What follows belongs to an exercise in optimizing a design on an open flow for small area and a short achievable clock period; a production flow would make more cautious choices. RTL that was checked went through simulation tests only; none was proved equivalent to the original. Some runs may be left out. An edit can pass the tests and still lose a function that they never use. No functional check of the RTL was part of runs 2 to 6.

$ cat flow/design.v
`default_nettype wire
`timescale 1 ns / 1 ps
parameter STEP    = 10;
parameter DWIDTH  = 16;
parameter LWIDTH  = 16;
parameter WAVSIZE = 16;
parameter CORE    = 4;
parameter CORELOG = 2;
parameter NETSIZE = 10;
module mac
  ( input                       clk
  , input                       xrst
  , input                       out_en
  , input                       accum_we
  , input                       reset
  , input  signed [DWIDTH-1:0]  x
  , input  signed [DWIDTH-1:0]  w
  , output signed [DWIDTH-1:0]  y
  );
  wire signed [2*DWIDTH-1:0] pro;
  wire signed [DWIDTH-1:0]   pro_short;
  reg signed [DWIDTH-1:0] x$;
  reg signed [DWIDTH-1:0] w$;
  reg signed [DWIDTH-1:0] y$;
  reg signed [DWIDTH-1:0] accum$;
  reg signed [2*DWIDTH-1:0] pro$;
  reg signed [DWIDTH-1:0] pro_short$;
  assign pro = x$ * w$;
  assign pro_short = round(pro$);
  assign y = y$;
  always @(posedge clk)
    if (!xrst)
      x$ <= 0;
    else
      x$ <= x;
  always @(posedge clk)
    if (!xrst)
      w$ <= 0;
    else
      w$ <= w;
  always @(posedge clk)
    if (!xrst)
      y$ <= 0;
    else if (out_en)
      y$ <= accum$;
  always @(posedge clk)
    if (!xrst)
      accum$ <= 0;
    else if (reset)
      accum$ <= 0;
    else if (accum_we)
      accum$ <= accum$ + pro_short$;
  always @(posedge clk)
    if (!xrst)
      pro$ <= 0;
    else
      pro$ <= pro;
  always @(posedge clk)
    if (!xrst)
      pro_short$ <= 0;
    else
      pro_short$ <= pro_short;
  function signed [DWIDTH-1:0] round;
    input signed [2*DWIDTH-1:0] data;
    if (data[2*DWIDTH-DWIDTH/2-2] == 1 && data[DWIDTH/2-1:0] == 0)
      round = $signed({
                data[2*DWIDTH-DWIDTH/2-2],
                data[2*DWIDTH-DWIDTH/2-2:DWIDTH/2] - 1'b1
              });
    else
      round = $signed({
                data[2*DWIDTH-DWIDTH/2-2],
                data[2*DWIDTH-DWIDTH/2-2:DWIDTH/2]
              });
  endfunction
endmodule
$ cat flow/run.sh
#!/bin/bash
# synth_recipe.tcl (not shown) runs the flow's synth.tcl, then flattens the netlist and writes it again
# the make line also repeats each setting of config.mk as NAME=value (left out here)
make -C /OpenROAD-flow-scripts/flow DESIGN_CONFIG=/design/flow/config.mk WORK_HOME=/design/flow/orfs CLKGATE_MAP_FILE= SYNTH_SCRIPT=/design/flow/synth_recipe.tcl finish
$ cat flow/config.mk
export PLATFORM = sky130hd
export DESIGN_NAME = mac
export DESIGN_NICKNAME = mac
export VERILOG_FILES = /design/flow/design.v
export SDC_FILE = /design/flow/constraint.sdc
export NUM_CORES = 4
export LEC_CHECK = 0
export CAP_MARGIN = 20
export CORE_MARGIN = 2
export CORE_UTILIZATION = 40
export SLEW_MARGIN = 20
$ cat flow/constraint.sdc
create_clock -name core_clock -period 6.0 [get_ports {clk}]
set_input_delay 1.2000 -clock core_clock [delete_from_list [all_inputs] [get_ports {clk}]]
set_output_delay 1.2000 -clock core_clock [all_outputs]
set_load 0.01 [all_outputs]
==> summary.txt, run 1 <==
Status
  • Run status: no timing/DRC/antenna violations

Clock network
  • Buffer type at the clock tree root: clkbuf_16
  • Post-CTS resize count: 0
  • Number of CTS-inserted buffers: 9

STA
  • Sum of negative setup slack: 0 ns
  • Final setup violation count: 0
  • Setup repair after global routing missed its margin: no
  • Min setup slack post-route: 0.253 ns
  • Maximum frequency from static timing analysis: ~170 MHz

Hold path
  • Worst hold stages: 2

Yosys
  • Number of synthesized flops with an enable pin: 0
  • Top area cells in the synthesized netlist: fa_1, dfxtp_1, and2_1, ha_1, inv_1
  • Number of distinct library cells after synthesis: 57
  • Top cell type's share of synthesized area: a little under a third
  • Primary FF master, synth: dfxtp_1
  • Synthesized net count: between 1500 and 2000
  • Synth Area in Compound Gates: 4.64%
  • Xor/xnor share of the synthesized area: 4.50%

Global route
  • Sum of overflow across all layers after global routing: 0
  • Wire length of the first global-routing pass: 38.8 mm

Setup path
  • Beginning of the worst register-to-register path: w$[8]
  • CP max-delay cell: dfxtp_1
  • Worst R2R Setup Slack: 0.25 ns
  • Largest fanout of any net on the critical path: 10
  • Maximum single-stage delay on the critical path: 0.66 ns
  • Kind of start point of the critical path: flip-flop

Placed design
  • HPWL after DPL: 18.7 mm
  • Placer's final routability congestion estimate: 0.849

Detailed routing
  • Initial detailed-routing violation count: 267

Finish
  • Multi-input logic area: 8180 um2
  • Count of sequential standard cells: 103

Flow run
  • Max Cap Violations: 0

Floorplan
  • Core area: 27800 um2
  • Inserted tap cell count: 378
[run 1: routing by layer]
layer,part of all wire [%],up-vias,GRT usage (%)
li1,-,3780,-
met1,47,3751,21.9
met5,0,-,0
met3,4.8,23,2.70
met4,1.4,0,4.20
met2,47,150,28.6
[run 1: synth_stat cells, types with 3 or more instances]
library cell and instances:
a211oi_1 5, a21boi_1 3, a21o_1 6, a21oi_1 24, a31oi_1 4, and2_1 179, and3_1 6, clkbuf_1 39
dfxtp_1 103, fa_1 176, ha_1 88, inv_1 235, mux2i_1 27, nand2_1 115, nand2b_1 7, nand3_1 8
nand4_1 3, nor2_1 39, nor2b_1 17, nor3_1 11, nor3b_1 3, o21a_1 6, o21ai_0 14, or3_1 4
xnor2_1 44, xor2_1 14
[run 1: worst max path at each step]
stage / start / end / slack [ns] / cells past startpoint
2_1_floorplan: w$[1] / pro$[22] / 0.52 / 19
3_3_place_gp: x$[7] / pro$[22] / 0.27 / 19
3_5_place_dp: x$[7] / pro$[22] / 0.16 / 19
5_1_grt: x$[5] / pro$[22] / 0.003 / 19
4_1_cts: x$[7] / pro$[22] / 0.11 / 19
6_report: w$[8] / pro$[22] / 0.25 / 19
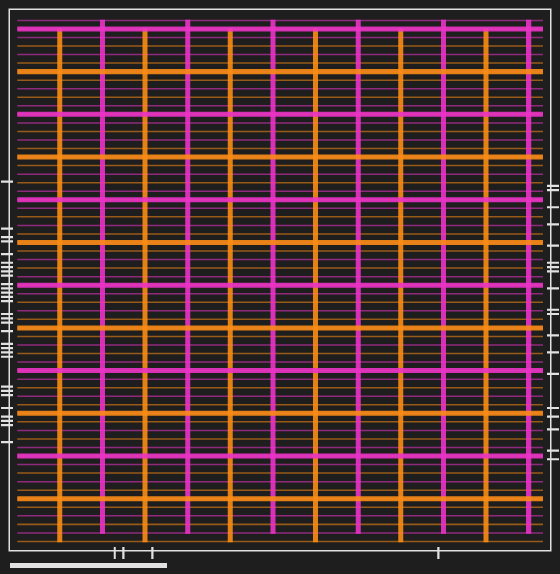
run_1/floorplan.png
Bar = 50 um. Pins as bars on the die edge.
| net | colour |
|---|---|
| VSS | orange |
| VDD | magenta |
met5 straps: 12
met4 straps: 12

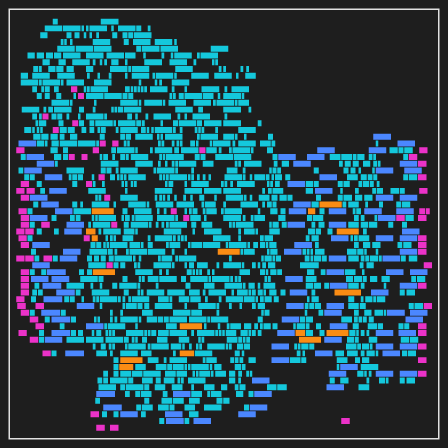
run_1/class_map.png
| class | colour | cells | share of their area |
|---|---|---|---|
| remaining logic cells | cyan | 1076 | 75% |
| clock drivers and dummy loads | orange | 16 | 2.7% |
| remaining buffers and delay cells | magenta | 72 | 5.5% |
| sequential cells | blue | 103 | 17% |

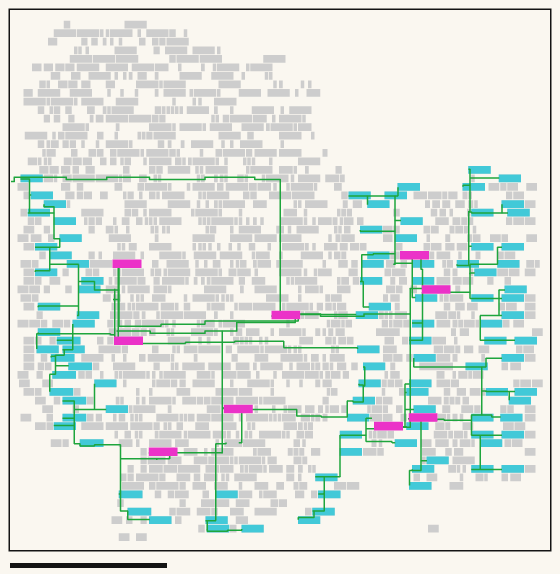
run_1/clock_wires.png
Bar = 50 um.
[flip-flops] cyan | count: 103
[clock-net drivers] magenta | count: 9
[clock wires] green | length: 1560 um
routed clock nets: 10

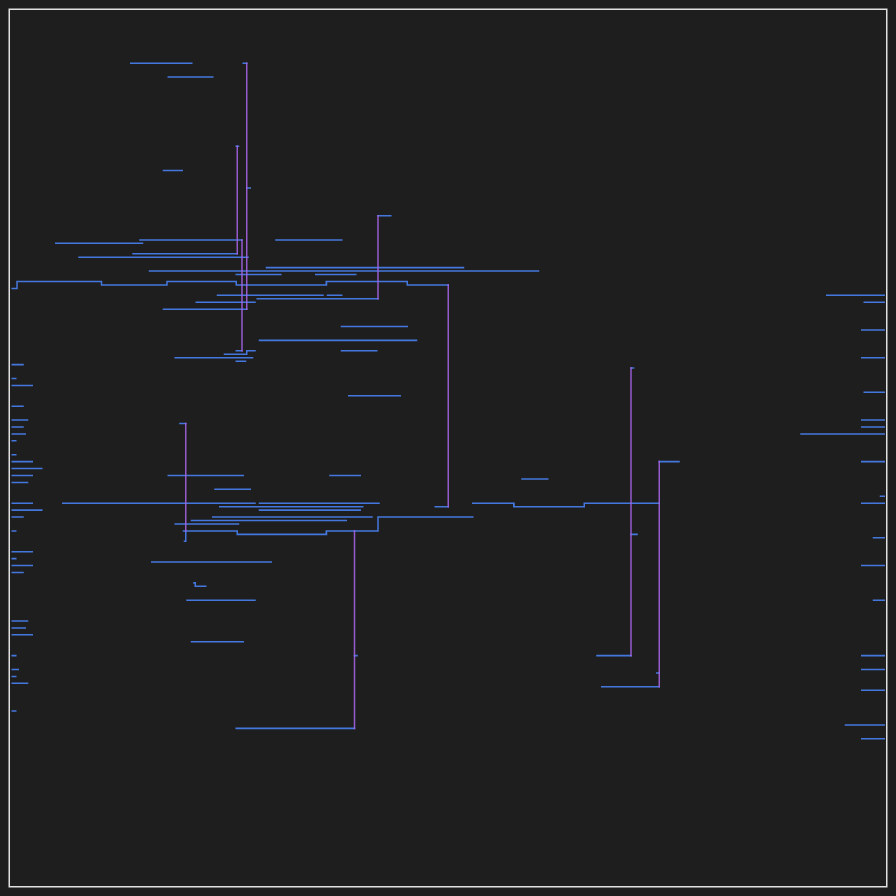
run_1/layers.png
Only two layers are drawn.
| layer | colour | wire length |
|---|---|---|
| M4 | purple | 311 um |
| M3 | blue | 1100 um |

run_1/routed.png
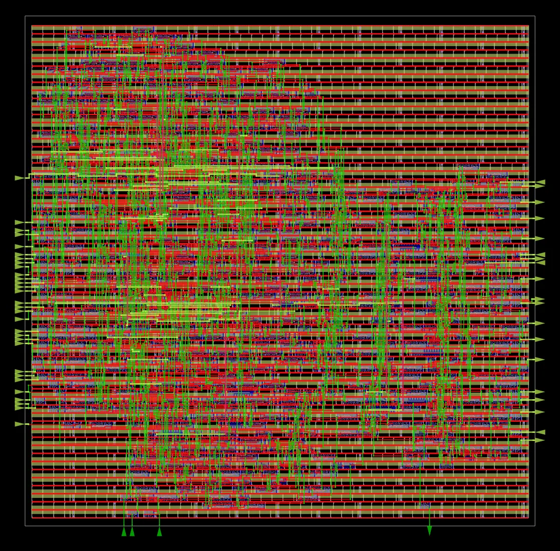

==> run 2: a larger rewrite; changed files in full <==
==> flow/design.v <==
`default_nettype wire
`timescale 1 ns / 1 ps
parameter STEP    = 10;
parameter DWIDTH  = 16;
parameter LWIDTH  = 16;
parameter WAVSIZE = 16;
parameter CORE    = 4;
parameter CORELOG = 2;
parameter NETSIZE = 10;
module mac
  ( input                       clk
  , input                       xrst
  , input                       out_en
  , input                       accum_we
  , input                       reset
  , input  signed [DWIDTH-1:0]  x
  , input  signed [DWIDTH-1:0]  w
  , output signed [DWIDTH-1:0]  y
  );
  reg v0, v1, v2;
  always @(posedge clk) begin
    v0 <= xrst;
    v1 <= xrst & v0;
    v2 <= xrst & v1;
  end
  reg [15:0] xr;
  always @(posedge clk) xr <= x;
  reg [15:0] wr;
  always @(posedge clk) wr <= w;
  wire [16:0] we = {wr, 1'b0};
  wire [7:0] neg, one, two;
  genvar g;
  generate for (g = 0; g < 8; g = g + 1) begin : benc
    assign neg[g] = we[2*g+2];
    assign one[g] = we[2*g+1] ^ we[2*g];
    assign two[g] = (we[2*g+2] & ~we[2*g+1] & ~we[2*g]) | (~we[2*g+2] & we[2*g+1] & we[2*g]);
  end endgenerate
  wire [17:0] xe = {xr[15], xr, 1'b0};
  wire neg0 = neg[0];
  wire [16:0] pp0 = ({17{one[0]}} & xe[17:1] | {17{two[0]}} & xe[16:0]) ^ {17{neg[0]}};
  wire npp0 = ~pp0[16];
  wire neg1 = neg[1];
  wire [16:0] pp1 = ({17{one[1]}} & xe[17:1] | {17{two[1]}} & xe[16:0]) ^ {17{neg[1]}};
  wire npp1 = ~pp1[16];
  wire neg2 = neg[2];
  wire [16:0] pp2 = ({17{one[2]}} & xe[17:1] | {17{two[2]}} & xe[16:0]) ^ {17{neg[2]}};
  wire npp2 = ~pp2[16];
  wire neg3 = neg[3];
  wire [16:0] pp3 = ({17{one[3]}} & xe[17:1] | {17{two[3]}} & xe[16:0]) ^ {17{neg[3]}};
  wire npp3 = ~pp3[16];
  wire neg4 = neg[4];
  wire [16:0] pp4 = ({17{one[4]}} & xe[17:1] | {17{two[4]}} & xe[16:0]) ^ {17{neg[4]}};
  wire npp4 = ~pp4[16];
  wire neg5 = neg[5];
  wire [16:0] pp5 = ({17{one[5]}} & xe[17:1] | {17{two[5]}} & xe[16:0]) ^ {17{neg[5]}};
  wire npp5 = ~pp5[16];
  wire neg6 = neg[6];
  wire [16:0] pp6 = ({17{one[6]}} & xe[17:1] | {17{two[6]}} & xe[16:0]) ^ {17{neg[6]}};
  wire npp6 = ~pp6[16];
  wire neg7 = neg[7];
  wire [16:0] pp7 = ({17{one[7]}} & xe[17:1] | {17{two[7]}} & xe[16:0]) ^ {17{neg[7]}};
  wire npp7 = ~pp7[16];
  wire s1;
  wire c2;
  wire s3;
  wire c4;
  wire s5;
  wire c6;
  wire s7;
  wire c8;
  wire s9;
  wire c10;
  wire s11;
  wire c12;
  wire s13;
  wire c14;
  wire s15;
  wire c16;
  wire s17;
  wire c18;
  wire s19;
  wire c20;
  wire s21;
  wire c22;
  wire s23;
  wire c24;
  wire s25;
  wire c26;
  wire s27;
  wire c28;
  wire s29;
  wire c30;
  wire s31;
  wire c32;
  wire s33;
  wire c34;
  wire s35;
  wire c36;
  wire s37;
  wire c38;
  wire s39;
  wire c40;
  wire s41;
  wire c42;
  wire s43;
  wire c44;
  wire s45;
  wire c46;
  wire s47;
  wire c48;
  wire s49;
  wire c50;
  wire s51;
  wire c52;
  wire s53;
  wire c54;
  wire s55;
  wire c56;
  wire s57;
  wire c58;
  wire s59;
  wire c60;
  wire s61;
  wire c62;
  wire s63;
  wire c64;
  wire s65;
  wire c66;
  wire s67;
  wire c68;
  wire s69;
  wire c70;
  wire s71;
  wire c72;
  wire s73;
  wire c74;
  wire s75;
  wire c76;
  wire s77;
  wire c78;
  wire s79;
  wire c80;
  wire s81;
  wire c82;
  wire s83;
  wire c84;
  wire s85;
  wire c86;
  wire s87;
  wire c88;
  wire s89;
  wire c90;
  wire s91;
  wire c92;
  wire s93;
  wire c94;
  wire s95;
  wire c96;
  wire s97;
  wire c98;
  wire s99;
  wire c100;
  wire s101;
  wire c102;
  wire s103;
  wire c104;
  wire s105;
  wire c106;
  wire s107;
  wire c108;
  wire s109;
  wire c110;
  wire s111;
  wire c112;
  wire s113;
  wire c114;
  wire s115;
  wire c116;
  wire s117;
  wire c118;
  wire s119;
  wire c120;
  wire s121;
  wire c122;
  wire s123;
  wire c124;
  wire s125;
  wire c126;
  wire s127;
  wire c128;
  wire s129;
  wire c130;
  wire s131;
  wire c132;
  wire s133;
  wire c134;
  wire s135;
  wire c136;
  wire s137;
  wire c138;
  wire s139;
  wire c140;
  wire s141;
  wire c142;
  wire s143;
  wire c144;
  wire s145;
  wire c146;
  wire s147;
  wire c148;
  wire s149;
  wire c150;
  wire s151;
  wire c152;
  wire s153;
  wire c154;
  wire s155;
  wire c156;
  wire s157;
  wire c158;
  wire s159;
  wire c160;
  wire s161;
  wire c162;
  wire s163;
  wire c164;
  wire s165;
  wire c166;
  wire s167;
  wire c168;
  wire s169;
  wire c170;
  wire s171;
  wire c172;
  wire s173;
  wire c174;
  wire s175;
  wire c176;
  wire s177;
  wire c178;
  wire s179;
  wire c180;
  wire s181;
  wire c182;
  wire s183;
  wire c184;
  wire s185;
  wire c186;
  wire s187;
  wire c188;
  wire s189;
  wire c190;
  wire s191;
  wire c192;
  wire s193;
  wire c194;
  wire s195;
  wire c196;
  assign {c2, s1} = pp0[6] + pp1[4];
  assign {c4, s3} = pp0[7] + pp1[5];
  assign {c6, s5} = pp0[4] + pp1[2];
  assign {c8, s7} = pp0[5] + pp1[3];
  assign {c10, s9} = pp2[2] + pp3[0] + neg3;
  assign {c12, s11} = pp2[3] + pp3[1] + s3;
  assign {c14, s13} = pp0[2] + pp1[0];
  assign {c16, s15} = pp0[3] + pp1[1];
  assign {c18, s17} = pp2[0] + neg2 + s5;
  assign {c20, s19} = pp2[1] + s7 + c6;
  assign {c22, s21} = s1 + s9 + c8;
  assign {c24, s23} = c2 + s11 + c10;
  wire [7:0] lo_a = {s23, s21, s19, s17, s15, neg1, pp0[1], pp0[0]};
  wire [7:0] lo_b = {c22, c20, c18, c16, c14, s13, 1'b0, neg0};
  wire [8:0] lo_sum = lo_a + lo_b;
  assign {c26, s25} = pp0[8] + pp1[6] + pp2[4];
  assign {c28, s27} = pp3[2] + pp4[0];
  assign {c30, s29} = pp0[9] + pp1[7];
  assign {c32, s31} = pp0[10] + pp1[8] + pp2[6];
  assign {c34, s33} = pp0[11] + pp1[9];
  assign {c36, s35} = pp0[12] + pp1[10] + pp2[8];
  assign {c38, s37} = pp3[6] + pp4[4];
  assign {c40, s39} = pp0[13] + pp1[11] + pp2[9];
  assign {c42, s41} = pp3[7] + pp4[5];
  assign {c44, s43} = pp0[14] + pp1[12] + pp2[10];
  assign {c46, s45} = pp3[8] + pp4[6] + pp5[4];
  assign {c48, s47} = pp6[2] + pp7[0];
  assign {c50, s49} = pp0[15] + pp1[13] + pp2[11];
  assign {c52, s51} = pp3[9] + pp4[7] + pp5[5];
  assign {c54, s53} = pp6[3] + pp7[1];
  assign {c56, s55} = npp0 + pp1[14] + pp2[12];
  assign {c58, s57} = pp3[10] + pp4[8] + pp5[6];
  assign {c60, s59} = pp6[4] + pp7[2] + 1'b1;
  assign {c62, s61} = pp1[15] + pp2[13] + pp3[11];
  assign {c64, s63} = pp4[9] + pp5[7] + pp6[5];
  assign {c66, s65} = pp7[3] + 1'b1;
  assign {c68, s67} = npp1 + pp2[14] + pp3[12];
  assign {c70, s69} = pp4[10] + pp5[8] + pp6[6];
  assign {c72, s71} = pp2[15] + pp3[13] + pp4[11];
  assign {c74, s73} = pp5[9] + pp6[7];
  assign {c76, s75} = npp2 + pp3[14] + pp4[12];
  assign {c78, s77} = pp3[15] + pp4[13];
  assign {c80, s79} = neg4 + c4 + c12;
  assign {c82, s81} = pp2[5] + pp3[3] + pp4[1];
  assign {c84, s83} = s29 + c26;
  assign {c86, s85} = pp3[4] + pp4[2] + pp5[0];
  assign {c88, s87} = neg5 + s31 + c30;
  assign {c90, s89} = pp2[7] + pp3[5] + pp4[3];
  assign {c92, s91} = pp5[1] + s33 + c32;
  assign {c94, s93} = pp5[2] + pp6[0] + neg6;
  assign {c96, s95} = s35 + s37 + c34;
  assign {c98, s97} = pp5[3] + pp6[1] + s39;
  assign {c100, s99} = s41 + c36 + c38;
  assign {c102, s101} = neg7 + s43 + s45;
  assign {c104, s103} = s47 + c40 + c42;
  assign {c106, s105} = s49 + s51 + s53;
  assign {c108, s107} = c44 + c46 + c48;
  assign {c110, s109} = s55 + s57 + s59;
  assign {c112, s111} = c50 + c52 + c54;
  assign {c114, s113} = s61 + s63 + s65;
  assign {c116, s115} = c56 + c58 + c60;
  assign {c118, s117} = pp7[4] + s67 + s69;
  assign {c120, s119} = c62 + c64 + c66;
  assign {c122, s121} = pp7[5] + 1'b1 + s71;
  assign {c124, s123} = s73 + c68 + c70;
  assign {c126, s125} = pp5[10] + pp6[8] + pp7[6];
  assign {c128, s127} = s75 + c72 + c74;
  assign {c130, s129} = pp5[11] + pp6[9] + pp7[7];
  assign {c132, s131} = 1'b1 + s77 + c76;
  assign {c134, s133} = npp3 + pp4[14] + pp5[12];
  assign {c136, s135} = pp6[10] + pp7[8] + c78;
  assign {c138, s137} = c24 + s25;
  assign {c140, s139} = c28 + s81 + s83;
  assign {c142, s141} = s85 + s87 + c82;
  assign {c144, s143} = s89 + s91 + c86;
  assign {c146, s145} = s93 + s95 + c90;
  assign {c148, s147} = s97 + s99 + c94;
  assign {c150, s149} = s101 + s103 + c98;
  assign {c152, s151} = s105 + s107 + c102;
  assign {c154, s153} = s109 + s111 + c106;
  assign {c156, s155} = s113 + s115 + c110;
  assign {c158, s157} = s117 + s119 + c114;
  assign {c160, s159} = s121 + s123 + c118;
  assign {c162, s161} = s125 + s127 + c122;
  assign {c164, s163} = s129 + s131 + c126;
  assign {c166, s165} = s133 + s135 + c130;
  assign {c168, s167} = s27 + s79;
  assign {c170, s169} = c80 + s139 + c138;
  assign {c172, s171} = c84 + s141 + c140;
  assign {c174, s173} = c88 + s143 + c142;
  assign {c176, s175} = c92 + s145 + c144;
  assign {c178, s177} = c96 + s147 + c146;
  assign {c180, s179} = c100 + s149 + c148;
  assign {c182, s181} = c104 + s151 + c150;
  assign {c184, s183} = c108 + s153 + c152;
  assign {c186, s185} = c112 + s155 + c154;
  assign {c188, s187} = c116 + s157 + c156;
  assign {c190, s189} = c120 + s159 + c158;
  assign {c192, s191} = c124 + s161 + c160;
  assign {c194, s193} = c128 + s163 + c162;
  assign {c196, s195} = c132 + s165 + c164;
  reg lo_c, lo_z;
  reg ra0;
  reg rb0;
  reg ra1;
  reg rb1;
  reg ra2;
  reg rb2;
  reg ra3;
  reg rb3;
  reg ra4;
  reg rb4;
  reg ra5;
  reg rb5;
  reg ra6;
  reg rb6;
  reg ra7;
  reg rb7;
  reg ra8;
  reg rb8;
  reg ra9;
  reg rb9;
  reg ra10;
  reg rb10;
  reg ra11;
  reg rb11;
  reg ra12;
  reg rb12;
  reg ra13;
  reg rb13;
  reg ra14;
  reg rb14;
  always @(posedge clk) begin
    lo_c <= lo_sum[8];
    lo_z <= lo_sum[7:0] == 0;
    ra0 <= s137;
    rb0 <= s167;
    ra1 <= s169;
    rb1 <= c168;
    ra2 <= s171;
    rb2 <= c170;
    ra3 <= s173;
    rb3 <= c172;
    ra4 <= s175;
    rb4 <= c174;
    ra5 <= s177;
    rb5 <= c176;
    ra6 <= s179;
    rb6 <= c178;
    ra7 <= s181;
    rb7 <= c180;
    ra8 <= s183;
    rb8 <= c182;
    ra9 <= s185;
    rb9 <= c184;
    ra10 <= s187;
    rb10 <= c186;
    ra11 <= s189;
    rb11 <= c188;
    ra12 <= s191;
    rb12 <= c190;
    ra13 <= s193;
    rb13 <= c192;
    ra14 <= s195;
    rb14 <= c194;
  end
  wire [14:0] ha = {ra14, ra13, ra12, ra11, ra10, ra9, ra8, ra7, ra6, ra5, ra4, ra3, ra2, ra1, ra0};
  wire [14:0] hb = {rb14, rb13, rb12, rb11, rb10, rb9, rb8, rb7, rb6, rb5, rb4, rb3, rb2, rb1, rb0};
  wire [14:0] ph = ha + hb + lo_c;
  wire dec = ph[14] & lo_z;
  wire [15:0] rnd = {ph[14], ph - dec};
  reg [15:0] rr;
  always @(posedge clk) rr <= rnd;
  reg [15:0] acc, yr;
  always @(posedge clk)
    if (!xrst | reset)
      acc <= 0;
    else if (accum_we & v2)
      acc <= acc + rr;
  always @(posedge clk)
    if (!xrst)
      yr <= 0;
    else if (out_en)
      yr <= acc;
  assign y = yr;
endmodule
==> flow/config.mk <==
export PLATFORM = sky130hd
export DESIGN_NAME = mac
export DESIGN_NICKNAME = mac
export VERILOG_FILES = /design/flow/design.v
export SDC_FILE = /design/flow/constraint.sdc
export NUM_CORES = 4
export LEC_CHECK = 0
export ABC_CLOCK_PERIOD_IN_PS = 2500
export CAP_MARGIN = 20
export CORE_MARGIN = 2
export CORE_UTILIZATION = 40
export SETUP_SLACK_MARGIN = 3.3
export SLEW_MARGIN = 20
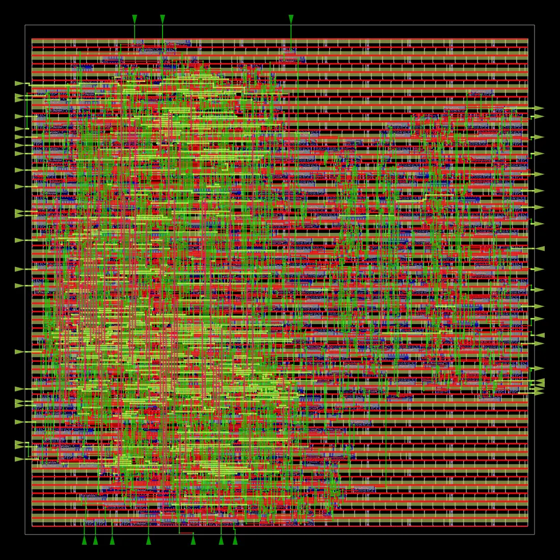
run_2/routed.png
total met3 wirelength after detailed routing: 3.45 mm
WL/cell: 18.8 um
routed vias: 10700
met2 wire length: 15.7 mm
top sig layer: met4

==> run 2 against run 1 <==
Highest routed layer unchanged. Synthesized area down 4.9%. Global-route usage up 7.2 points. Largest cell class unchanged. Utilization is 11 points higher. Still clean. Final area increased by 17%.
==> summary.txt, run 2 <==
Detailed routing
  • Routed met1 length: 13.3 mm (+25%)
  • DR DRC count: 0
  • Total Wirelength: 34.4 mm

Yosys
  • Number of synthesized flops with an enable pin: 0 (unchanged)
  • Leading cell types by count after synthesis: a21oi_1, nand2_1, dfxtp_1
  • Synthesized net count: 1537 (+1.1%)
  • Number of distinct library cells after synthesis: 63 (+11%)
  • Primary FF master, synth: dfxtp_1
  • Most frequent cell after synthesis: a21oi_1
  • Flop and latch count out of synthesis: 115
  • Share of flip-flops with an asynchronous set or reset after synthesis: 0%
  • Top area cells in the synthesized netlist: dfxtp_1, fa_1, ha_1, a21oi_1, nand2_1
  • Avg Cell Area, Syn: 7.85 um2
  • Top cell type's share of synthesized area: 21.4% (-9.8 points)

Finish
  • Count of sequential standard cells: 115 (+12%)
  • Multi-input comb cells: ~1000
  • Multi-input logic area: 8500 um2 (+3.9%)
  • Buffering overhead: 16.2%
  • Share of post-route cells with drive strength above 1: 29.1%

Global route
  • Layer with the highest usage: met2
  • Wire length of the first global-routing pass: 53.1 mm (+37%)
  • Number of antenna violations at the first check in global routing: 0
  • Global Route met1 Usage: 29.2% (+7.3 points)
  • Global-route met3 utilization: 5.76% (+3.1 points)
  • Sum of overflow across all layers after global routing: 0 (unchanged)
  • Met2 Use GR: 39.8% (+11 points)

Placed design
  • HPWL after DPL: 20.7 mm (+10%)
  • Placer's final routability congestion estimate: 0.928 (+9.3%)

STA
  • Final setup violation count: 0 (unchanged)
  • Time the worst path needs with I/O delays and setup: about 3.3 ns
  • Setup repair after global routing missed its margin: yes
  • Sum of negative setup slack: 0 ns (unchanged)
  • Worst-Margin Slew: a little under 0.9 ns
  • Count of final max-slew check failures: 0

Status
  • Run status: no timing/DRC/antenna violations

Clock network
  • Post-CTS resize count: 251 (+251)
  • Number of CTS-inserted buffers: 17 (+8)
  • Buffer type at the clock tree root: clkbuf_16
  • Worst-skew pair later-pin latency: 0.44 ns

Floorplan
  • Inserted tap cell count: 335 (-11%)
  • Core area: 26200 um2 (-5.7%)
  • Std-Cell Rows: 59

Setup path
  • Largest fanout of any net on the critical path: 15 (+5)
  • Kind of start point of the critical path: flip-flop
  • WP data arrival: 3.72 ns
  • Maximum single-stage delay on the critical path: 0.52 ns (-0.14 ns)
  • CP max-delay cell: fa_1

Flow run
  • Max Cap Violations: 0 (unchanged)
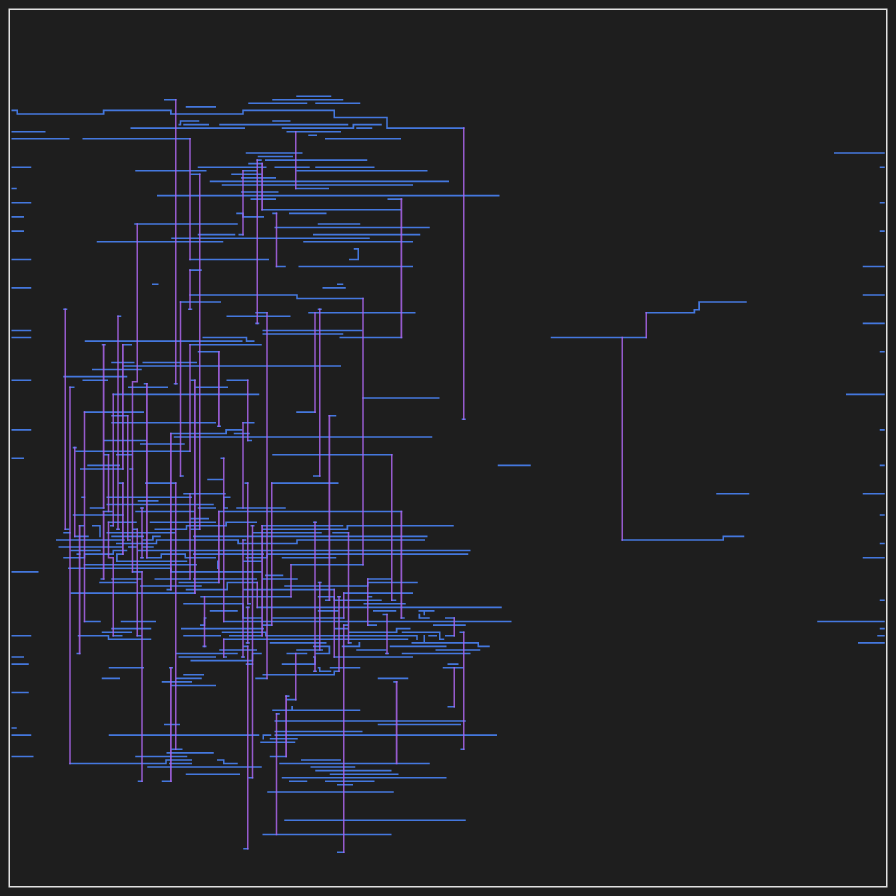
run_2/layers.png
Only two layers are drawn.
| layer | colour | wire length |
|---|---|---|
| M3 | blue | 3450 um |
| M4 | purple | 1940 um |

run 2: worst reg2reg max path, stage by stage (launching register included):
cell	delay, ns
dfxtp_4	0.41
buf_12	0.18
nand3_1	0.13
a21oi_2	0.17
nor2_1	0.08
a221oi_4	0.25
fa_1	0.48
fa_1	0.52
inv_1	0.05
fa_1	0.47
inv_1	0.05
fa_2	0.51
run 2: final timing paths:
path	start	endpoint	slack, ns	cells after the start
setup reg to reg	xr[11]	ra6	2.66	11
hold reg to reg	v0	v1	0.42	1
setup / recovery	xr[11]	ra6	2.66	11
hold / removal	v0	v1	0.42	1
run 2: cells by family after synthesis:
| family | Yosys count | synth area share (%) |
|---|---|---|
| compound gates | 442 | 25.6 |
| simple gates | 325 | 13.8 |
| buf+inv | 232 | 8.11 |
| fa+ha+maj | 151 | 22.2 |
| flops | 115 | 21.4 |
| xor+xnor | 81 | 6.81 |
| mux | 22 | 2.07 |
run 2: metrics by stage:
stage,instance area [um2],utilization (%),setup WS (ns)
2_1_floorplan,11200,-,2.64
6_report,14700,56.1,2.66
3_3_place_gp,11500,44.0,1.82
3_5_place_dp,11500,44.0,1.79
5_1_grt,14700,56.1,2.52
4_1_cts,14100,53.7,2.72
run_2/clock_wires.png
Bar = 50 um.
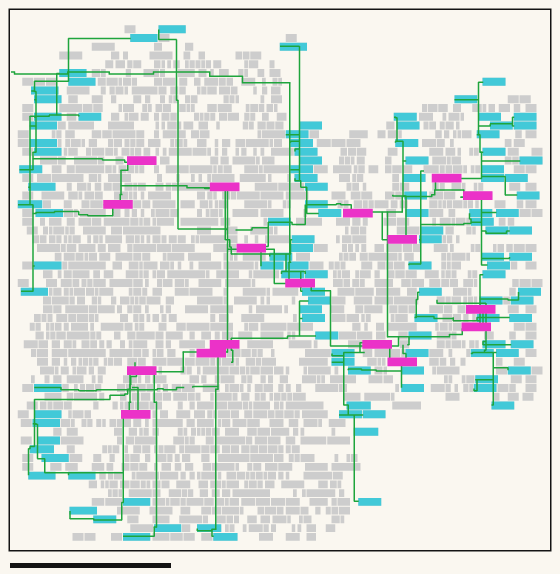

--- run 3 (diff from run 2) ---
--- a/flow/config.mk
+++ b/flow/config.mk
@@ -6,8 +6,6 @@
 export NUM_CORES = 4
 export LEC_CHECK = 0
-export ABC_CLOCK_PERIOD_IN_PS = 2500
 export CAP_MARGIN = 20
 export CORE_MARGIN = 2
 export CORE_UTILIZATION = 40
-export SETUP_SLACK_MARGIN = 3.3
 export SLEW_MARGIN = 20
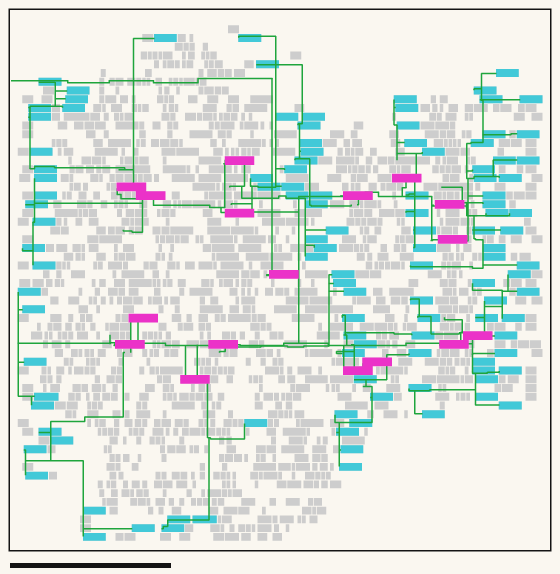
run_3/clock_wires.png
Bar = 50 um.
[flip-flops] cyan | count: 115
[clock wires] green | length: 1950 um
[clock-net drivers] magenta | count: 17
routed clock nets: 18

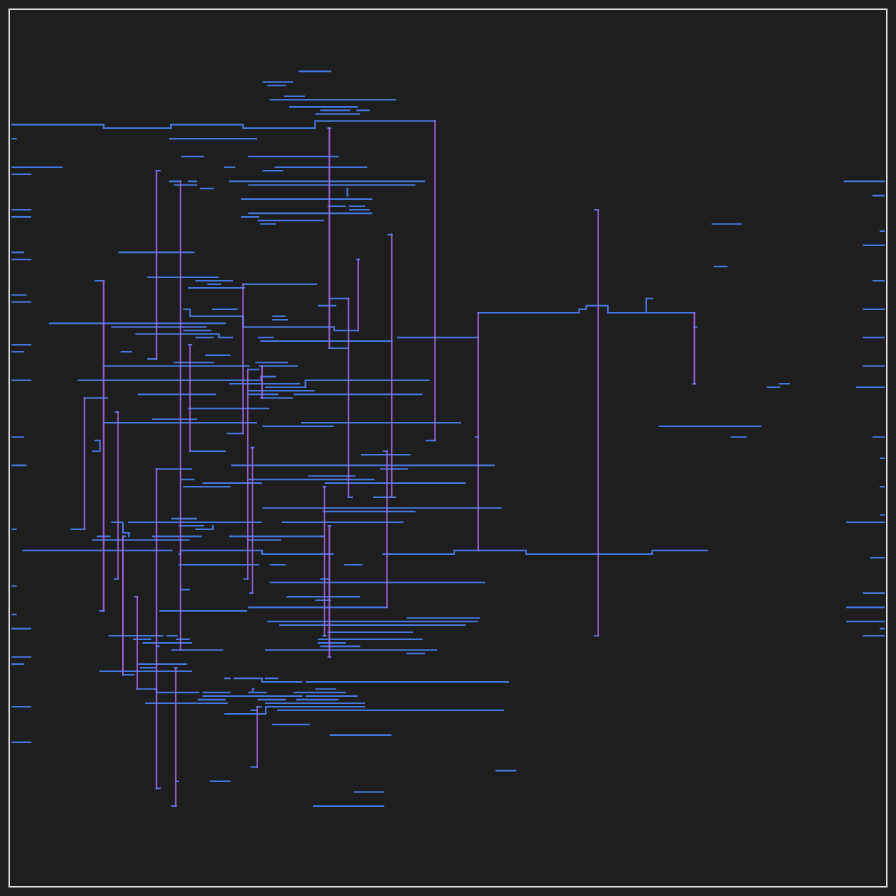
run_3/layers.png
Only two layers are drawn.
| layer | colour | wire length |
|---|---|---|
| M4 | purple | 943 um |
| M3 | blue | 2290 um |

==> run 3 against run 2 <==
Still clean. Final cell count is 7.9% lower. Final area is 18% lower. Clock-buffer cell count is 1 lower. Global-route usage is 2.5 points lower. Via count is 9.8% lower. Critical path depth is 4 higher. First-iteration DRC count is 10% lower. Maximum frequency is 22% lower.
==> summary.txt, run 3 <==
Yosys
  • Share of flip-flops with an asynchronous set or reset after synthesis: 0% (unchanged)
  • Top area cells in the synthesized netlist: dfxtp_1, fa_1, ha_1, a21oi_1, nand2_1
  • Number of distinct library cells after synthesis: 63 (unchanged)
  • Number of synthesized flops with an enable pin: 0 (unchanged)
  • Leading cell types by count after synthesis: a21oi_1, nand2_1, dfxtp_1
  • Primary FF master, synth: dfxtp_1
  • Top cell type's share of synthesized area: 21.4% (unchanged)
  • Flop and latch count out of synthesis: 115 (unchanged)
  • Avg Cell Area, Syn: 7.85 um2 (unchanged)
  • Synthesized net count: 1537 (unchanged)

STA
  • Min setup slack post-route: 1.70 ns (-0.957 ns)
  • Sum of negative setup slack: 0 ns (unchanged)
  • Count of final max-slew check failures: 0 (unchanged)
  • Time the worst path needs with I/O delays and setup: 4.30 ns (+0.957 ns)
  • Worst-Margin Slew: 0.954 ns (+0.0648 ns)
  • Setup repair after global routing missed its margin: no

Detailed routing
  • Routed vias: 9647 (-9.8%)
  • WL/cell: 17.6 um (-6.7%)
  • Routed met1 length: 12.8 mm (-4.2%)
  • DR DRC count: 0 (unchanged)
  • Total Wirelength: 29.6 mm (-14%)
  • Total met3 wirelength after detailed routing: 2.29 mm (-34%)

Placed design
  • Placed standard-cell area: 11400 um2 (-1.3%)

Clock network
  • Buffer type at the clock tree root: clkbuf_16
  • Post-CTS resize count: 0 (-100%)
  • Worst-skew pair later-pin latency: 0.43 ns (about the same)

Global route
  • Sum of overflow across all layers after global routing: 0 (unchanged)
  • Layer with the highest usage: met2
  • Global-route met3 utilization: 3.57% (-2.2 points)

Status
  • Run status: no timing/DRC/antenna violations

Finish
  • Core Util, Final: 45.8% (-10 points)
  • Share of post-route cells with drive strength above 1: 5.11% (-24 points)

Setup path
  • Largest fanout of any net on the critical path: 30 (+15)
  • CP max-delay cell: dfxtp_1

Flow run
  • Max Cap Violations: 0 (unchanged)

Floorplan
  • Core area: 26200 um2 (unchanged)
  • Std-Cell Rows: 59 (unchanged)
[run 3: changes by cell type in the layout (fill, tap and decap cells not counted), sizes merged, moves of 3 or more]
cell	delta
bufbuf	-8
buf	-134
bufinv	+3
clkinvlp	-7
inv	+7
[run 3: final timing paths]
check / start / endpoint / slack [ns] / cells past startpoint
worst max-delay path: wr[3] / lo_z / 1.70 / 15
worst max register to register: wr[3] / lo_z / 1.70 / 15
worst min register to register: v0 / v1 / 0.42 / 1
worst min-delay path: v0 / v1 / 0.42 / 1
[run 3: cell families (layout without fill, tap and decap cells)]
kind of cell	Yosys count	after routing	synth area share, %
XOR/XNOR	81	81	6.81
buffers and inverters	232	213	8.11
AO/OA/AOI/OAI	442	442	25.6
multiplexers	22	22	2.07
AND/OR/NAND/NOR	325	325	13.8
flip-flops	115	115	21.4
adder cells (fa/ha/maj)	151	151	22.2
[run 3: layout make-up]
| class | count | share of cell area [%] |
|---|---|---|
| Inverter | 107 | 3.35 |
| Multi-Input combinational cell | 1021 | 63.1 |
| Clock buffer | 17 | 3.55 |
| Tap cell | 335 | 3.49 |
| Clock inverter | 15 | 1.62 |
| Timing Repair Buffer | 74 | 5.72 |
| Sequential cell | 115 | 19.2 |
run_3/class_map.png
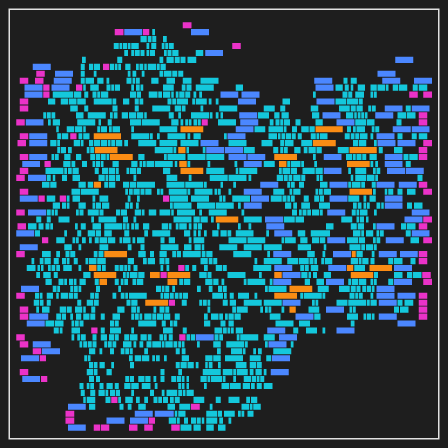

--- run 4 (diff from run 3) ---
--- a/flow/design.v
+++ b/flow/design.v
@@ -26,14 +26,13 @@
   reg [15:0] xr;
   always @(posedge clk) xr <= x;
-  reg [15:0] wr;
-  always @(posedge clk) wr <= w;
-  wire [16:0] we = {wr, 1'b0};
-  wire [7:0] neg, one, two;
-  genvar g;
-  generate for (g = 0; g < 8; g = g + 1) begin : benc
-    assign neg[g] = we[2*g+2];
-    assign one[g] = we[2*g+1] ^ we[2*g];
-    assign two[g] = (we[2*g+2] & ~we[2*g+1] & ~we[2*g]) | (~we[2*g+2] & we[2*g+1] & we[2*g]);
-  end endgenerate
+  reg [7:0] neg, one, two;
+  integer i;
+  wire [16:0] we = {w, 1'b0};
+  always @(posedge clk)
+    for (i = 0; i < 8; i = i + 1) begin
+      neg[i] <= we[2*i+2];
+      one[i] <= we[2*i+1] ^ we[2*i];
+      two[i] <= (we[2*i+2] & ~we[2*i+1] & ~we[2*i]) | (~we[2*i+2] & we[2*i+1] & we[2*i]);
+    end
   wire [17:0] xe = {xr[15], xr, 1'b0};
   wire neg0 = neg[0];
@@ -425,7 +424,14 @@
   wire [14:0] ha = {ra14, ra13, ra12, ra11, ra10, ra9, ra8, ra7, ra6, ra5, ra4, ra3, ra2, ra1, ra0};
   wire [14:0] hb = {rb14, rb13, rb12, rb11, rb10, rb9, rb8, rb7, rb6, rb5, rb4, rb3, rb2, rb1, rb0};
-  wire [14:0] ph = ha + hb + lo_c;
+  wire [15:0] phs = {ha, 1'b1} + {hb, lo_c};
+  wire [14:0] ph = phs[15:1];
   wire dec = ph[14] & lo_z;
-  wire [15:0] rnd = {ph[14], ph - dec};
+  wire [14:0] nz;
+  assign nz[0] = 1'b0;
+  genvar q;
+  generate for (q = 1; q < 15; q = q + 1) begin : rz
+    assign nz[q] = |ph[q-1:0];
+  end endgenerate
+  wire [15:0] rnd = {ph[14], ph ^ ({15{dec}} & ~nz)};
   reg [15:0] rr;
   always @(posedge clk) rr <= rnd;
--- a/flow/config.mk
+++ b/flow/config.mk
@@ -9,3 +9,4 @@
 export CORE_MARGIN = 2
 export CORE_UTILIZATION = 40
+export SETUP_SLACK_MARGIN = 2.8
 export SLEW_MARGIN = 20
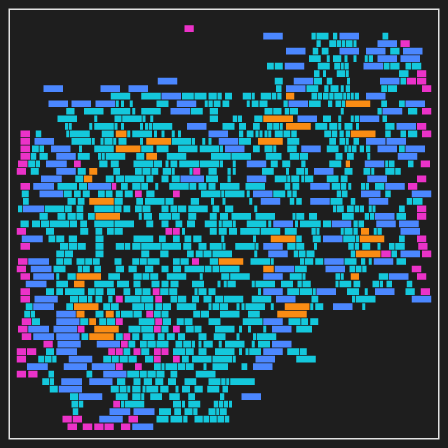
run_4/class_map.png
| class | colour | cells | share of their area |
|---|---|---|---|
| clock drivers and dummy loads | orange | 32 | 5.8% |
| remaining buffers and delay cells | magenta | 81 | 7.1% |
| sequential cells | blue | 123 | 24% |
| remaining logic cells | cyan | 765 | 63% |

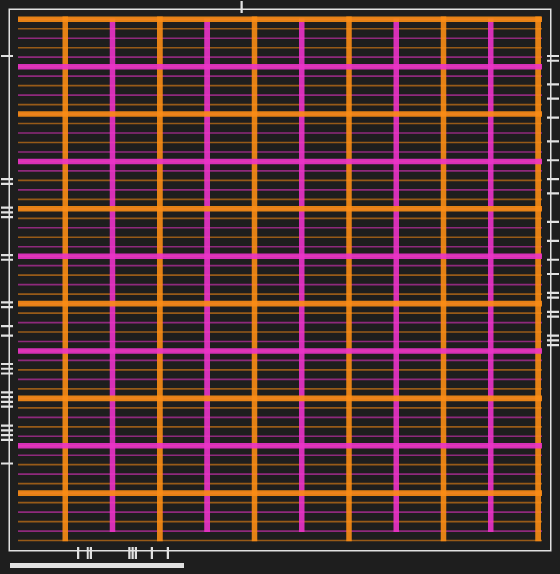
run_4/floorplan.png
Bar = 50 um. Pins as bars on the die edge.
| net | colour |
|---|---|
| VSS | orange |
| VDD | magenta |
met4 straps: 11
rows: 55
met1 rails: 56

==> run 4 against run 3 <==
Utilization increased by 2.1 points. Maximum frequency rose by 38%. Worst hold slack about the same. Register-to-register slack better by 1.2 ns. Global-route usage fell by 4.2 points. Synthesized area fell by 15%. Synthesized cell count fell by 30%. Die area down 15%. Final area is 10% lower. Critical path type unchanged.
==> summary.txt, run 4 <==
Finish
  • Proportion of cell area spent on the clock network: 5.61% (+0.45 points)
  • Multi-input comb cells: 671 (-34%)
  • Multi-input gate share of total cell area: 57.3% (-5.8 points)
  • Cell kind with the greatest summed area: multi-input gates
  • Number of inverters outside the clock class in the layout: 94 (-12%)
  • # clk buffers: 17 (unchanged)

STA
  • Time the worst path needs with I/O delays and setup: 3.12 ns (-1.18 ns)
  • Setup repair after global routing missed its margin: yes
  • Count of final max-slew check failures: 0 (unchanged)
  • Sum of negative setup slack: 0 ns (unchanged)
  • Min setup slack post-route: 2.88 ns (+1.18 ns)

Yosys
  • Portion of netlist area occupied by mux cells: 2.10% (+0.025 points)
  • Flop and latch count out of synthesis: 123 (+7.0%)
  • Xor/xnor share of the synthesized area: 16.4% (+9.6 points)
  • Post-synthesis share of cell area spent on and, or, nand and nor gates: 8.22% (-5.6 points)
  • Dominant combinational cell family by area after synthesis: adder cells
  • Leading cell types by count after synthesis: dfxtp_1, a22oi_1, xnor2_1
  • Top cell type's share of synthesized area: 27.0% (+5.6 points)

Detailed routing
  • DR DRC count: 0 (unchanged)
  • Total met3 wirelength after detailed routing: 918 um (-60%)
  • Routed met1 length: 8.62 mm (-32%)

Hold path
  • Hold endpoint: v1
  • Worst hold stages: 1 (unchanged)
  • Start point of the worst min-delay path: v0

Setup path
  • Beginning of the worst register-to-register path: one[1]
  • Worst setup path startpoint: one[1]
  • Endpoint of the most critical setup path: ra9
  • Worst R2R Setup Slack: 2.88 ns (+1.18 ns)

Clock network
  • Buffer type at the clock tree root: clkbuf_16
  • Post-CTS resize count: 40 (+40)

Global route
  • Layer with the highest usage: met2

Flow run
  • Max Cap Violations: 0 (unchanged)

Status
  • Run status: no timing/DRC/antenna violations
run 4: stage by stage:
stage	hold slack (ns)	cell area, um2	cells	util [%]
after CTS	0.425	10500	1261	46.5
after detailed placement	0.411	9760	1225	43.4
after global routing	0.448	10800	1286	47.8
after global placement	0.413	9760	1225	43.4
after floorplan	0.406	9160	951	-
final	0.424	10800	1286	47.8
run 4: critical path, cell delays in order, from the launching register on:
cell     delay [ns]
dfxtp_4        0.37
buf_4          0.19
a22oi_2        0.10
xor2_1         0.20
fa_1           0.54
inv_1          0.07
fa_1           0.53
inv_1          0.05
fa_1           0.49
inv_1          0.05
fa_1           0.42
run 4: cells by family (layout without fill, tap and decap cells):
kind of cell	count (synthesis)	count (layout)
adder cells (fa/ha/maj)	130	130
buffers and inverters	157	207
XOR/XNOR	171	171
AO/OA/AOI/OAI	210	210
AND/OR/NAND/NOR	141	141
flip-flops	123	123
multiplexers	19	19
run_4/layers.png
Only two layers are drawn.
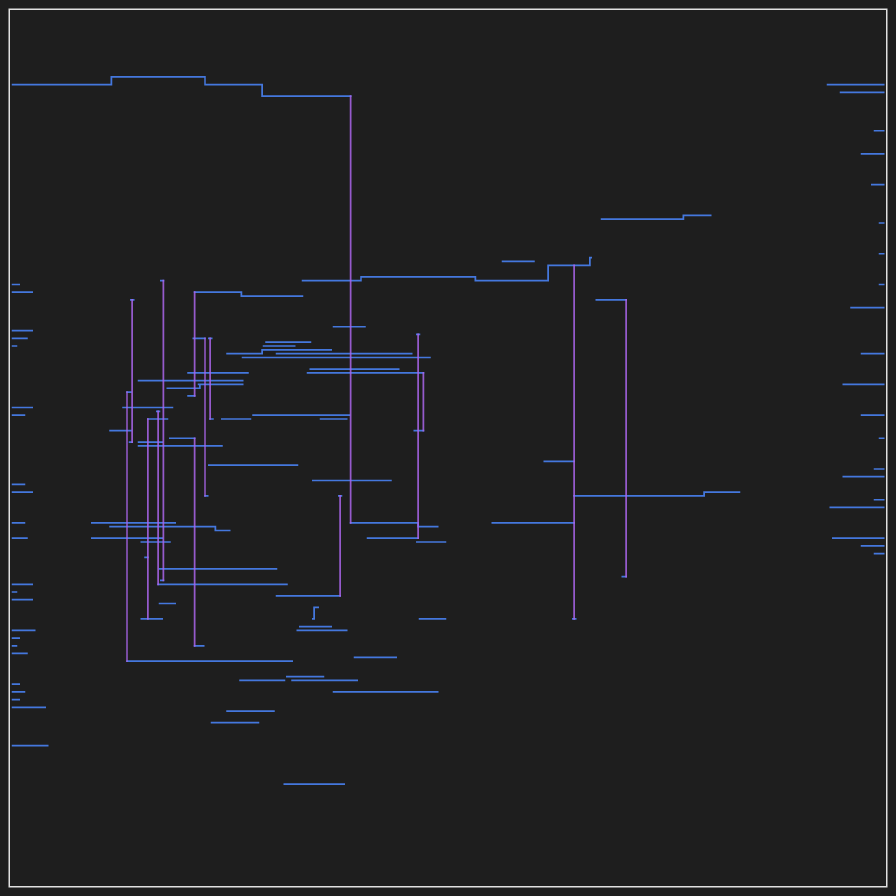

--- run 5 (diff from run 4) ---
--- a/flow/config.mk
+++ b/flow/config.mk
@@ -9,4 +9,3 @@
 export CORE_MARGIN = 2
 export CORE_UTILIZATION = 40
-export SETUP_SLACK_MARGIN = 2.8
 export SLEW_MARGIN = 20
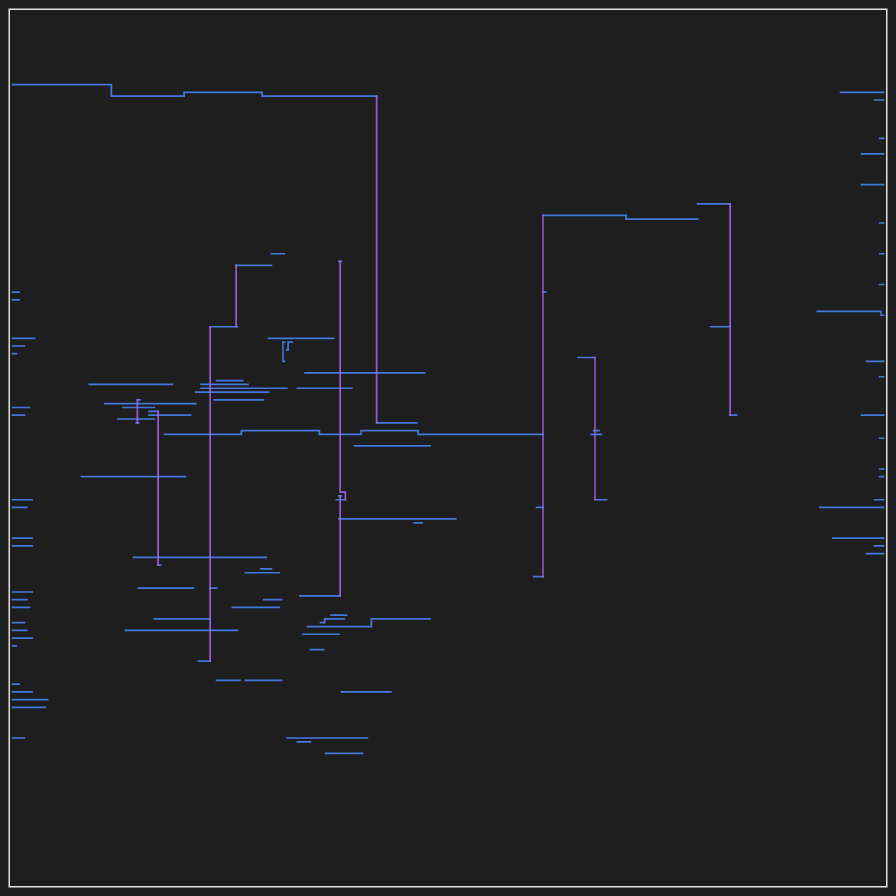
run_5/layers.png
Only two layers are drawn.
| layer | colour | wire length |
|---|---|---|
| M4 | purple | 346 um |
| M3 | blue | 720 um |

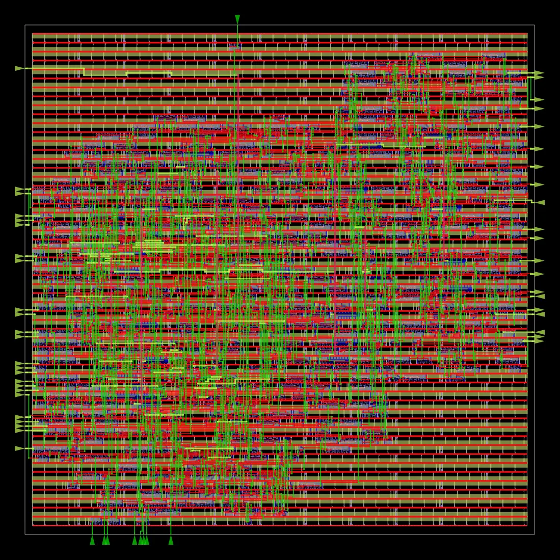
run_5/routed.png
routed vias: 6491
WL/cell: 14.9 um
Routed met1 length: 8.57 mm
Total Routing Usage GR: 16.9%
met2 wire length: 9.15 mm

==> run 5 against run 4 <==
Via count decreased by 2.0%. Clock-buffer cell count did not move. Final cell count decreased by 2.3%. Final area down 3.7%. First-iteration DRC count increased by 10%. Critical path type unchanged.
==> summary.txt, run 5 <==
Yosys
  • Leading cell types by count after synthesis: dfxtp_1, a22oi_1, xnor2_1
  • Flop and latch count out of synthesis: 123 (unchanged)
  • Top cell type's share of synthesized area: 27.0% (unchanged)

Finish
  • Number of inverters outside the clock class in the layout: 94 (unchanged)
  • Proportion of cell area spent on the clock network: 5.81% (+0.19 points)
  • Post-Layout Cell Count: 1257 (-2.3%)
  • Non-Filler Cell Area, Final: 10400 um2 (-3.7%)
  • Multi-input gate share of total cell area: 58.6% (+1.3 points)
  • # clk buffers: 17 (unchanged)
  • Multi-input comb cells: 671 (unchanged)
  • Cell kind with the greatest summed area: multi-input gates

Placed design
  • Placed Instances: 1225 (unchanged)
  • Placed standard-cell area: 9760 um2 (unchanged)

Clock network
  • Buffer type at the clock tree root: clkbuf_16
  • Post-CTS resize count: 0 (-100%)

Detailed routing
  • DR DRC count: 0 (unchanged)

Global route
  • Sum of overflow across all layers after global routing: 0
  • Layer with the highest usage: met2

Status
  • Run status: no timing/DRC/antenna violations

Hold path
  • Worst hold-check path type: reg2reg
  • Worst hold stages: 1 (unchanged)
  • Start point of the worst min-delay path: v0
  • Hold endpoint: v1

Setup path
  • Endpoint of the most critical setup path: lo_z
  • Beginning of the worst register-to-register path: neg[1]
  • Worst setup path startpoint: neg[1]
  • Worst R2R Setup Slack: 2.31 ns (-0.57 ns)

STA
  • Time the worst path needs with I/O delays and setup: 3.69 ns (+0.570 ns)
  • Setup repair after global routing missed its margin: no
  • Min setup slack post-route: 2.31 ns (-0.570 ns)
  • Hold WS: 0.425 ns (+0.00135 ns)
  • Sum of negative setup slack: 0 ns (unchanged)

Flow run
  • Max Cap Violations: 0 (unchanged)
==> run 5: cell counts after synthesis <==
No cell type changed its count.
==> run 5: per-layer routing <==
layer	vias up	share of wire [%]
li1	3208	-
met1	3100	46
met2	156	49
met3	27	3.8
met4	0	1.8
met5	-	0
==> run 5: logic make-up (layout without fill, tap and decap cells) <==
| family | count (synthesis) | count (layout) | share of synthesized area (%) |
|---|---|---|---|
| buffers and inverters | 157 | 178 | 6.46 |
| XOR/XNOR | 171 | 171 | 16.4 |
| flip-flops | 123 | 123 | 27.0 |
| multiplexers | 19 | 19 | 2.10 |
| AND/OR/NAND/NOR | 141 | 141 | 8.22 |
| AO/OA/AOI/OAI | 210 | 210 | 16.1 |
| adder cells (fa/ha/maj) | 130 | 130 | 23.7 |
==> run 5: critical path: stages, from the launching register on <==
cell and delay [ns]:
dfxtp_1 0.97, xnor2_1 0.17, ha_1 0.31, inv_1 0.06, fa_1 0.47, fa_1 0.49
inv_1 0.04, ha_1 0.27, inv_1 0.08, a211oi_1 0.20, o311ai_0 0.17, nor3_1 0.20
o21ai_0 0.10, nor2_1 0.08
run_5/floorplan.png
Bar = 50 um. Pins as bars on the die edge.
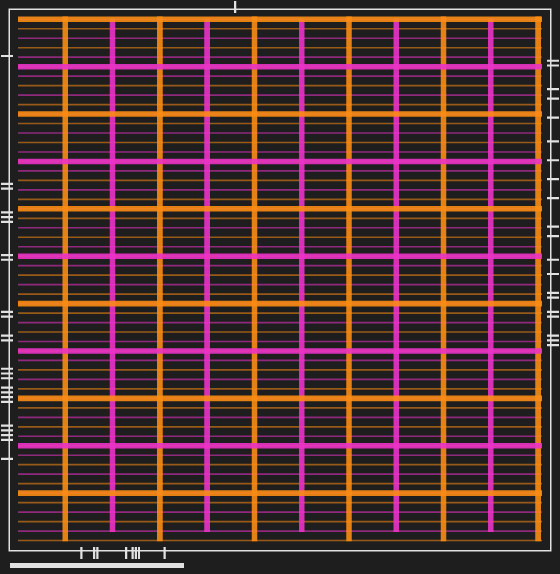

--- run 6 (diff from run 5) ---
--- a/flow/design.v
+++ b/flow/design.v
@@ -271,4 +271,5 @@
   wire [7:0] lo_b = {c22, c20, c18, c16, c14, s13, 1'b0, neg0};
   wire [8:0] lo_sum = lo_a + lo_b;
+  wire lo_zero = &(~((lo_a ^ lo_b) ^ {lo_a[6:0] | lo_b[6:0], 1'b0}));
   assign {c26, s25} = pp0[8] + pp1[6] + pp2[4];
   assign {c28, s27} = pp3[2] + pp4[0];
@@ -390,5 +391,5 @@
   always @(posedge clk) begin
     lo_c <= lo_sum[8];
-    lo_z <= lo_sum[7:0] == 0;
+    lo_z <= lo_zero;
     ra0 <= s137;
     rb0 <= s167;
@@ -427,13 +428,14 @@
   wire [14:0] ph = phs[15:1];
   wire dec = ph[14] & lo_z;
-  wire [14:0] nz;
-  assign nz[0] = 1'b0;
-  genvar q;
-  generate for (q = 1; q < 15; q = q + 1) begin : rz
-    assign nz[q] = |ph[q-1:0];
-  end endgenerate
-  wire [15:0] rnd = {ph[14], ph ^ ({15{dec}} & ~nz)};
-  reg [15:0] rr;
-  always @(posedge clk) rr <= rnd;
+  reg [14:0] phr;
+  reg decr;
+  always @(posedge clk) begin
+    phr <= ph;
+    decr <= dec;
+  end
+  wire [15:0] q16 = {phr[14], phr};
+  wire [15:0] ts = ~(acc ^ q16);
+  wire [15:0] tc = {acc[14:0] | q16[14:0], ~decr};
+  wire [15:0] sum = ts + tc;
   reg [15:0] acc, yr;
   always @(posedge clk)
@@ -441,5 +443,5 @@
       acc <= 0;
     else if (accum_we & v2)
-      acc <= acc + rr;
+      acc <= sum;
   always @(posedge clk)
     if (!xrst)
--- a/flow/config.mk
+++ b/flow/config.mk
@@ -9,3 +9,4 @@
 export CORE_MARGIN = 2
 export CORE_UTILIZATION = 40
+export SETUP_SLACK_MARGIN = 3.3
 export SLEW_MARGIN = 20
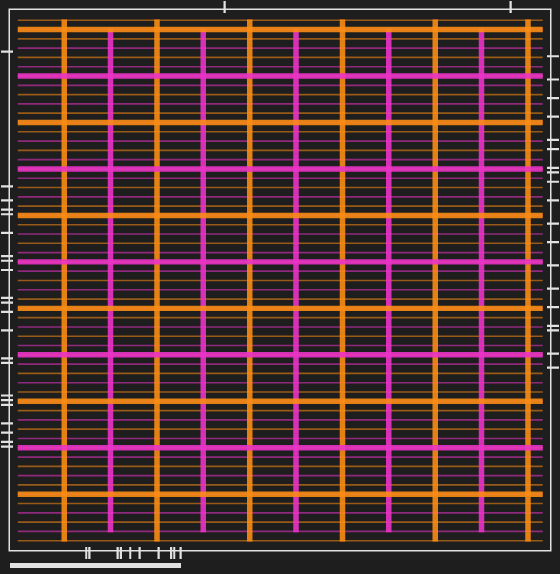
run_6/floorplan.png
Bar = 50 um. Pins as bars on the die edge.
| net | colour |
|---|---|
| VSS | orange |
| VDD | magenta |
rows: 56
signal pins: 53
met1 rails: 57
met5 straps: 11
met4 straps: 11

==> run 6 against run 5 <==
Non-clock buffer count up 62. Sequential share of layout area down 1.9 points. Maximum frequency up 23%. Synthesized cell count up 7.3%. Clock skew up 0.0033 ns. Global-route usage up 1.4 points. Via count up 12%. Register-to-register slack better by 0.69 ns. Final cell count up 13%.
==> summary.txt, run 6 <==
Finish
  • Cell kind with the greatest summed area: multi-input gates
  • Number of inverters outside the clock class in the layout: 157 (+67%)
  • Multi-input gate share of total cell area: 55.8% (-2.8 points)
  • Multi-input comb cells: 677 (+0.89%)
  • Proportion of cell area spent on the clock network: 5.08% (-0.73 points)

STA
  • Sum of negative setup slack: 0 ns (unchanged)
  • Time the worst path needs with I/O delays and setup: 3.00 ns (-0.688 ns)
  • Hold WS: 0.433 ns (+0.00819 ns)
  • Min setup slack post-route: 3.00 ns (+0.688 ns)

Clock network
  • Buffer type at the clock tree root: clkbuf_16
  • Post-CTS resize count: 109 (+109)

Detailed routing
  • Total met3 wirelength after detailed routing: 1.09 mm (+52%)
  • Top sig layer: met4
  • Routed vias: 7263 (+12%)
  • Met2 wire length: 10.5 mm (+15%)
  • DR DRC count: 0 (unchanged)

Setup path
  • CP max-delay cell: fa_1
  • Crit path cell chain: buf_4 -> a22oi_1 -> xnor2_1 -> fa_1 -> fa_2 -> fa_1 -> inv_1 -> fa_1
  • Maximum single-stage delay on the critical path: 0.61 ns (-0.36 ns)
  • CP most frequent cell: fa_1

Status
  • Run status: no timing/DRC/antenna violations

Global route
  • Layer with the highest usage: met2
  • Sum of overflow across all layers after global routing: 0 (unchanged)

Yosys
  • Flop and latch count out of synthesis: 123 (unchanged)
  • Leading cell types by count after synthesis: inv_1, dfxtp_1, a22oi_1
  • Top cell type's share of synthesized area: 25.9% (-1.1 points)
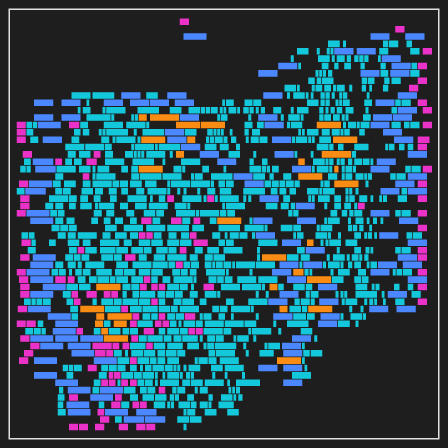
run_6/class_map.png
| class | colour | cells | share of their area |
|---|---|---|---|
| sequential cells | blue | 123 | 23% |
| remaining buffers and delay cells | magenta | 114 | 9.2% |
| clock drivers and dummy loads | orange | 32 | 5.3% |
| remaining logic cells | cyan | 834 | 63% |

==> run 6: path summary, 6_finish.rpt <==
path | depth (start not counted) | endpoint | slack, ns | startpoint
hold / removal | 1 | v2 | 0.43 | v1
setup reg to reg | 8 | ra5 | 3.00 | one[0]
setup / recovery | 8 | ra5 | 3.00 | one[0]
hold reg to reg | 1 | v2 | 0.43 | v1
==> run 6: critical path: cells and delay by family, from the launching register on <==
family,cells,cell delay (ns)
fa+ha+maj,4,1.98
xor+xnor,1,0.13
flops,1,0.38
buf+inv,2,0.19
compound gates,1,0.19
==> run 6: per-stage QoR <==
stage                     area, um2  cells
after global placement        10200   1328
after global routing          11800   1422
after detailed placement      10200   1328
final                         11800   1422
after CTS                     11500   1408
after floorplan                9790   1020
==> run 6: cells by family after synthesis <==
| logic type | share of synthesized area (%) |
|---|---|
| AO/OA/AOI/OAI | 15.9 |
| flip-flops | 25.9 |
| multiplexers | 2.12 |
| AND/OR/NAND/NOR | 7.38 |
| XOR/XNOR | 14.5 |
| adder cells (fa/ha/maj) | 25.3 |
| buffers and inverters | 8.91 |
run_6/routed.png
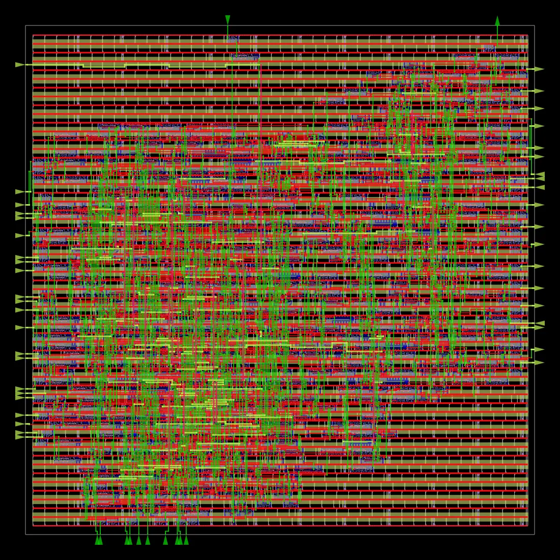

--- run 7 (diff from run 6) ---
--- a/flow/design.v
+++ b/flow/design.v
@@ -343,86 +343,116 @@
   assign {c164, s163} = s129 + s131 + c126;
   assign {c166, s165} = s133 + s135 + c130;
-  assign {c168, s167} = s27 + s79;
-  assign {c170, s169} = c80 + s139 + c138;
-  assign {c172, s171} = c84 + s141 + c140;
-  assign {c174, s173} = c88 + s143 + c142;
-  assign {c176, s175} = c92 + s145 + c144;
-  assign {c178, s177} = c96 + s147 + c146;
-  assign {c180, s179} = c100 + s149 + c148;
-  assign {c182, s181} = c104 + s151 + c150;
-  assign {c184, s183} = c108 + s153 + c152;
-  assign {c186, s185} = c112 + s155 + c154;
-  assign {c188, s187} = c116 + s157 + c156;
-  assign {c190, s189} = c120 + s159 + c158;
-  assign {c192, s191} = c124 + s161 + c160;
-  assign {c194, s193} = c128 + s163 + c162;
-  assign {c196, s195} = c132 + s165 + c164;
   reg lo_c, lo_z;
-  reg ra0;
-  reg rb0;
-  reg ra1;
-  reg rb1;
-  reg ra2;
-  reg rb2;
-  reg ra3;
-  reg rb3;
-  reg ra4;
-  reg rb4;
-  reg ra5;
-  reg rb5;
-  reg ra6;
-  reg rb6;
-  reg ra7;
-  reg rb7;
-  reg ra8;
-  reg rb8;
-  reg ra9;
-  reg rb9;
-  reg ra10;
-  reg rb10;
-  reg ra11;
-  reg rb11;
-  reg ra12;
-  reg rb12;
-  reg ra13;
-  reg rb13;
-  reg ra14;
-  reg rb14;
+  reg t8_0;
+  reg t8_1;
+  reg t8_2;
+  reg t9_0;
+  reg t9_1;
+  reg t9_2;
+  reg t10_0;
+  reg t10_1;
+  reg t10_2;
+  reg t11_0;
+  reg t11_1;
+  reg t11_2;
+  reg t12_0;
+  reg t12_1;
+  reg t12_2;
+  reg t13_0;
+  reg t13_1;
+  reg t13_2;
+  reg t14_0;
+  reg t14_1;
+  reg t14_2;
+  reg t15_0;
+  reg t15_1;
+  reg t15_2;
+  reg t16_0;
+  reg t16_1;
+  reg t16_2;
+  reg t17_0;
+  reg t17_1;
+  reg t17_2;
+  reg t18_0;
+  reg t18_1;
+  reg t18_2;
+  reg t19_0;
+  reg t19_1;
+  reg t19_2;
+  reg t20_0;
+  reg t20_1;
+  reg t20_2;
+  reg t21_0;
+  reg t21_1;
+  reg t21_2;
+  reg t22_0;
+  reg t22_1;
+  reg t22_2;
   always @(posedge clk) begin
     lo_c <= lo_sum[8];
     lo_z <= lo_zero;
-    ra0 <= s137;
-    rb0 <= s167;
-    ra1 <= s169;
-    rb1 <= c168;
-    ra2 <= s171;
-    rb2 <= c170;
-    ra3 <= s173;
-    rb3 <= c172;
-    ra4 <= s175;
-    rb4 <= c174;
-    ra5 <= s177;
-    rb5 <= c176;
-    ra6 <= s179;
-    rb6 <= c178;
-    ra7 <= s181;
-    rb7 <= c180;
-    ra8 <= s183;
-    rb8 <= c182;
-    ra9 <= s185;
-    rb9 <= c184;
-    ra10 <= s187;
-    rb10 <= c186;
-    ra11 <= s189;
-    rb11 <= c188;
-    ra12 <= s191;
-    rb12 <= c190;
-    ra13 <= s193;
-    rb13 <= c192;
-    ra14 <= s195;
-    rb14 <= c194;
+    t8_0 <= s27;
+    t8_1 <= s79;
+    t8_2 <= s137;
+    t9_0 <= c80;
+    t9_1 <= s139;
+    t9_2 <= c138;
+    t10_0 <= c84;
+    t10_1 <= s141;
+    t10_2 <= c140;
+    t11_0 <= c88;
+    t11_1 <= s143;
+    t11_2 <= c142;
+    t12_0 <= c92;
+    t12_1 <= s145;
+    t12_2 <= c144;
+    t13_0 <= c96;
+    t13_1 <= s147;
+    t13_2 <= c146;
+    t14_0 <= c100;
+    t14_1 <= s149;
+    t14_2 <= c148;
+    t15_0 <= c104;
+    t15_1 <= s151;
+    t15_2 <= c150;
+    t16_0 <= c108;
+    t16_1 <= s153;
+    t16_2 <= c152;
+    t17_0 <= c112;
+    t17_1 <= s155;
+    t17_2 <= c154;
+    t18_0 <= c116;
+    t18_1 <= s157;
+    t18_2 <= c156;
+    t19_0 <= c120;
+    t19_1 <= s159;
+    t19_2 <= c158;
+    t20_0 <= c124;
+    t20_1 <= s161;
+    t20_2 <= c160;
+    t21_0 <= c128;
+    t21_1 <= s163;
+    t21_2 <= c162;
+    t22_0 <= c132;
+    t22_1 <= s165;
+    t22_2 <= c164;
   end
-  wire [14:0] ha = {ra14, ra13, ra12, ra11, ra10, ra9, ra8, ra7, ra6, ra5, ra4, ra3, ra2, ra1, ra0};
-  wire [14:0] hb = {rb14, rb13, rb12, rb11, rb10, rb9, rb8, rb7, rb6, rb5, rb4, rb3, rb2, rb1, rb0};
+  assign {c168, s167} = t8_0 + t8_1;
+  assign {c170, s169} = t9_0 + t9_1 + t9_2;
+  assign {c172, s171} = t10_0 + t10_1 + t10_2;
+  assign {c174, s173} = t11_0 + t11_1 + t11_2;
+  assign {c176, s175} = t12_0 + t12_1 + t12_2;
+  assign {c178, s177} = t13_0 + t13_1 + t13_2;
+  assign {c180, s179} = t14_0 + t14_1 + t14_2;
+  assign {c182, s181} = t15_0 + t15_1 + t15_2;
+  assign {c184, s183} = t16_0 + t16_1 + t16_2;
+  assign {c186, s185} = t17_0 + t17_1 + t17_2;
+  assign {c188, s187} = t18_0 + t18_1 + t18_2;
+  assign {c190, s189} = t19_0 + t19_1 + t19_2;
+  assign {c192, s191} = t20_0 + t20_1 + t20_2;
+  assign {c194, s193} = t21_0 + t21_1 + t21_2;
+  assign {c196, s195} = t22_0 + t22_1 + t22_2;
+  wire [14:0] ha = {s195, s193, s191, s189, s187, s185, s183, s181, s179, s177, s175, s173, s171, s169, t8_2};
+  wire [14:0] hb = {c194, c192, c190, c188, c186, c184, c182, c180, c178, c176, c174, c172, c170, c168, s167};
   wire [15:0] phs = {ha, 1'b1} + {hb, lo_c};
   wire [14:0] ph = phs[15:1];
--- a/flow/config.mk
+++ b/flow/config.mk
@@ -8,5 +8,7 @@
 export CAP_MARGIN = 20
 export CORE_MARGIN = 2
-export CORE_UTILIZATION = 40
+export CORE_UTILIZATION = 60
+export CTS_BUF_LIST = sky130_fd_sc_hd__clkbuf_8
+export CTS_CLUSTER_SIZE = 30
 export SETUP_SLACK_MARGIN = 3.3
 export SLEW_MARGIN = 20
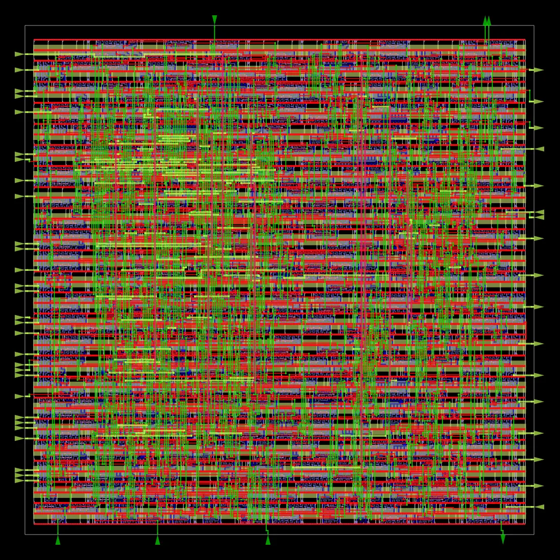
run_7/routed.png
routed vias: 7034
Routed met1 length: 8.57 mm
total met3 wirelength after detailed routing: 990 um
WL/cell: 16.2 um
Total Wirelength: 20.5 mm

==> run 7 against run 6 <==
Final cell count is 11% lower. Clock skew fell by 0.0011 ns. Worst setup slack improved by 0.24 ns. Utilization up 20 points. Clock-buffer cell count did not move. Worst hold slack improved by 0.011 ns. Register-to-register slack gained 0.24 ns. Non-clock buffer count decreased by 48. Largest cell class unchanged.
==> summary.txt, run 7 <==
Placed design
  • Placed standard-cell area: 10300 um2 (+0.72%)
  • Placed Instances: 1220 (-8.1%)

Yosys
  • Number of synthesized flops with an enable pin: 0
  • Portion of netlist area occupied by mux cells: 2.28% (+0.16 points)
  • Post-synthesis share of cell area spent on and, or, nand and nor gates: 7.26% (-0.12 points)
  • Flop and latch count out of synthesis: 138 (+12%)
  • Dominant combinational cell family by area after synthesis: adder cells
  • Xor/xnor share of the synthesized area: 13.7% (-0.75 points)
  • Synth Area in Compound Gates: 15.6% (-0.32 points)
  • Leading cell types by count after synthesis: inv_1, dfxtp_1, xnor2_1
  • Top cell type's share of synthesized area: 28.3% (+2.4 points)
  • Area share of fa/ha/maj cells after synthesis: 24.6% (-0.69 points)
  • Sequential share of the synthesized area: ~28%

Global route
  • Wire length of the first global-routing pass: 33.8 mm
  • Layer with the highest usage: met2
  • Maximum number of pins on one net before global-route repair: 22
  • Sum of overflow across all layers after global routing: 0 (unchanged)

STA
  • Time the worst path needs with I/O delays and setup: 2.76 ns (-0.240 ns)
  • Sum of negative setup slack: 0 ns (unchanged)
  • Min setup slack post-route: 3.24 ns (+0.240 ns)
  • Maximum frequency from static timing analysis: 363 MHz
  • Setup repair after global routing missed its margin: yes
  • Hold WS: 0.445 ns (+0.0111 ns)

Setup path
  • CP max-delay cell: fa_1
  • WP data arrival: slightly above 3 ns
  • Crit path cell chain: buf_6 -> a22oi_1 -> xnor2_1 -> ha_1 -> inv_1 -> fa_1 -> inv_1 -> ha_1 -> xor2_1 -> nand4_1 -> a2111oi_4
  • Type of element capturing the critical path: flip-flop
  • Largest fanout of any net on the critical path: 16
  • Maximum single-stage delay on the critical path: 0.50 ns (-0.11 ns)

Detailed routing
  • Met2 wire length: 10.2 mm (-2.5%)
  • Top sig layer: met4
  • Routed vias/inst: 5.56

Clock network
  • Buffer type at the clock tree root: clkbuf_8
  • H-tree depth: 4
  • Setup Buffers After CTS: 12
  • Post-CTS resize count: 56 (-49%)

Finish
  • Post-Layout Cell Count: 1266 (-11%)
  • Share of post-route cells with drive strength above 1: 12.5%

Status
  • Run status: no timing/DRC/antenna violations
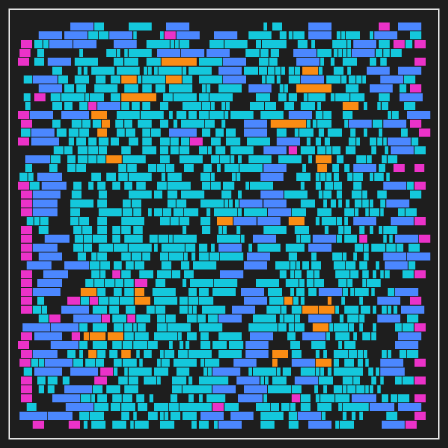
run_7/class_map.png
| class | colour | cells | share of their area |
|---|---|---|---|
| clock drivers and dummy loads | orange | 32 | 4.0% |
| remaining logic cells | cyan | 814 | 64% |
| remaining buffers and delay cells | magenta | 66 | 5.9% |
| sequential cells | blue | 138 | 26% |

run 7: cell types whose count changed after synthesis, moves of 5 or more:
cell	previous run	this run
a21oi_1	32	27
buf_2	8	2
clkbuf_1	50	61
dfxtp_1	123	138
inv_1	154	143
nand3_1	3	8
nor2_1	28	15
xnor2_1	91	107
xor2_1	66	46
run 7: critical path: cells and delay by family (launching register included):
family	cells	cell delay [ns]
AOI/OAI and AO/OA	2	0.55
xor gates and xnor gates	2	0.25
adders and majority gates	3	1.08
buffers and inverters	3	0.24
DFF	1	0.36
and+or+nand+nor	1	0.16
run 7: layout make-up:
class	instances	area (um2)
inverter	147	556
tap	216	270
fill	1299	4730
timing repair buffer	66	643
multi-input combinational	667	6390
sequential	138	2860
clock buffer	18	248
clock inverter	14	191
run 7: worst paths after layout:
check | from | to | slack (ns) | depth (start not counted)
worst max-delay path | one[0] | lo_z | 3.24 | 11
worst min-delay path | v1 | v2 | 0.44 | 1
worst max register to register | one[0] | lo_z | 3.24 | 11
worst min register to register | v1 | v2 | 0.44 | 1
run_7/layers.png
Only two layers are drawn.
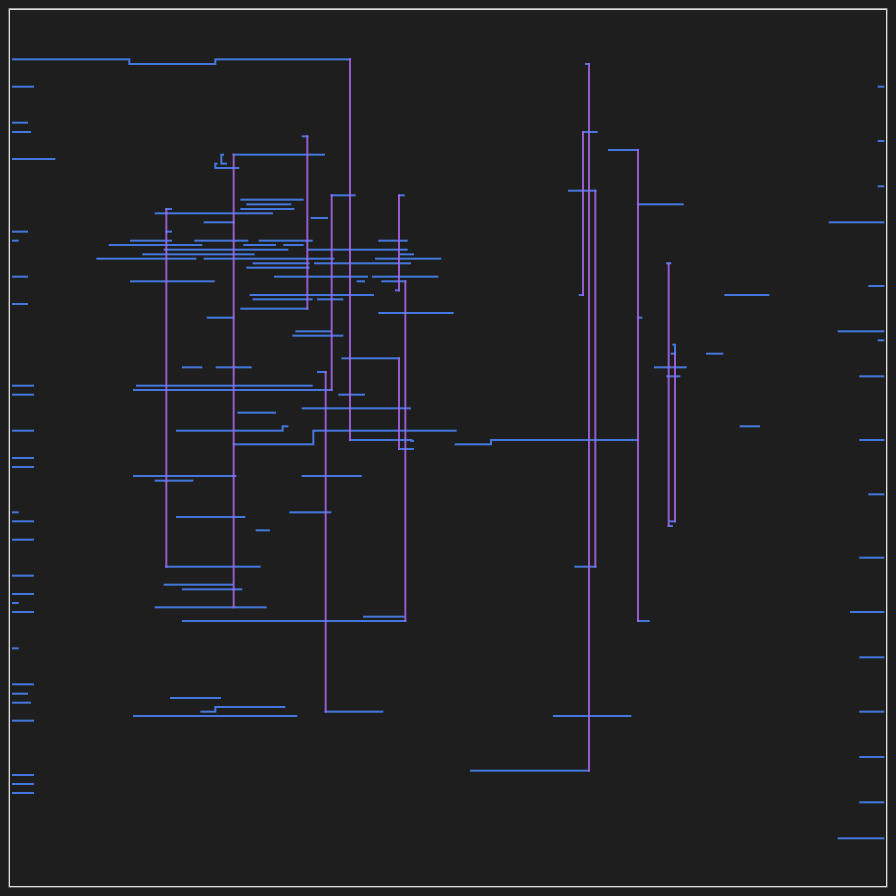

--- run 8 (diff from run 7) ---
--- a/flow/config.mk
+++ b/flow/config.mk
@@ -8,7 +8,5 @@
 export CAP_MARGIN = 20
 export CORE_MARGIN = 2
-export CORE_UTILIZATION = 60
-export CTS_BUF_LIST = sky130_fd_sc_hd__clkbuf_8
-export CTS_CLUSTER_SIZE = 30
+export CORE_UTILIZATION = 40
 export SETUP_SLACK_MARGIN = 3.3
 export SLEW_MARGIN = 20
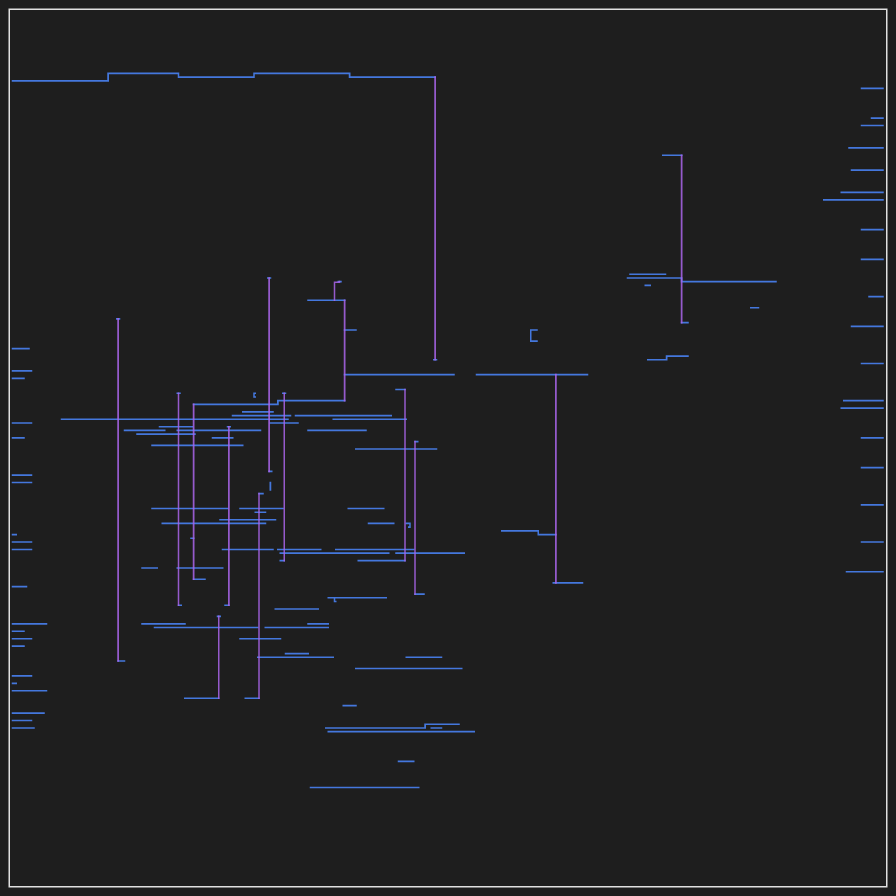
run_8/layers.png
Only two layers are drawn.
| layer | colour | wire length |
|---|---|---|
| M3 | blue | 932 um |
| M4 | purple | 486 um |

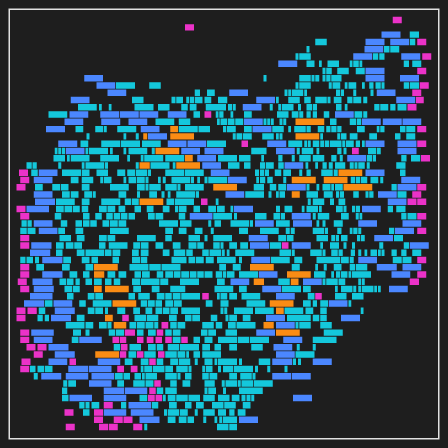
run_8/class_map.png
| class | colour | cells | share of their area |
|---|---|---|---|
| clock drivers and dummy loads | orange | 32 | 5.5% |
| sequential cells | blue | 138 | 26% |
| remaining logic cells | cyan | 814 | 62% |
| remaining buffers and delay cells | magenta | 82 | 6.7% |

==> run 8 against run 7 <==
Clock skew up 0.0038 ns. Final cell count increased by 9.8%. Utilization down 22 points. Non-clock buffer count increased by 16. Synthesized cell count is the same. Still clean. Sequential cell count did not move. Clock-buffer cell count stayed put.
==> summary.txt, run 8 <==
Global route
  • Global-route met3 utilization: ~2.6%
  • Layer with the highest usage: met2
  • Number of global-route vias before repair: 7136
  • Maximum number of pins on one net before global-route repair: 22 (unchanged)

Setup path
  • Maximum single-stage delay on the critical path: 0.50 ns (about the same)
  • Type of element capturing the critical path: flip-flop
  • Worst Path Buf+Inv: 2 (-1)
  • WP data arrival: 3.15 ns (+0.04 ns)
  • Kind of cell adding the most delay to the critical path: adder cells
  • Crit path cell chain: a22oi_2 -> xnor2_1 -> ha_1 -> inv_1 -> fa_1 -> inv_1 -> fa_1 -> ha_4 -> a211o_1 -> a211oi_2 -> nor3_1
  • Largest fanout of any net on the critical path: 4 (-12)
  • Worst setup path startpoint: one[0]
  • Beginning of the worst register-to-register path: one[0]
  • CP max-delay cell: fa_1

Clock network
  • Post-CTS resize count: 50 (-11%)
  • Setup Buffers After CTS: 19 (+7)
  • Buffer type at the clock tree root: clkbuf_16
  • H-tree depth: 4 (unchanged)

STA
  • Setup repair after global routing missed its margin: yes
  • Min setup slack post-route: 3.15 ns (-0.0900 ns)
  • Maximum frequency from static timing analysis: 351 MHz (-3.2%)
  • Time the worst path needs with I/O delays and setup: 2.85 ns (+0.0900 ns)
  • Hold WS: 0.440 ns (-0.00484 ns)
  • Sum of negative setup slack: 0 ns (unchanged)

Yosys
  • Synth warnings: 1
  • Share of flip-flops with an asynchronous set or reset after synthesis: 0%
  • Synthesized area: 9760 um2
  • Sequential share of the synthesized area: 28.3% (unchanged)
  • Portion of netlist area occupied by mux cells: 2.28% (unchanged)
  • Synth Area in Compound Gates: 15.6% (unchanged)
  • Dominant combinational cell family by area after synthesis: adder cells
  • Leading cell types by count after synthesis: inv_1, dfxtp_1, xnor2_1
  • Area share of fa/ha/maj cells after synthesis: 24.6% (unchanged)
  • Top cell type's share of synthesized area: 28.3% (unchanged)
  • Flop and latch count out of synthesis: 138 (unchanged)
  • Xor/xnor share of the synthesized area: 13.7% (unchanged)
  • Number of synthesized flops with an enable pin: 0 (unchanged)

Finish
  • Filler cell count: 2325 (+79%)
  • Multi-input logic area: 6370 um2 (-0.41%)
  • Area used by sequential logic in the layout: 2850 um2 (-0.39%)
  • Share of post-route cells with drive strength above 1: 13.1% (+0.66 points)

Status
  • Run status: no timing/DRC/antenna violations

Detailed routing
  • Top sig layer: met4
  • Routed vias/inst: 5.10 (-8.3%)
  • Routed vias: 7084 (+0.71%)
  • WL/cell: 14.7 um (-9.0%)
  • Routed met1 length: 9.14 mm (+6.7%)

Hold path
  • Start point of the worst min-delay path: v0
run 8: cell counts after synthesis:
No cell type changed its count.
run 8: kinds of logic (layout without fill, tap and decap cells):
kind of cell	Yosys count	in the layout
buffers and inverters	214	261
AND/OR/NAND/NOR	129	129
AO/OA/AOI/OAI	214	214
adder cells (fa/ha/maj)	149	149
XOR/XNOR	153	153
flip-flops	138	138
multiplexers	22	22
run 8: worst paths after layout:
check	endpoint	slack, ns	depth (start not counted)
worst min register to register	v1	0.44	1
worst min-delay path	v1	0.44	1
worst max register to register	lo_c	3.15	11
worst max-delay path	lo_c	3.15	11
run 8: stage by stage:
stage,std cells,area [um2]
floorplan,1019,9840
global placement,1330,10500
detailed placement,1330,10500
CTS,1381,11300
global route,1390,11500
finish,1390,11500
run 8: cell type report:
class                      count  area share (%)
inverter                     147            4.79
sequential                   138            24.7
clock buffer                  18            3.81
multi-input combinational    667            55.2
timing repair buffer          82            6.49
tap                          324            3.52
clock inverter                14            1.49
run_8/routed.png
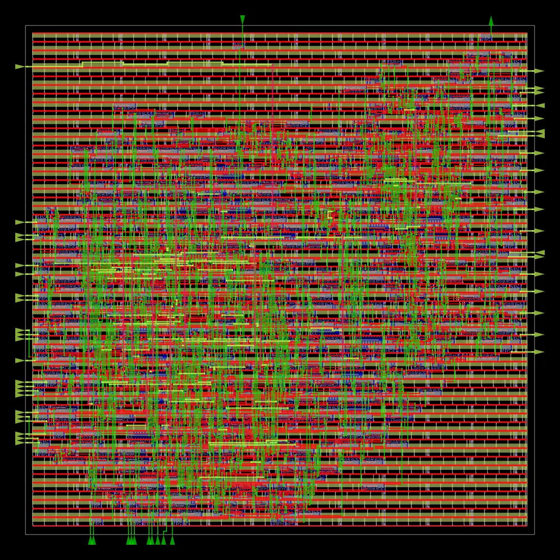

--- run 9 (changed files replaced; the others as in run 8) ---
==> flow/design.v <==
`default_nettype wire
`timescale 1 ns / 1 ps
parameter STEP    = 10;
parameter DWIDTH  = 16;
parameter LWIDTH  = 16;
parameter WAVSIZE = 16;
parameter CORE    = 4;
parameter CORELOG = 2;
parameter NETSIZE = 10;
module mac
  ( input                       clk
  , input                       xrst
  , input                       out_en
  , input                       accum_we
  , input                       reset
  , input  signed [DWIDTH-1:0]  x
  , input  signed [DWIDTH-1:0]  w
  , output signed [DWIDTH-1:0]  y
  );
  reg v0, v1, v2;
  always @(posedge clk) begin
    v0 <= xrst;
    v1 <= xrst & v0;
    v2 <= xrst & v1;
  end
  reg [15:0] xr;
  always @(posedge clk) xr <= x;
  reg [7:0] neg, one, two;
  integer i;
  wire [16:0] we = {w, 1'b0};
  always @(posedge clk)
    for (i = 0; i < 8; i = i + 1) begin
      neg[i] <= we[2*i+2];
      one[i] <= we[2*i+1] ^ we[2*i];
      two[i] <= (we[2*i+2] & ~we[2*i+1] & ~we[2*i]) | (~we[2*i+2] & we[2*i+1] & we[2*i]);
    end
  wire [17:0] xe = {xr[15], xr, 1'b0};
  wire neg0 = neg[0];
  wire [16:0] pp0 = ({17{one[0]}} & xe[17:1] | {17{two[0]}} & xe[16:0]) ^ {17{neg[0]}};
  wire npp0 = ~pp0[16];
  wire neg1 = neg[1];
  wire [16:0] pp1 = ({17{one[1]}} & xe[17:1] | {17{two[1]}} & xe[16:0]) ^ {17{neg[1]}};
  wire npp1 = ~pp1[16];
  wire neg2 = neg[2];
  wire [16:0] pp2 = ({17{one[2]}} & xe[17:1] | {17{two[2]}} & xe[16:0]) ^ {17{neg[2]}};
  wire npp2 = ~pp2[16];
  wire neg3 = neg[3];
  wire [16:0] pp3 = ({17{one[3]}} & xe[17:1] | {17{two[3]}} & xe[16:0]) ^ {17{neg[3]}};
  wire npp3 = ~pp3[16];
  wire neg4 = neg[4];
  wire [16:0] pp4 = ({17{one[4]}} & xe[17:1] | {17{two[4]}} & xe[16:0]) ^ {17{neg[4]}};
  wire npp4 = ~pp4[16];
  wire neg5 = neg[5];
  wire [16:0] pp5 = ({17{one[5]}} & xe[17:1] | {17{two[5]}} & xe[16:0]) ^ {17{neg[5]}};
  wire npp5 = ~pp5[16];
  wire neg6 = neg[6];
  wire [16:0] pp6 = ({17{one[6]}} & xe[17:1] | {17{two[6]}} & xe[16:0]) ^ {17{neg[6]}};
  wire npp6 = ~pp6[16];
  wire neg7 = neg[7];
  wire [16:0] pp7 = ({17{one[7]}} & xe[17:1] | {17{two[7]}} & xe[16:0]) ^ {17{neg[7]}};
  wire npp7 = ~pp7[16];
  wire s1;
  wire c2;
  wire s3;
  wire c4;
  wire s5;
  wire c6;
  wire s7;
  wire c8;
  wire s9;
  wire c10;
  wire s11;
  wire c12;
  wire s13;
  wire c14;
  wire s15;
  wire c16;
  wire s17;
  wire c18;
  wire s19;
  wire c20;
  wire s21;
  wire c22;
  wire s23;
  wire c24;
  wire s25;
  wire c26;
  wire s27;
  wire c28;
  wire s29;
  wire c30;
  wire s31;
  wire c32;
  wire s33;
  wire c34;
  wire s35;
  wire c36;
  wire s37;
  wire c38;
  wire s39;
  wire c40;
  wire s41;
  wire c42;
  wire s43;
  wire c44;
  wire s45;
  wire c46;
  wire s47;
  wire c48;
  wire s49;
  wire c50;
  wire s51;
  wire c52;
  wire s53;
  wire c54;
  wire s55;
  wire c56;
  wire s57;
  wire c58;
  wire s59;
  wire c60;
  wire s61;
  wire c62;
  wire s63;
  wire c64;
  wire s65;
  wire c66;
  wire s67;
  wire c68;
  wire s69;
  wire c70;
  wire s71;
  wire c72;
  wire s73;
  wire c74;
  wire s75;
  wire c76;
  wire s77;
  wire c78;
  wire s79;
  wire c80;
  wire s81;
  wire c82;
  wire s83;
  wire c84;
  wire s85;
  wire c86;
  wire s87;
  wire c88;
  wire s89;
  wire c90;
  wire s91;
  wire c92;
  wire s93;
  wire c94;
  wire s95;
  wire c96;
  wire s97;
  wire c98;
  wire s99;
  wire c100;
  wire s101;
  wire c102;
  wire s103;
  wire c104;
  wire s105;
  wire c106;
  wire s107;
  wire c108;
  wire s109;
  wire c110;
  wire s111;
  wire c112;
  wire s113;
  wire c114;
  wire s115;
  wire c116;
  wire s117;
  wire c118;
  wire s119;
  wire c120;
  wire s121;
  wire c122;
  wire s123;
  wire c124;
  wire s125;
  wire c126;
  wire s127;
  wire c128;
  wire s129;
  wire c130;
  wire s131;
  wire c132;
  wire s133;
  wire c134;
  wire s135;
  wire c136;
  wire s137;
  wire c138;
  wire s139;
  wire c140;
  wire s141;
  wire c142;
  wire s143;
  wire c144;
  wire s145;
  wire c146;
  wire s147;
  wire c148;
  wire s149;
  wire c150;
  wire s151;
  wire c152;
  wire s153;
  wire c154;
  wire s155;
  wire c156;
  wire s157;
  wire c158;
  wire s159;
  wire c160;
  wire s161;
  wire c162;
  wire s163;
  wire c164;
  wire s165;
  wire c166;
  wire s167;
  wire c168;
  wire s169;
  wire c170;
  wire s171;
  wire c172;
  wire s173;
  wire c174;
  wire s175;
  wire c176;
  wire s177;
  wire c178;
  wire s179;
  wire c180;
  wire s181;
  wire c182;
  wire s183;
  wire c184;
  wire s185;
  wire c186;
  wire s187;
  wire c188;
  wire s189;
  wire c190;
  wire s191;
  wire c192;
  wire s193;
  wire c194;
  assign {c2, s1} = pp0[4] + pp1[2];
  assign {c4, s3} = pp0[5] + pp1[3];
  assign {c6, s5} = pp0[2] + pp1[0];
  assign {c8, s7} = pp0[3] + pp1[1];
  assign {c10, s9} = pp2[0] + neg2 + s1;
  assign {c12, s11} = pp2[1] + s3 + c2;
  wire [5:0] lo_a = {s11, s9, s7, neg1, pp0[1], pp0[0]};
  wire [5:0] lo_b = {c10, c8, c6, s5, 1'b0, neg0};
  wire [6:0] lo_sum = lo_a + lo_b;
  wire lo_zero = &(~((lo_a ^ lo_b) ^ {lo_a[4:0] | lo_b[4:0], 1'b0}));
  assign {c14, s13} = pp0[6] + pp1[4];
  assign {c16, s15} = pp0[10] + pp1[8];
  assign {c18, s17} = pp0[11] + pp1[9];
  assign {c20, s19} = pp0[12] + pp1[10] + pp2[8];
  assign {c22, s21} = pp3[6] + pp4[4];
  assign {c24, s23} = pp0[13] + pp1[11] + pp2[9];
  assign {c26, s25} = pp3[7] + pp4[5];
  assign {c28, s27} = pp0[14] + pp1[12] + pp2[10];
  assign {c30, s29} = pp3[8] + pp4[6] + pp5[4];
  assign {c32, s31} = pp6[2] + pp7[0];
  assign {c34, s33} = pp0[15] + pp1[13] + pp2[11];
  assign {c36, s35} = pp3[9] + pp4[7] + pp5[5];
  assign {c38, s37} = pp6[3] + pp7[1];
  assign {c40, s39} = npp0 + pp1[14] + pp2[12];
  assign {c42, s41} = pp3[10] + pp4[8] + pp5[6];
  assign {c44, s43} = pp6[4] + pp7[2] + 1'b1;
  assign {c46, s45} = pp1[15] + pp2[13] + pp3[11];
  assign {c48, s47} = pp4[9] + pp5[7] + pp6[5];
  assign {c50, s49} = pp7[3] + 1'b1;
  assign {c52, s51} = npp1 + pp2[14] + pp3[12];
  assign {c54, s53} = pp4[10] + pp5[8] + pp6[6];
  assign {c56, s55} = pp2[15] + pp3[13] + pp4[11];
  assign {c58, s57} = pp5[9] + pp6[7];
  assign {c60, s59} = npp2 + pp3[14] + pp4[12];
  assign {c62, s61} = pp3[15] + pp4[13];
  assign {c64, s63} = pp2[2] + pp3[0] + neg3;
  assign {c66, s65} = pp0[7] + pp1[5] + pp2[3];
  assign {c68, s67} = pp0[8] + pp1[6] + pp2[4];
  assign {c70, s69} = pp3[2] + pp4[0];
  assign {c72, s71} = pp0[9] + pp1[7] + pp2[5];
  assign {c74, s73} = pp3[3] + pp4[1];
  assign {c76, s75} = pp2[6] + pp3[4] + pp4[2];
  assign {c78, s77} = pp5[0] + neg5 + s15;
  assign {c80, s79} = pp2[7] + pp3[5] + pp4[3];
  assign {c82, s81} = pp5[1] + s17 + c16;
  assign {c84, s83} = pp5[2] + pp6[0] + neg6;
  assign {c86, s85} = s19 + s21 + c18;
  assign {c88, s87} = pp5[3] + pp6[1] + s23;
  assign {c90, s89} = s25 + c20 + c22;
  assign {c92, s91} = neg7 + s27 + s29;
  assign {c94, s93} = s31 + c24 + c26;
  assign {c96, s95} = s33 + s35 + s37;
  assign {c98, s97} = c28 + c30 + c32;
  assign {c100, s99} = s39 + s41 + s43;
  assign {c102, s101} = c34 + c36 + c38;
  assign {c104, s103} = s45 + s47 + s49;
  assign {c106, s105} = c40 + c42 + c44;
  assign {c108, s107} = pp7[4] + s51 + s53;
  assign {c110, s109} = c46 + c48 + c50;
  assign {c112, s111} = pp7[5] + 1'b1 + s55;
  assign {c114, s113} = s57 + c52 + c54;
  assign {c116, s115} = pp5[10] + pp6[8] + pp7[6];
  assign {c118, s117} = s59 + c56 + c58;
  assign {c120, s119} = pp5[11] + pp6[9] + pp7[7];
  assign {c122, s121} = 1'b1 + s61 + c60;
  assign {c124, s123} = npp3 + pp4[14] + pp5[12];
  assign {c126, s125} = pp6[10] + pp7[8] + c62;
  assign {c128, s127} = c4 + c12;
  assign {c130, s129} = pp3[1] + c14 + s65;
  assign {c132, s131} = neg4 + s67 + s69;
  assign {c134, s133} = s71 + s73 + c68;
  assign {c136, s135} = s75 + s77 + c72;
  assign {c138, s137} = s79 + s81 + c76;
  assign {c140, s139} = s83 + s85 + c80;
  assign {c142, s141} = s87 + s89 + c84;
  assign {c144, s143} = s91 + s93 + c88;
  assign {c146, s145} = s95 + s97 + c92;
  assign {c148, s147} = s99 + s101 + c96;
  assign {c150, s149} = s103 + s105 + c100;
  assign {c152, s151} = s107 + s109 + c104;
  assign {c154, s153} = s111 + s113 + c108;
  assign {c156, s155} = s115 + s117 + c112;
  assign {c158, s157} = s119 + s121 + c116;
  assign {c160, s159} = s123 + s125 + c120;
  reg lo_c, lo_z;
  reg t6_0;
  reg t6_1;
  reg t6_2;
  reg t7_0;
  reg t7_1;
  reg t7_2;
  reg t8_0;
  reg t8_1;
  reg t8_2;
  reg t9_0;
  reg t9_1;
  reg t9_2;
  reg t10_0;
  reg t10_1;
  reg t10_2;
  reg t11_0;
  reg t11_1;
  reg t11_2;
  reg t12_0;
  reg t12_1;
  reg t12_2;
  reg t13_0;
  reg t13_1;
  reg t13_2;
  reg t14_0;
  reg t14_1;
  reg t14_2;
  reg t15_0;
  reg t15_1;
  reg t15_2;
  reg t16_0;
  reg t16_1;
  reg t16_2;
  reg t17_0;
  reg t17_1;
  reg t17_2;
  reg t18_0;
  reg t18_1;
  reg t18_2;
  reg t19_0;
  reg t19_1;
  reg t19_2;
  reg t20_0;
  reg t20_1;
  reg t20_2;
  reg t21_0;
  reg t21_1;
  reg t21_2;
  reg t22_0;
  reg t22_1;
  reg t22_2;
  always @(posedge clk) begin
    lo_c <= lo_sum[6];
    lo_z <= lo_zero;
    t6_0 <= s13;
    t6_1 <= s63;
    t6_2 <= s127;
    t7_0 <= c64;
    t7_1 <= s129;
    t7_2 <= c128;
    t8_0 <= c66;
    t8_1 <= s131;
    t8_2 <= c130;
    t9_0 <= c70;
    t9_1 <= s133;
    t9_2 <= c132;
    t10_0 <= c74;
    t10_1 <= s135;
    t10_2 <= c134;
    t11_0 <= c78;
    t11_1 <= s137;
    t11_2 <= c136;
    t12_0 <= c82;
    t12_1 <= s139;
    t12_2 <= c138;
    t13_0 <= c86;
    t13_1 <= s141;
    t13_2 <= c140;
    t14_0 <= c90;
    t14_1 <= s143;
    t14_2 <= c142;
    t15_0 <= c94;
    t15_1 <= s145;
    t15_2 <= c144;
    t16_0 <= c98;
    t16_1 <= s147;
    t16_2 <= c146;
    t17_0 <= c102;
    t17_1 <= s149;
    t17_2 <= c148;
    t18_0 <= c106;
    t18_1 <= s151;
    t18_2 <= c150;
    t19_0 <= c110;
    t19_1 <= s153;
    t19_2 <= c152;
    t20_0 <= c114;
    t20_1 <= s155;
    t20_2 <= c154;
    t21_0 <= c118;
    t21_1 <= s157;
    t21_2 <= c156;
    t22_0 <= c122;
    t22_1 <= s159;
    t22_2 <= c158;
  end
  assign {c162, s161} = t6_0 + t6_1;
  assign {c164, s163} = t7_0 + t7_1 + t7_2;
  assign {c166, s165} = t8_0 + t8_1 + t8_2;
  assign {c168, s167} = t9_0 + t9_1 + t9_2;
  assign {c170, s169} = t10_0 + t10_1 + t10_2;
  assign {c172, s171} = t11_0 + t11_1 + t11_2;
  assign {c174, s173} = t12_0 + t12_1 + t12_2;
  assign {c176, s175} = t13_0 + t13_1 + t13_2;
  assign {c178, s177} = t14_0 + t14_1 + t14_2;
  assign {c180, s179} = t15_0 + t15_1 + t15_2;
  assign {c182, s181} = t16_0 + t16_1 + t16_2;
  assign {c184, s183} = t17_0 + t17_1 + t17_2;
  assign {c186, s185} = t18_0 + t18_1 + t18_2;
  assign {c188, s187} = t19_0 + t19_1 + t19_2;
  assign {c190, s189} = t20_0 + t20_1 + t20_2;
  assign {c192, s191} = t21_0 + t21_1 + t21_2;
  assign {c194, s193} = t22_0 + t22_1 + t22_2;
  wire [16:0] ha = {s193, s191, s189, s187, s185, s183, s181, s179, s177, s175, s173, s171, s169, s167, s165, s163, t6_2};
  wire [16:0] hb = {c192, c190, c188, c186, c184, c182, c180, c178, c176, c174, c172, c170, c168, c166, c164, c162, s161};
  wire [17:0] phs = {ha, 1'b1} + {hb, lo_c};
  wire [16:0] ph = phs[17:1];
  wire [14:0] p15 = ph[16:2];
  wire dec = p15[14] & lo_z & ~|ph[1:0];
  reg [14:0] phr;
  reg decr;
  always @(posedge clk) begin
    phr <= p15;
    decr <= dec;
  end
  wire [15:0] q16 = {phr[14], phr};
  wire [15:0] ts = ~(acc ^ q16);
  wire [15:0] tc = {acc[14:0] | q16[14:0], ~decr};
  wire [15:0] sum = ts + tc;
  reg [15:0] acc, yr;
  always @(posedge clk)
    if (!xrst | reset)
      acc <= 0;
    else if (accum_we & v2)
      acc <= sum;
  always @(posedge clk)
    if (!xrst)
      yr <= 0;
    else if (out_en)
      yr <= acc;
  assign y = yr;
endmodule
==> flow/config.mk <==
export PLATFORM = sky130hd
export DESIGN_NAME = mac
export DESIGN_NICKNAME = mac
export VERILOG_FILES = /design/flow/design.v
export SDC_FILE = /design/flow/constraint.sdc
export NUM_CORES = 4
export LEC_CHECK = 0
export CAP_MARGIN = 20
export CORE_MARGIN = 2
export CORE_UTILIZATION = 60
export CTS_BUF_LIST = sky130_fd_sc_hd__clkbuf_8
export CTS_CLUSTER_SIZE = 30
export SETUP_SLACK_MARGIN = 3.6
export SLEW_MARGIN = 20
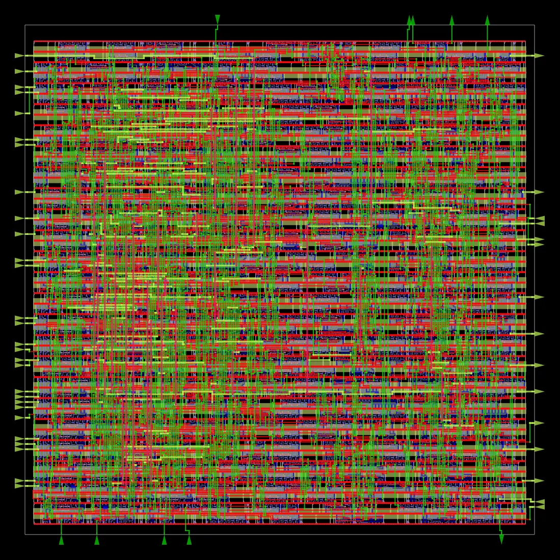
run_9/routed.png
routed vias: 7460
Total Routing Usage GR: 26.5%
Routed met1 length: 8.97 mm
Total Wirelength: 23.0 mm

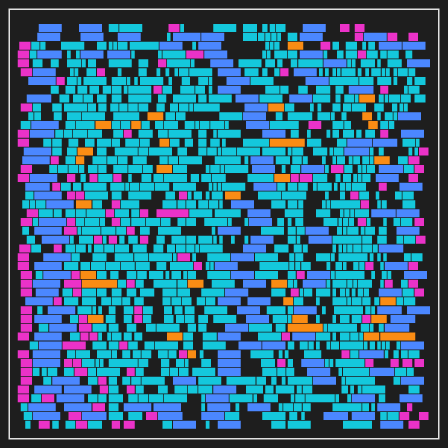
run_9/class_map.png
| class | colour | cells | share of their area |
|---|---|---|---|
| remaining buffers and delay cells | magenta | 128 | 9.6% |
| clock drivers and dummy loads | orange | 31 | 3.8% |
| remaining logic cells | cyan | 808 | 61% |
| sequential cells | blue | 144 | 25% |

==> run 9 against run 8 <==
Wire length rose by 12%. Critical path depth down 5. Global-route usage is 9.8 points higher. First-iteration DRC count is 4.8% lower. Still clean.
==> summary.txt, run 9 <==
Clock network
  • Buffer type at the clock tree root: clkbuf_8
  • H-tree depth: 4 (unchanged)

Placed design
  • Placed standard-cell area: 10500 um2 (+0.22%)
  • Placed Instances: 1223 (-8.0%)

Setup path
  • Capture point of the worst reg-to-reg path: t15_1
  • Beginning of the worst register-to-register path: two[2]
  • Worst setup path startpoint: two[2]
  • Worst R2R Setup Slack: 3.46 ns (+0.30 ns)
  • Cell depth of the worst setup path: 6 (-5)
  • WP data arrival: 2.97 ns (-0.18 ns)
  • Maximum single-stage delay on the critical path: 0.62 ns (+0.12 ns)
  • Largest fanout of any net on the critical path: 6 (+2)
  • Worst Path Buf+Inv: 1 (-1)
  • Type of element capturing the critical path: flip-flop
  • Kind of cell adding the most delay to the critical path: adder cells
  • CP max-delay cell: fa_1
  • Worst reg2reg path depth: 6 (-5)
  • Endpoint of the most critical setup path: t15_1
  • Crit path cell chain: buf_6 -> a22oi_2 -> xnor2_2 -> fa_1 -> fa_1 -> fa_2

Global route
  • Layer with the highest usage: met2
  • Maximum number of pins on one net before global-route repair: 21 (-4.5%)
  • Number of global-route vias before repair: 7510 (+5.2%)
  • Global-route met3 utilization: 6.11% (+3.5 points)

Detailed routing
  • Top sig layer: met4
  • WL/cell: 17.3 um (+18%)
  • Routed vias/inst: 5.62 (+10%)

STA
  • Sum of negative setup slack: 0 ns (unchanged)
  • Setup repair after global routing missed its margin: yes
  • Time the worst path needs with I/O delays and setup: 2.54 ns (-0.304 ns)
  • Min setup slack post-route: 3.46 ns (+0.304 ns)
  • Worst-Margin Slew: between 0.9 and 1 ns
  • Hold WS: 0.444 ns (+0.00462 ns)

Finish
  • Share of post-route cells with drive strength above 1: 24.9% (+12 points)
  • Filler cell count: 1121 (-52%)
  • Non-Filler Cell Area, Final: 12200 um2 (+5.7%)
  • Post-Layout Cell Count: 1327 (-4.5%)

Yosys
  • Synth warnings: 1 (unchanged)
  • Synthesized area: 9840 um2 (+0.83%)
  • Number of synthesized flops with an enable pin: 0 (unchanged)
  • Top cell type's share of synthesized area: 29.3% (+0.99 points)
  • Sequential share of the synthesized area: 29.3% (+0.99 points)

Hold path
  • Hold endpoint: v2
  • Worst hold stages: 1 (unchanged)
  • Start point of the worst min-delay path: v1

Status
  • Run status: no timing/DRC/antenna violations

Floorplan
  • I/O Pins: 53
-- run 9: cell types whose count changed in the layout (fill, tap and decap cells not counted), sizes merged, moves of 6 or more --
cell and change:
dlygate4sd2 +16, dfxtp +6, nor2 +12, buf +46
clkdlybuf4s50 -17, inv -23
-- run 9: layout make-up --
type	instances	area (um2)	area share [%]
timing repair buffer	128	1150	9.43
clock buffer	20	275	2.26
clock inverter	11	179	1.47
tap	216	270	2.22
sequential	144	3020	24.8
multi-input combinational	675	6780	55.7
inverter	133	507	4.16
-- run 9: logic make-up (layout without fill, tap and decap cells) --
group / count (synthesis) / count (layout) / share of synthesized area (%)
muxes: 24 / 24 / 2.51
AOI/OAI and AO/OA: 217 / 217 / 15.9
and+or+nand+nor: 136 / 136 / 7.20
adders and majority gates: 145 / 145 / 23.8
xor gates and xnor gates: 153 / 153 / 13.6
DFF: 144 / 144 / 29.3
buffers and inverters: 196 / 292 / 7.71
-- run 9: what timing repair did --
action | in CTS | in global routing
setup buffers | 47 | 25
resized for setup | 166 | 63
gates cloned | 1 | 0
setup endpoints to repair | 62 | 34
pin swaps | 54 | 65
run_9/floorplan.png
Bar = 50 um. Pins as bars on the die edge.
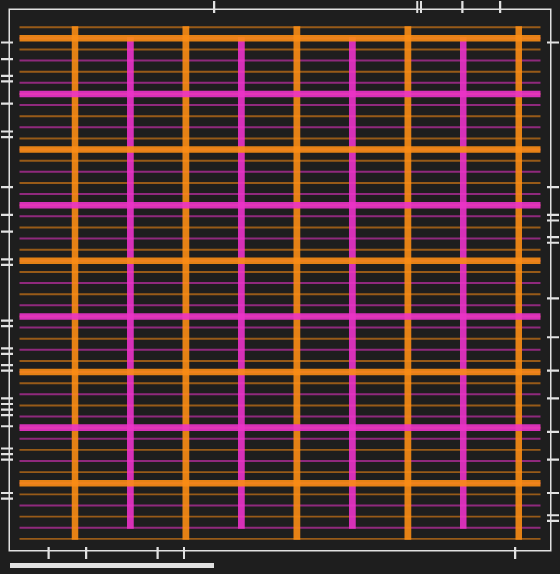

--- run 10 (diff from run 9) ---
--- a/flow/config.mk
+++ b/flow/config.mk
@@ -11,4 +11,4 @@
 export CTS_BUF_LIST = sky130_fd_sc_hd__clkbuf_8
 export CTS_CLUSTER_SIZE = 30
-export SETUP_SLACK_MARGIN = 3.6
+export SETUP_SLACK_MARGIN = 3.3
 export SLEW_MARGIN = 20
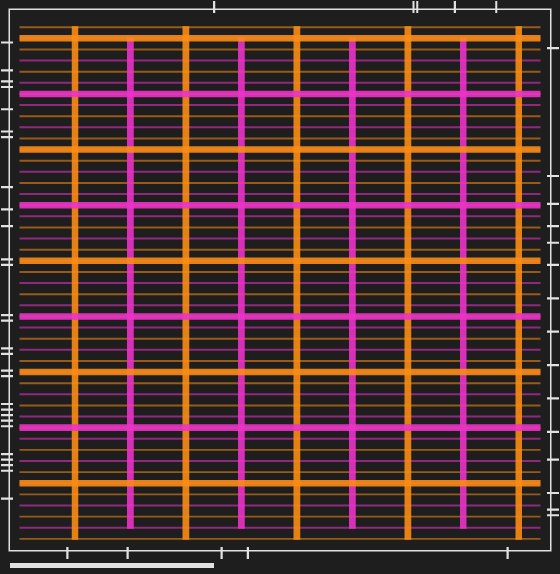
run_10/floorplan.png
Bar = 50 um. Pins as bars on the die edge.
| net | colour |
|---|---|
| VDD | magenta |
| VSS | orange |
rows: 46
signal pins: 53

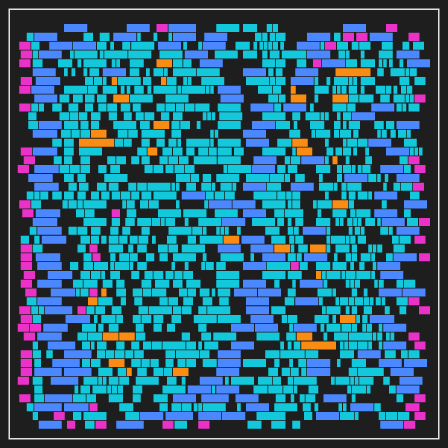
run_10/class_map.png
| class | colour | cells | share of their area |
|---|---|---|---|
| clock drivers and dummy loads | orange | 30 | 3.6% |
| sequential cells | blue | 144 | 28% |
| remaining logic cells | cyan | 808 | 63% |
| remaining buffers and delay cells | magenta | 61 | 5.5% |

==> run 10 against run 9 <==
First-iteration DRC count down 12%. Clock skew down 0.0059 ns. Non-clock buffer count down 67. Clock-buffer cell count down 2. Critical path depth unchanged.
==> summary.txt, run 10 <==
Floorplan
  • Inserted tap cell count: 216 (unchanged)
  • I/O Pins: 53 (unchanged)

Detailed routing
  • WL/cell: 15.7 um (-9.3%)
  • Routed vias/inst: 5.52 (-1.8%)
  • Total Wirelength: 19.8 mm (-14%)
  • Routed vias: 6948 (-6.9%)

Finish
  • Buffering overhead: 5.38% (-4.0 points)
  • Proportion of cell area spent on the clock network: 3.56% (-0.17 points)
  • Multi-input gate share of total cell area: 57.1% (+1.4 points)
  • Filler cell count: 1313 (+17%)
  • Multi-input comb cells: 675 (unchanged)
  • Non-Filler Cell Area, Final: 11000 um2 (-10%)
  • Post-Layout Cell Count: 1259 (-5.1%)
  • Multi-input logic area: 6260 um2 (-7.7%)

Setup path
  • Cell depth of the worst setup path: 6 (unchanged)
  • Largest fanout of any net on the critical path: 11 (+5)
  • Worst R2R Setup Slack: 3.39 ns (-0.07 ns)
  • Crit path cell chain: a22oi_1 -> xor2_1 -> fa_1 -> inv_1 -> fa_1 -> fa_1
  • Endpoint of the most critical setup path: t18_1
  • Capture point of the worst reg-to-reg path: t18_1
  • Type of element capturing the critical path: flip-flop
  • Maximum single-stage delay on the critical path: 0.58 ns (-0.04 ns)
  • Worst setup path startpoint: one[6]

Yosys
  • Top cell type's share of synthesized area: 29.3% (unchanged)
  • Number of synthesized flops with an enable pin: 0 (unchanged)

Global route
  • Number of global-route vias before repair: 7022 (-6.5%)
  • Global-route met3 utilization: 5.07% (-1.0 points)
  • Total Routing Usage GR: 23.8% (-2.7 points)
  • Layer with the highest usage: met2
  • Maximum number of pins on one net before global-route repair: 21 (unchanged)

Status
  • Run status: no timing/DRC/antenna violations

STA
  • Time the worst path needs with I/O delays and setup: 2.61 ns (+0.0709 ns)
  • Min setup slack post-route: 3.39 ns (-0.0709 ns)
  • Setup repair after global routing missed its margin: no

Hold path
  • Worst hold stages: 1 (unchanged)
  • Start point of the worst min-delay path: v0

Clock network
  • Buffer type at the clock tree root: clkbuf_8
## run 10: cell counts after synthesis
Identical to the previous run, type by type.
## run 10: timing repair
action                                  4_1_cts  5_1_grt
pin swaps                                     0        3
hold buffers                                  0        0
endpoints found under the setup margin       25       26
cloned                                        0        0
buffers inserted                              0        8
gates resized for setup                      30       31
endpoints found under the hold margin         0        0
## run 10: cells by family after synthesis
kind of cell / count (synthesis) / synth area share, %
compound gates: 217 / 15.9
buf+inv: 196 / 7.71
xor+xnor: 153 / 13.6
fa+ha+maj: 145 / 23.8
flops: 144 / 29.3
simple gates: 136 / 7.20
mux: 24 / 2.51
## run 10: worst min-delay path by stage
stage	slack [ns]	end
6_report	0.44	v1
4_1_cts	0.45	v1
3_3_place_gp	0.41	v1
3_5_place_dp	0.43	v1
2_1_floorplan	0.41	v1
5_1_grt	0.46	v1
## run 10: stage by stage
stage	util (%)	hold WS, ns
floorplan	-	0.406
global placement	65.1	0.411
detailed placement	65.1	0.430
CTS	67.8	0.449
global route	68.8	0.460
finish	68.8	0.440
run_10/routed.png
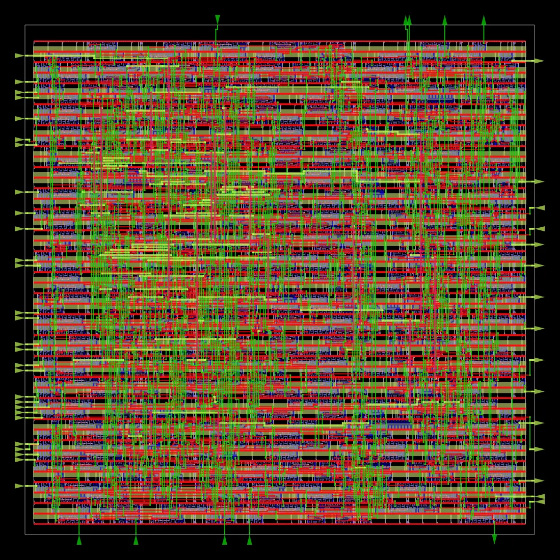

--- run 11 (diff from run 10) ---
==> flow/flow/run.sh (new file) <==
#!/bin/bash
# The standard layout (standard.sh: the standard flow's synthesis and ORFS flow, unchanged), except that
# the port buffers are plain buffers (buf_2) instead of the delay buffer buffer_ports picks
# by default. Every tool's output goes to standard.log in the work folder; ORFS also keeps
# its per-step logs under orfs/logs.
set -euo pipefail
bash standard.sh BUFFER_PORTS_ARGS="-buffer_cell sky130_fd_sc_hd__buf_2" finish > standard.log 2>&1
==> flow/standard.sh (new file) <==
#!/bin/bash
# synth_recipe.tcl (not shown) runs the flow's synth.tcl, then flattens the netlist and writes it again
# the make line also repeats each setting of config.mk as NAME=value (left out here)
make -C /OpenROAD-flow-scripts/flow DESIGN_CONFIG=/design/flow/config.mk WORK_HOME=/design/flow/orfs CLKGATE_MAP_FILE= SYNTH_SCRIPT=/design/flow/synth_recipe.tcl "${@:-finish}"
removed: flow/run.sh
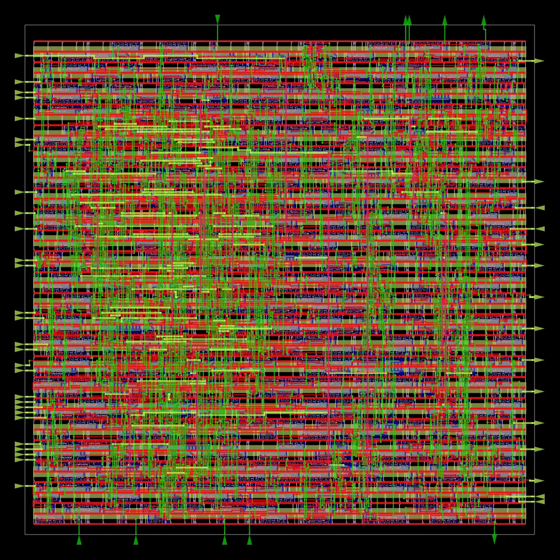
run_11/routed.png
total met3 wirelength after detailed routing: 1.13 mm
routed vias: 7023

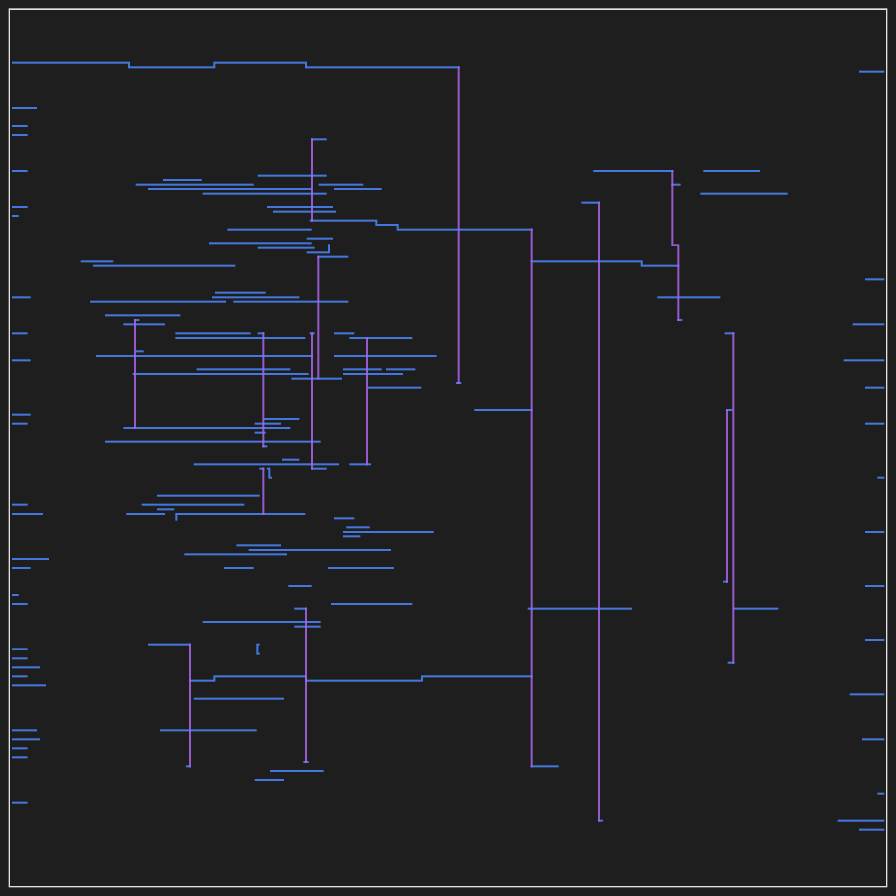
run_11/layers.png
Only two layers are drawn.
| layer | colour | wire length |
|---|---|---|
| M3 | blue | 1130 um |
| M4 | purple | 472 um |

==> run 11 against run 10 <==
Synthesized cell count unchanged. Sequential cell count stayed put. Worst hold slack lost 0.0088 ns. Synthesized area stayed put. Final area is 2.7% lower. Critical path depth increased by 2. Largest cell class unchanged.
==> summary.txt, run 11 <==
STA
  • Worst-Margin Slew: 0.836 ns
  • Time the worst path needs with I/O delays and setup: 2.62 ns (+0.00635 ns)
  • Hold WS: 0.431 ns (-0.00881 ns)
  • Number of hold violations in the final report: 0
  • Min setup slack post-route: 3.38 ns (-0.00635 ns)
  • Setup repair after global routing missed its margin: yes

Global route
  • Global-route met3 utilization: 4.42% (-0.65 points)
  • Number of global-route vias before repair: 7042 (+0.28%)
  • Layer with the highest usage: met2
  • Maximum number of pins on one net before global-route repair: 21 (unchanged)
  • Total Routing Usage GR: 24.5% (+0.62 points)
  • Met2 Use GR: 41.6%

Floorplan
  • I/O Pins: 53 (unchanged)

Yosys
  • Area share of fa/ha/maj cells after synthesis: 23.8% (unchanged)
  • Synth Area in Compound Gates: 15.9% (unchanged)
  • Top cell type's share of synthesized area: 29.3% (unchanged)
  • Dominant combinational cell family by area after synthesis: adder cells
  • Post-synthesis share of cell area spent on and, or, nand and nor gates: 7.20% (unchanged)
  • Share of flip-flops with an asynchronous set or reset after synthesis: 0%
  • Xor/xnor share of the synthesized area: 13.6% (unchanged)
  • Sequential share of the synthesized area: a little under 30%
  • Number of synthesized flops with an enable pin: 0 (unchanged)
  • Portion of netlist area occupied by mux cells: 2.51% (unchanged)

Setup path
  • Largest fanout of any net on the critical path: 16 (+5)
  • Type of element capturing the critical path: flip-flop
  • Maximum single-stage delay on the critical path: 0.56 ns (-0.02 ns)
  • Crit path cell chain: a22oi_1 -> xor2_1 -> fa_1 -> inv_1 -> fa_1 -> inv_1 -> fa_1 -> inv_1
  • Worst R2R Setup Slack: 3.38 ns (about the same)
  • Kind of start point of the critical path: flip-flop
  • Worst Path Buf+Inv: 3

Status
  • Run status: no timing/DRC/antenna violations

Detailed routing
  • Routed vias/inst: 5.59 (+1.2%)
  • WL/cell: 16.1 um (+2.5%)
  • Met2 wire length: 9.70 mm
  • Initial detailed-routing violation count: 424
  • Total Wirelength: 20.2 mm (+2.3%)
  • Residual antenna-violating net count after detailed routing: 0

Clock network
  • Number of CTS-inserted buffers: 17
  • Worst-skew pair later-pin latency: 0.45 ns
  • TritonCTS clock tree: built
  • Buffer type at the clock tree root: clkbuf_8
  • Cts-stage hold buffer count: 0 (unchanged)

Finish
  • Non-Filler Cell Area, Final: 10700 um2 (-2.7%)
  • Post-Layout Cell Count: 1257 (-0.16%)
  • Filler cell count: 1336 (+1.8%)
  • Core Util, Final: 66.9% (-1.9 points)
  • Registers with the most flip-flops: acc x16, xr x16, yr x16

Hold path
  • Worst hold-check path type: reg2reg

Placed design
  • HPWL after DPL: around 15 mm
[run 11: cell counts after synthesis]
No cell type changed its count.
[run 11: timing repair]
action,in CTS,in global routing
buffers inserted,0,4
pin swaps,0,6
resized for setup,31,25
setup endpoints to repair,21,18
gates cloned,0,0
[run 11: path summary, 6_finish.rpt]
| kind | depth (start not counted) | endpoint | startpoint |
|---|---|---|---|
| setup / recovery | 8 | t13_1 | two[2] |
| hold / removal | 1 | v1 | v0 |
| setup reg to reg | 8 | t13_1 | two[2] |
| hold reg to reg | 1 | v1 | v0 |
[run 11: cell type report]
cell class / instances / area [um2] / area share (%)
Sequential cell: 144 / 2960 / 27.7
Multi-Input combinational cell: 675 / 6230 / 58.4
Clock buffer: 19 / 262 / 2.45
Timing Repair Buffer: 57 / 298 / 2.79
Tap cell: 216 / 270 / 2.53
Inverter: 133 / 500 / 4.69
Clock inverter: 13 / 149 / 1.40

[port drivers added, routing unchanged]
The flow's constraints put no driver on any port. The routed layouts listed below were extracted and timed again, unchanged, in two steps. Step 1, drivers: a clkbuf_16 drives clk and a buf_2 each remaining input, both assumed. Step 2, shift: input delay + t, output delay - t, t = (earliest + latest rising clock arrival at the registers) / 2. This alone moves slack from input paths to output paths. Three values: ideal ports, drivers, drivers and shift; two values: the first two.
run	t, ns	setup WS [ns]	slew at the worst register clock pin (ns)	worst slew at a driven data input, ns	cell pins on the clock port's net
run 1	0.408	0.253 / 0.253 / 0.253	0.09 / 0.09	0.03	1
run 2	0.478	2.656 / 2.656 / 2.656	0.07 / 0.07	0.05	1
run 3	0.469	1.699 / 1.699 / 1.699	0.07 / 0.07	0.04	1
run 4	0.466	2.884 / 2.884 / 2.799	0.06 / 0.06	0.04	1
run 5	0.465	2.314 / 2.314 / 2.314	0.07 / 0.07	0.03	1
run 6	0.465	3.002 / 3.002 / 3.002	0.07 / 0.07	0.06	1
run 7	0.487	3.242 / 3.242 / 3.056	0.09 / 0.09	0.03	1
run 8	0.453	3.152 / 3.152 / 3.112	0.07 / 0.07	0.03	1
run 9	0.516	3.456 / 3.456 / 3.226	0.09 / 0.09	0.03	1
run 10	0.497	3.385 / 3.385 / 2.939	0.09 / 0.09	0.03	1
run 11	0.483	3.379 / 3.379 / 3.213	0.08 / 0.08	0.03	1
After both steps every run listed still meets setup and hold. The setup slack of run 10, which loses most, moves by 0.000 ns with the drivers and by -0.446 ns with both steps.
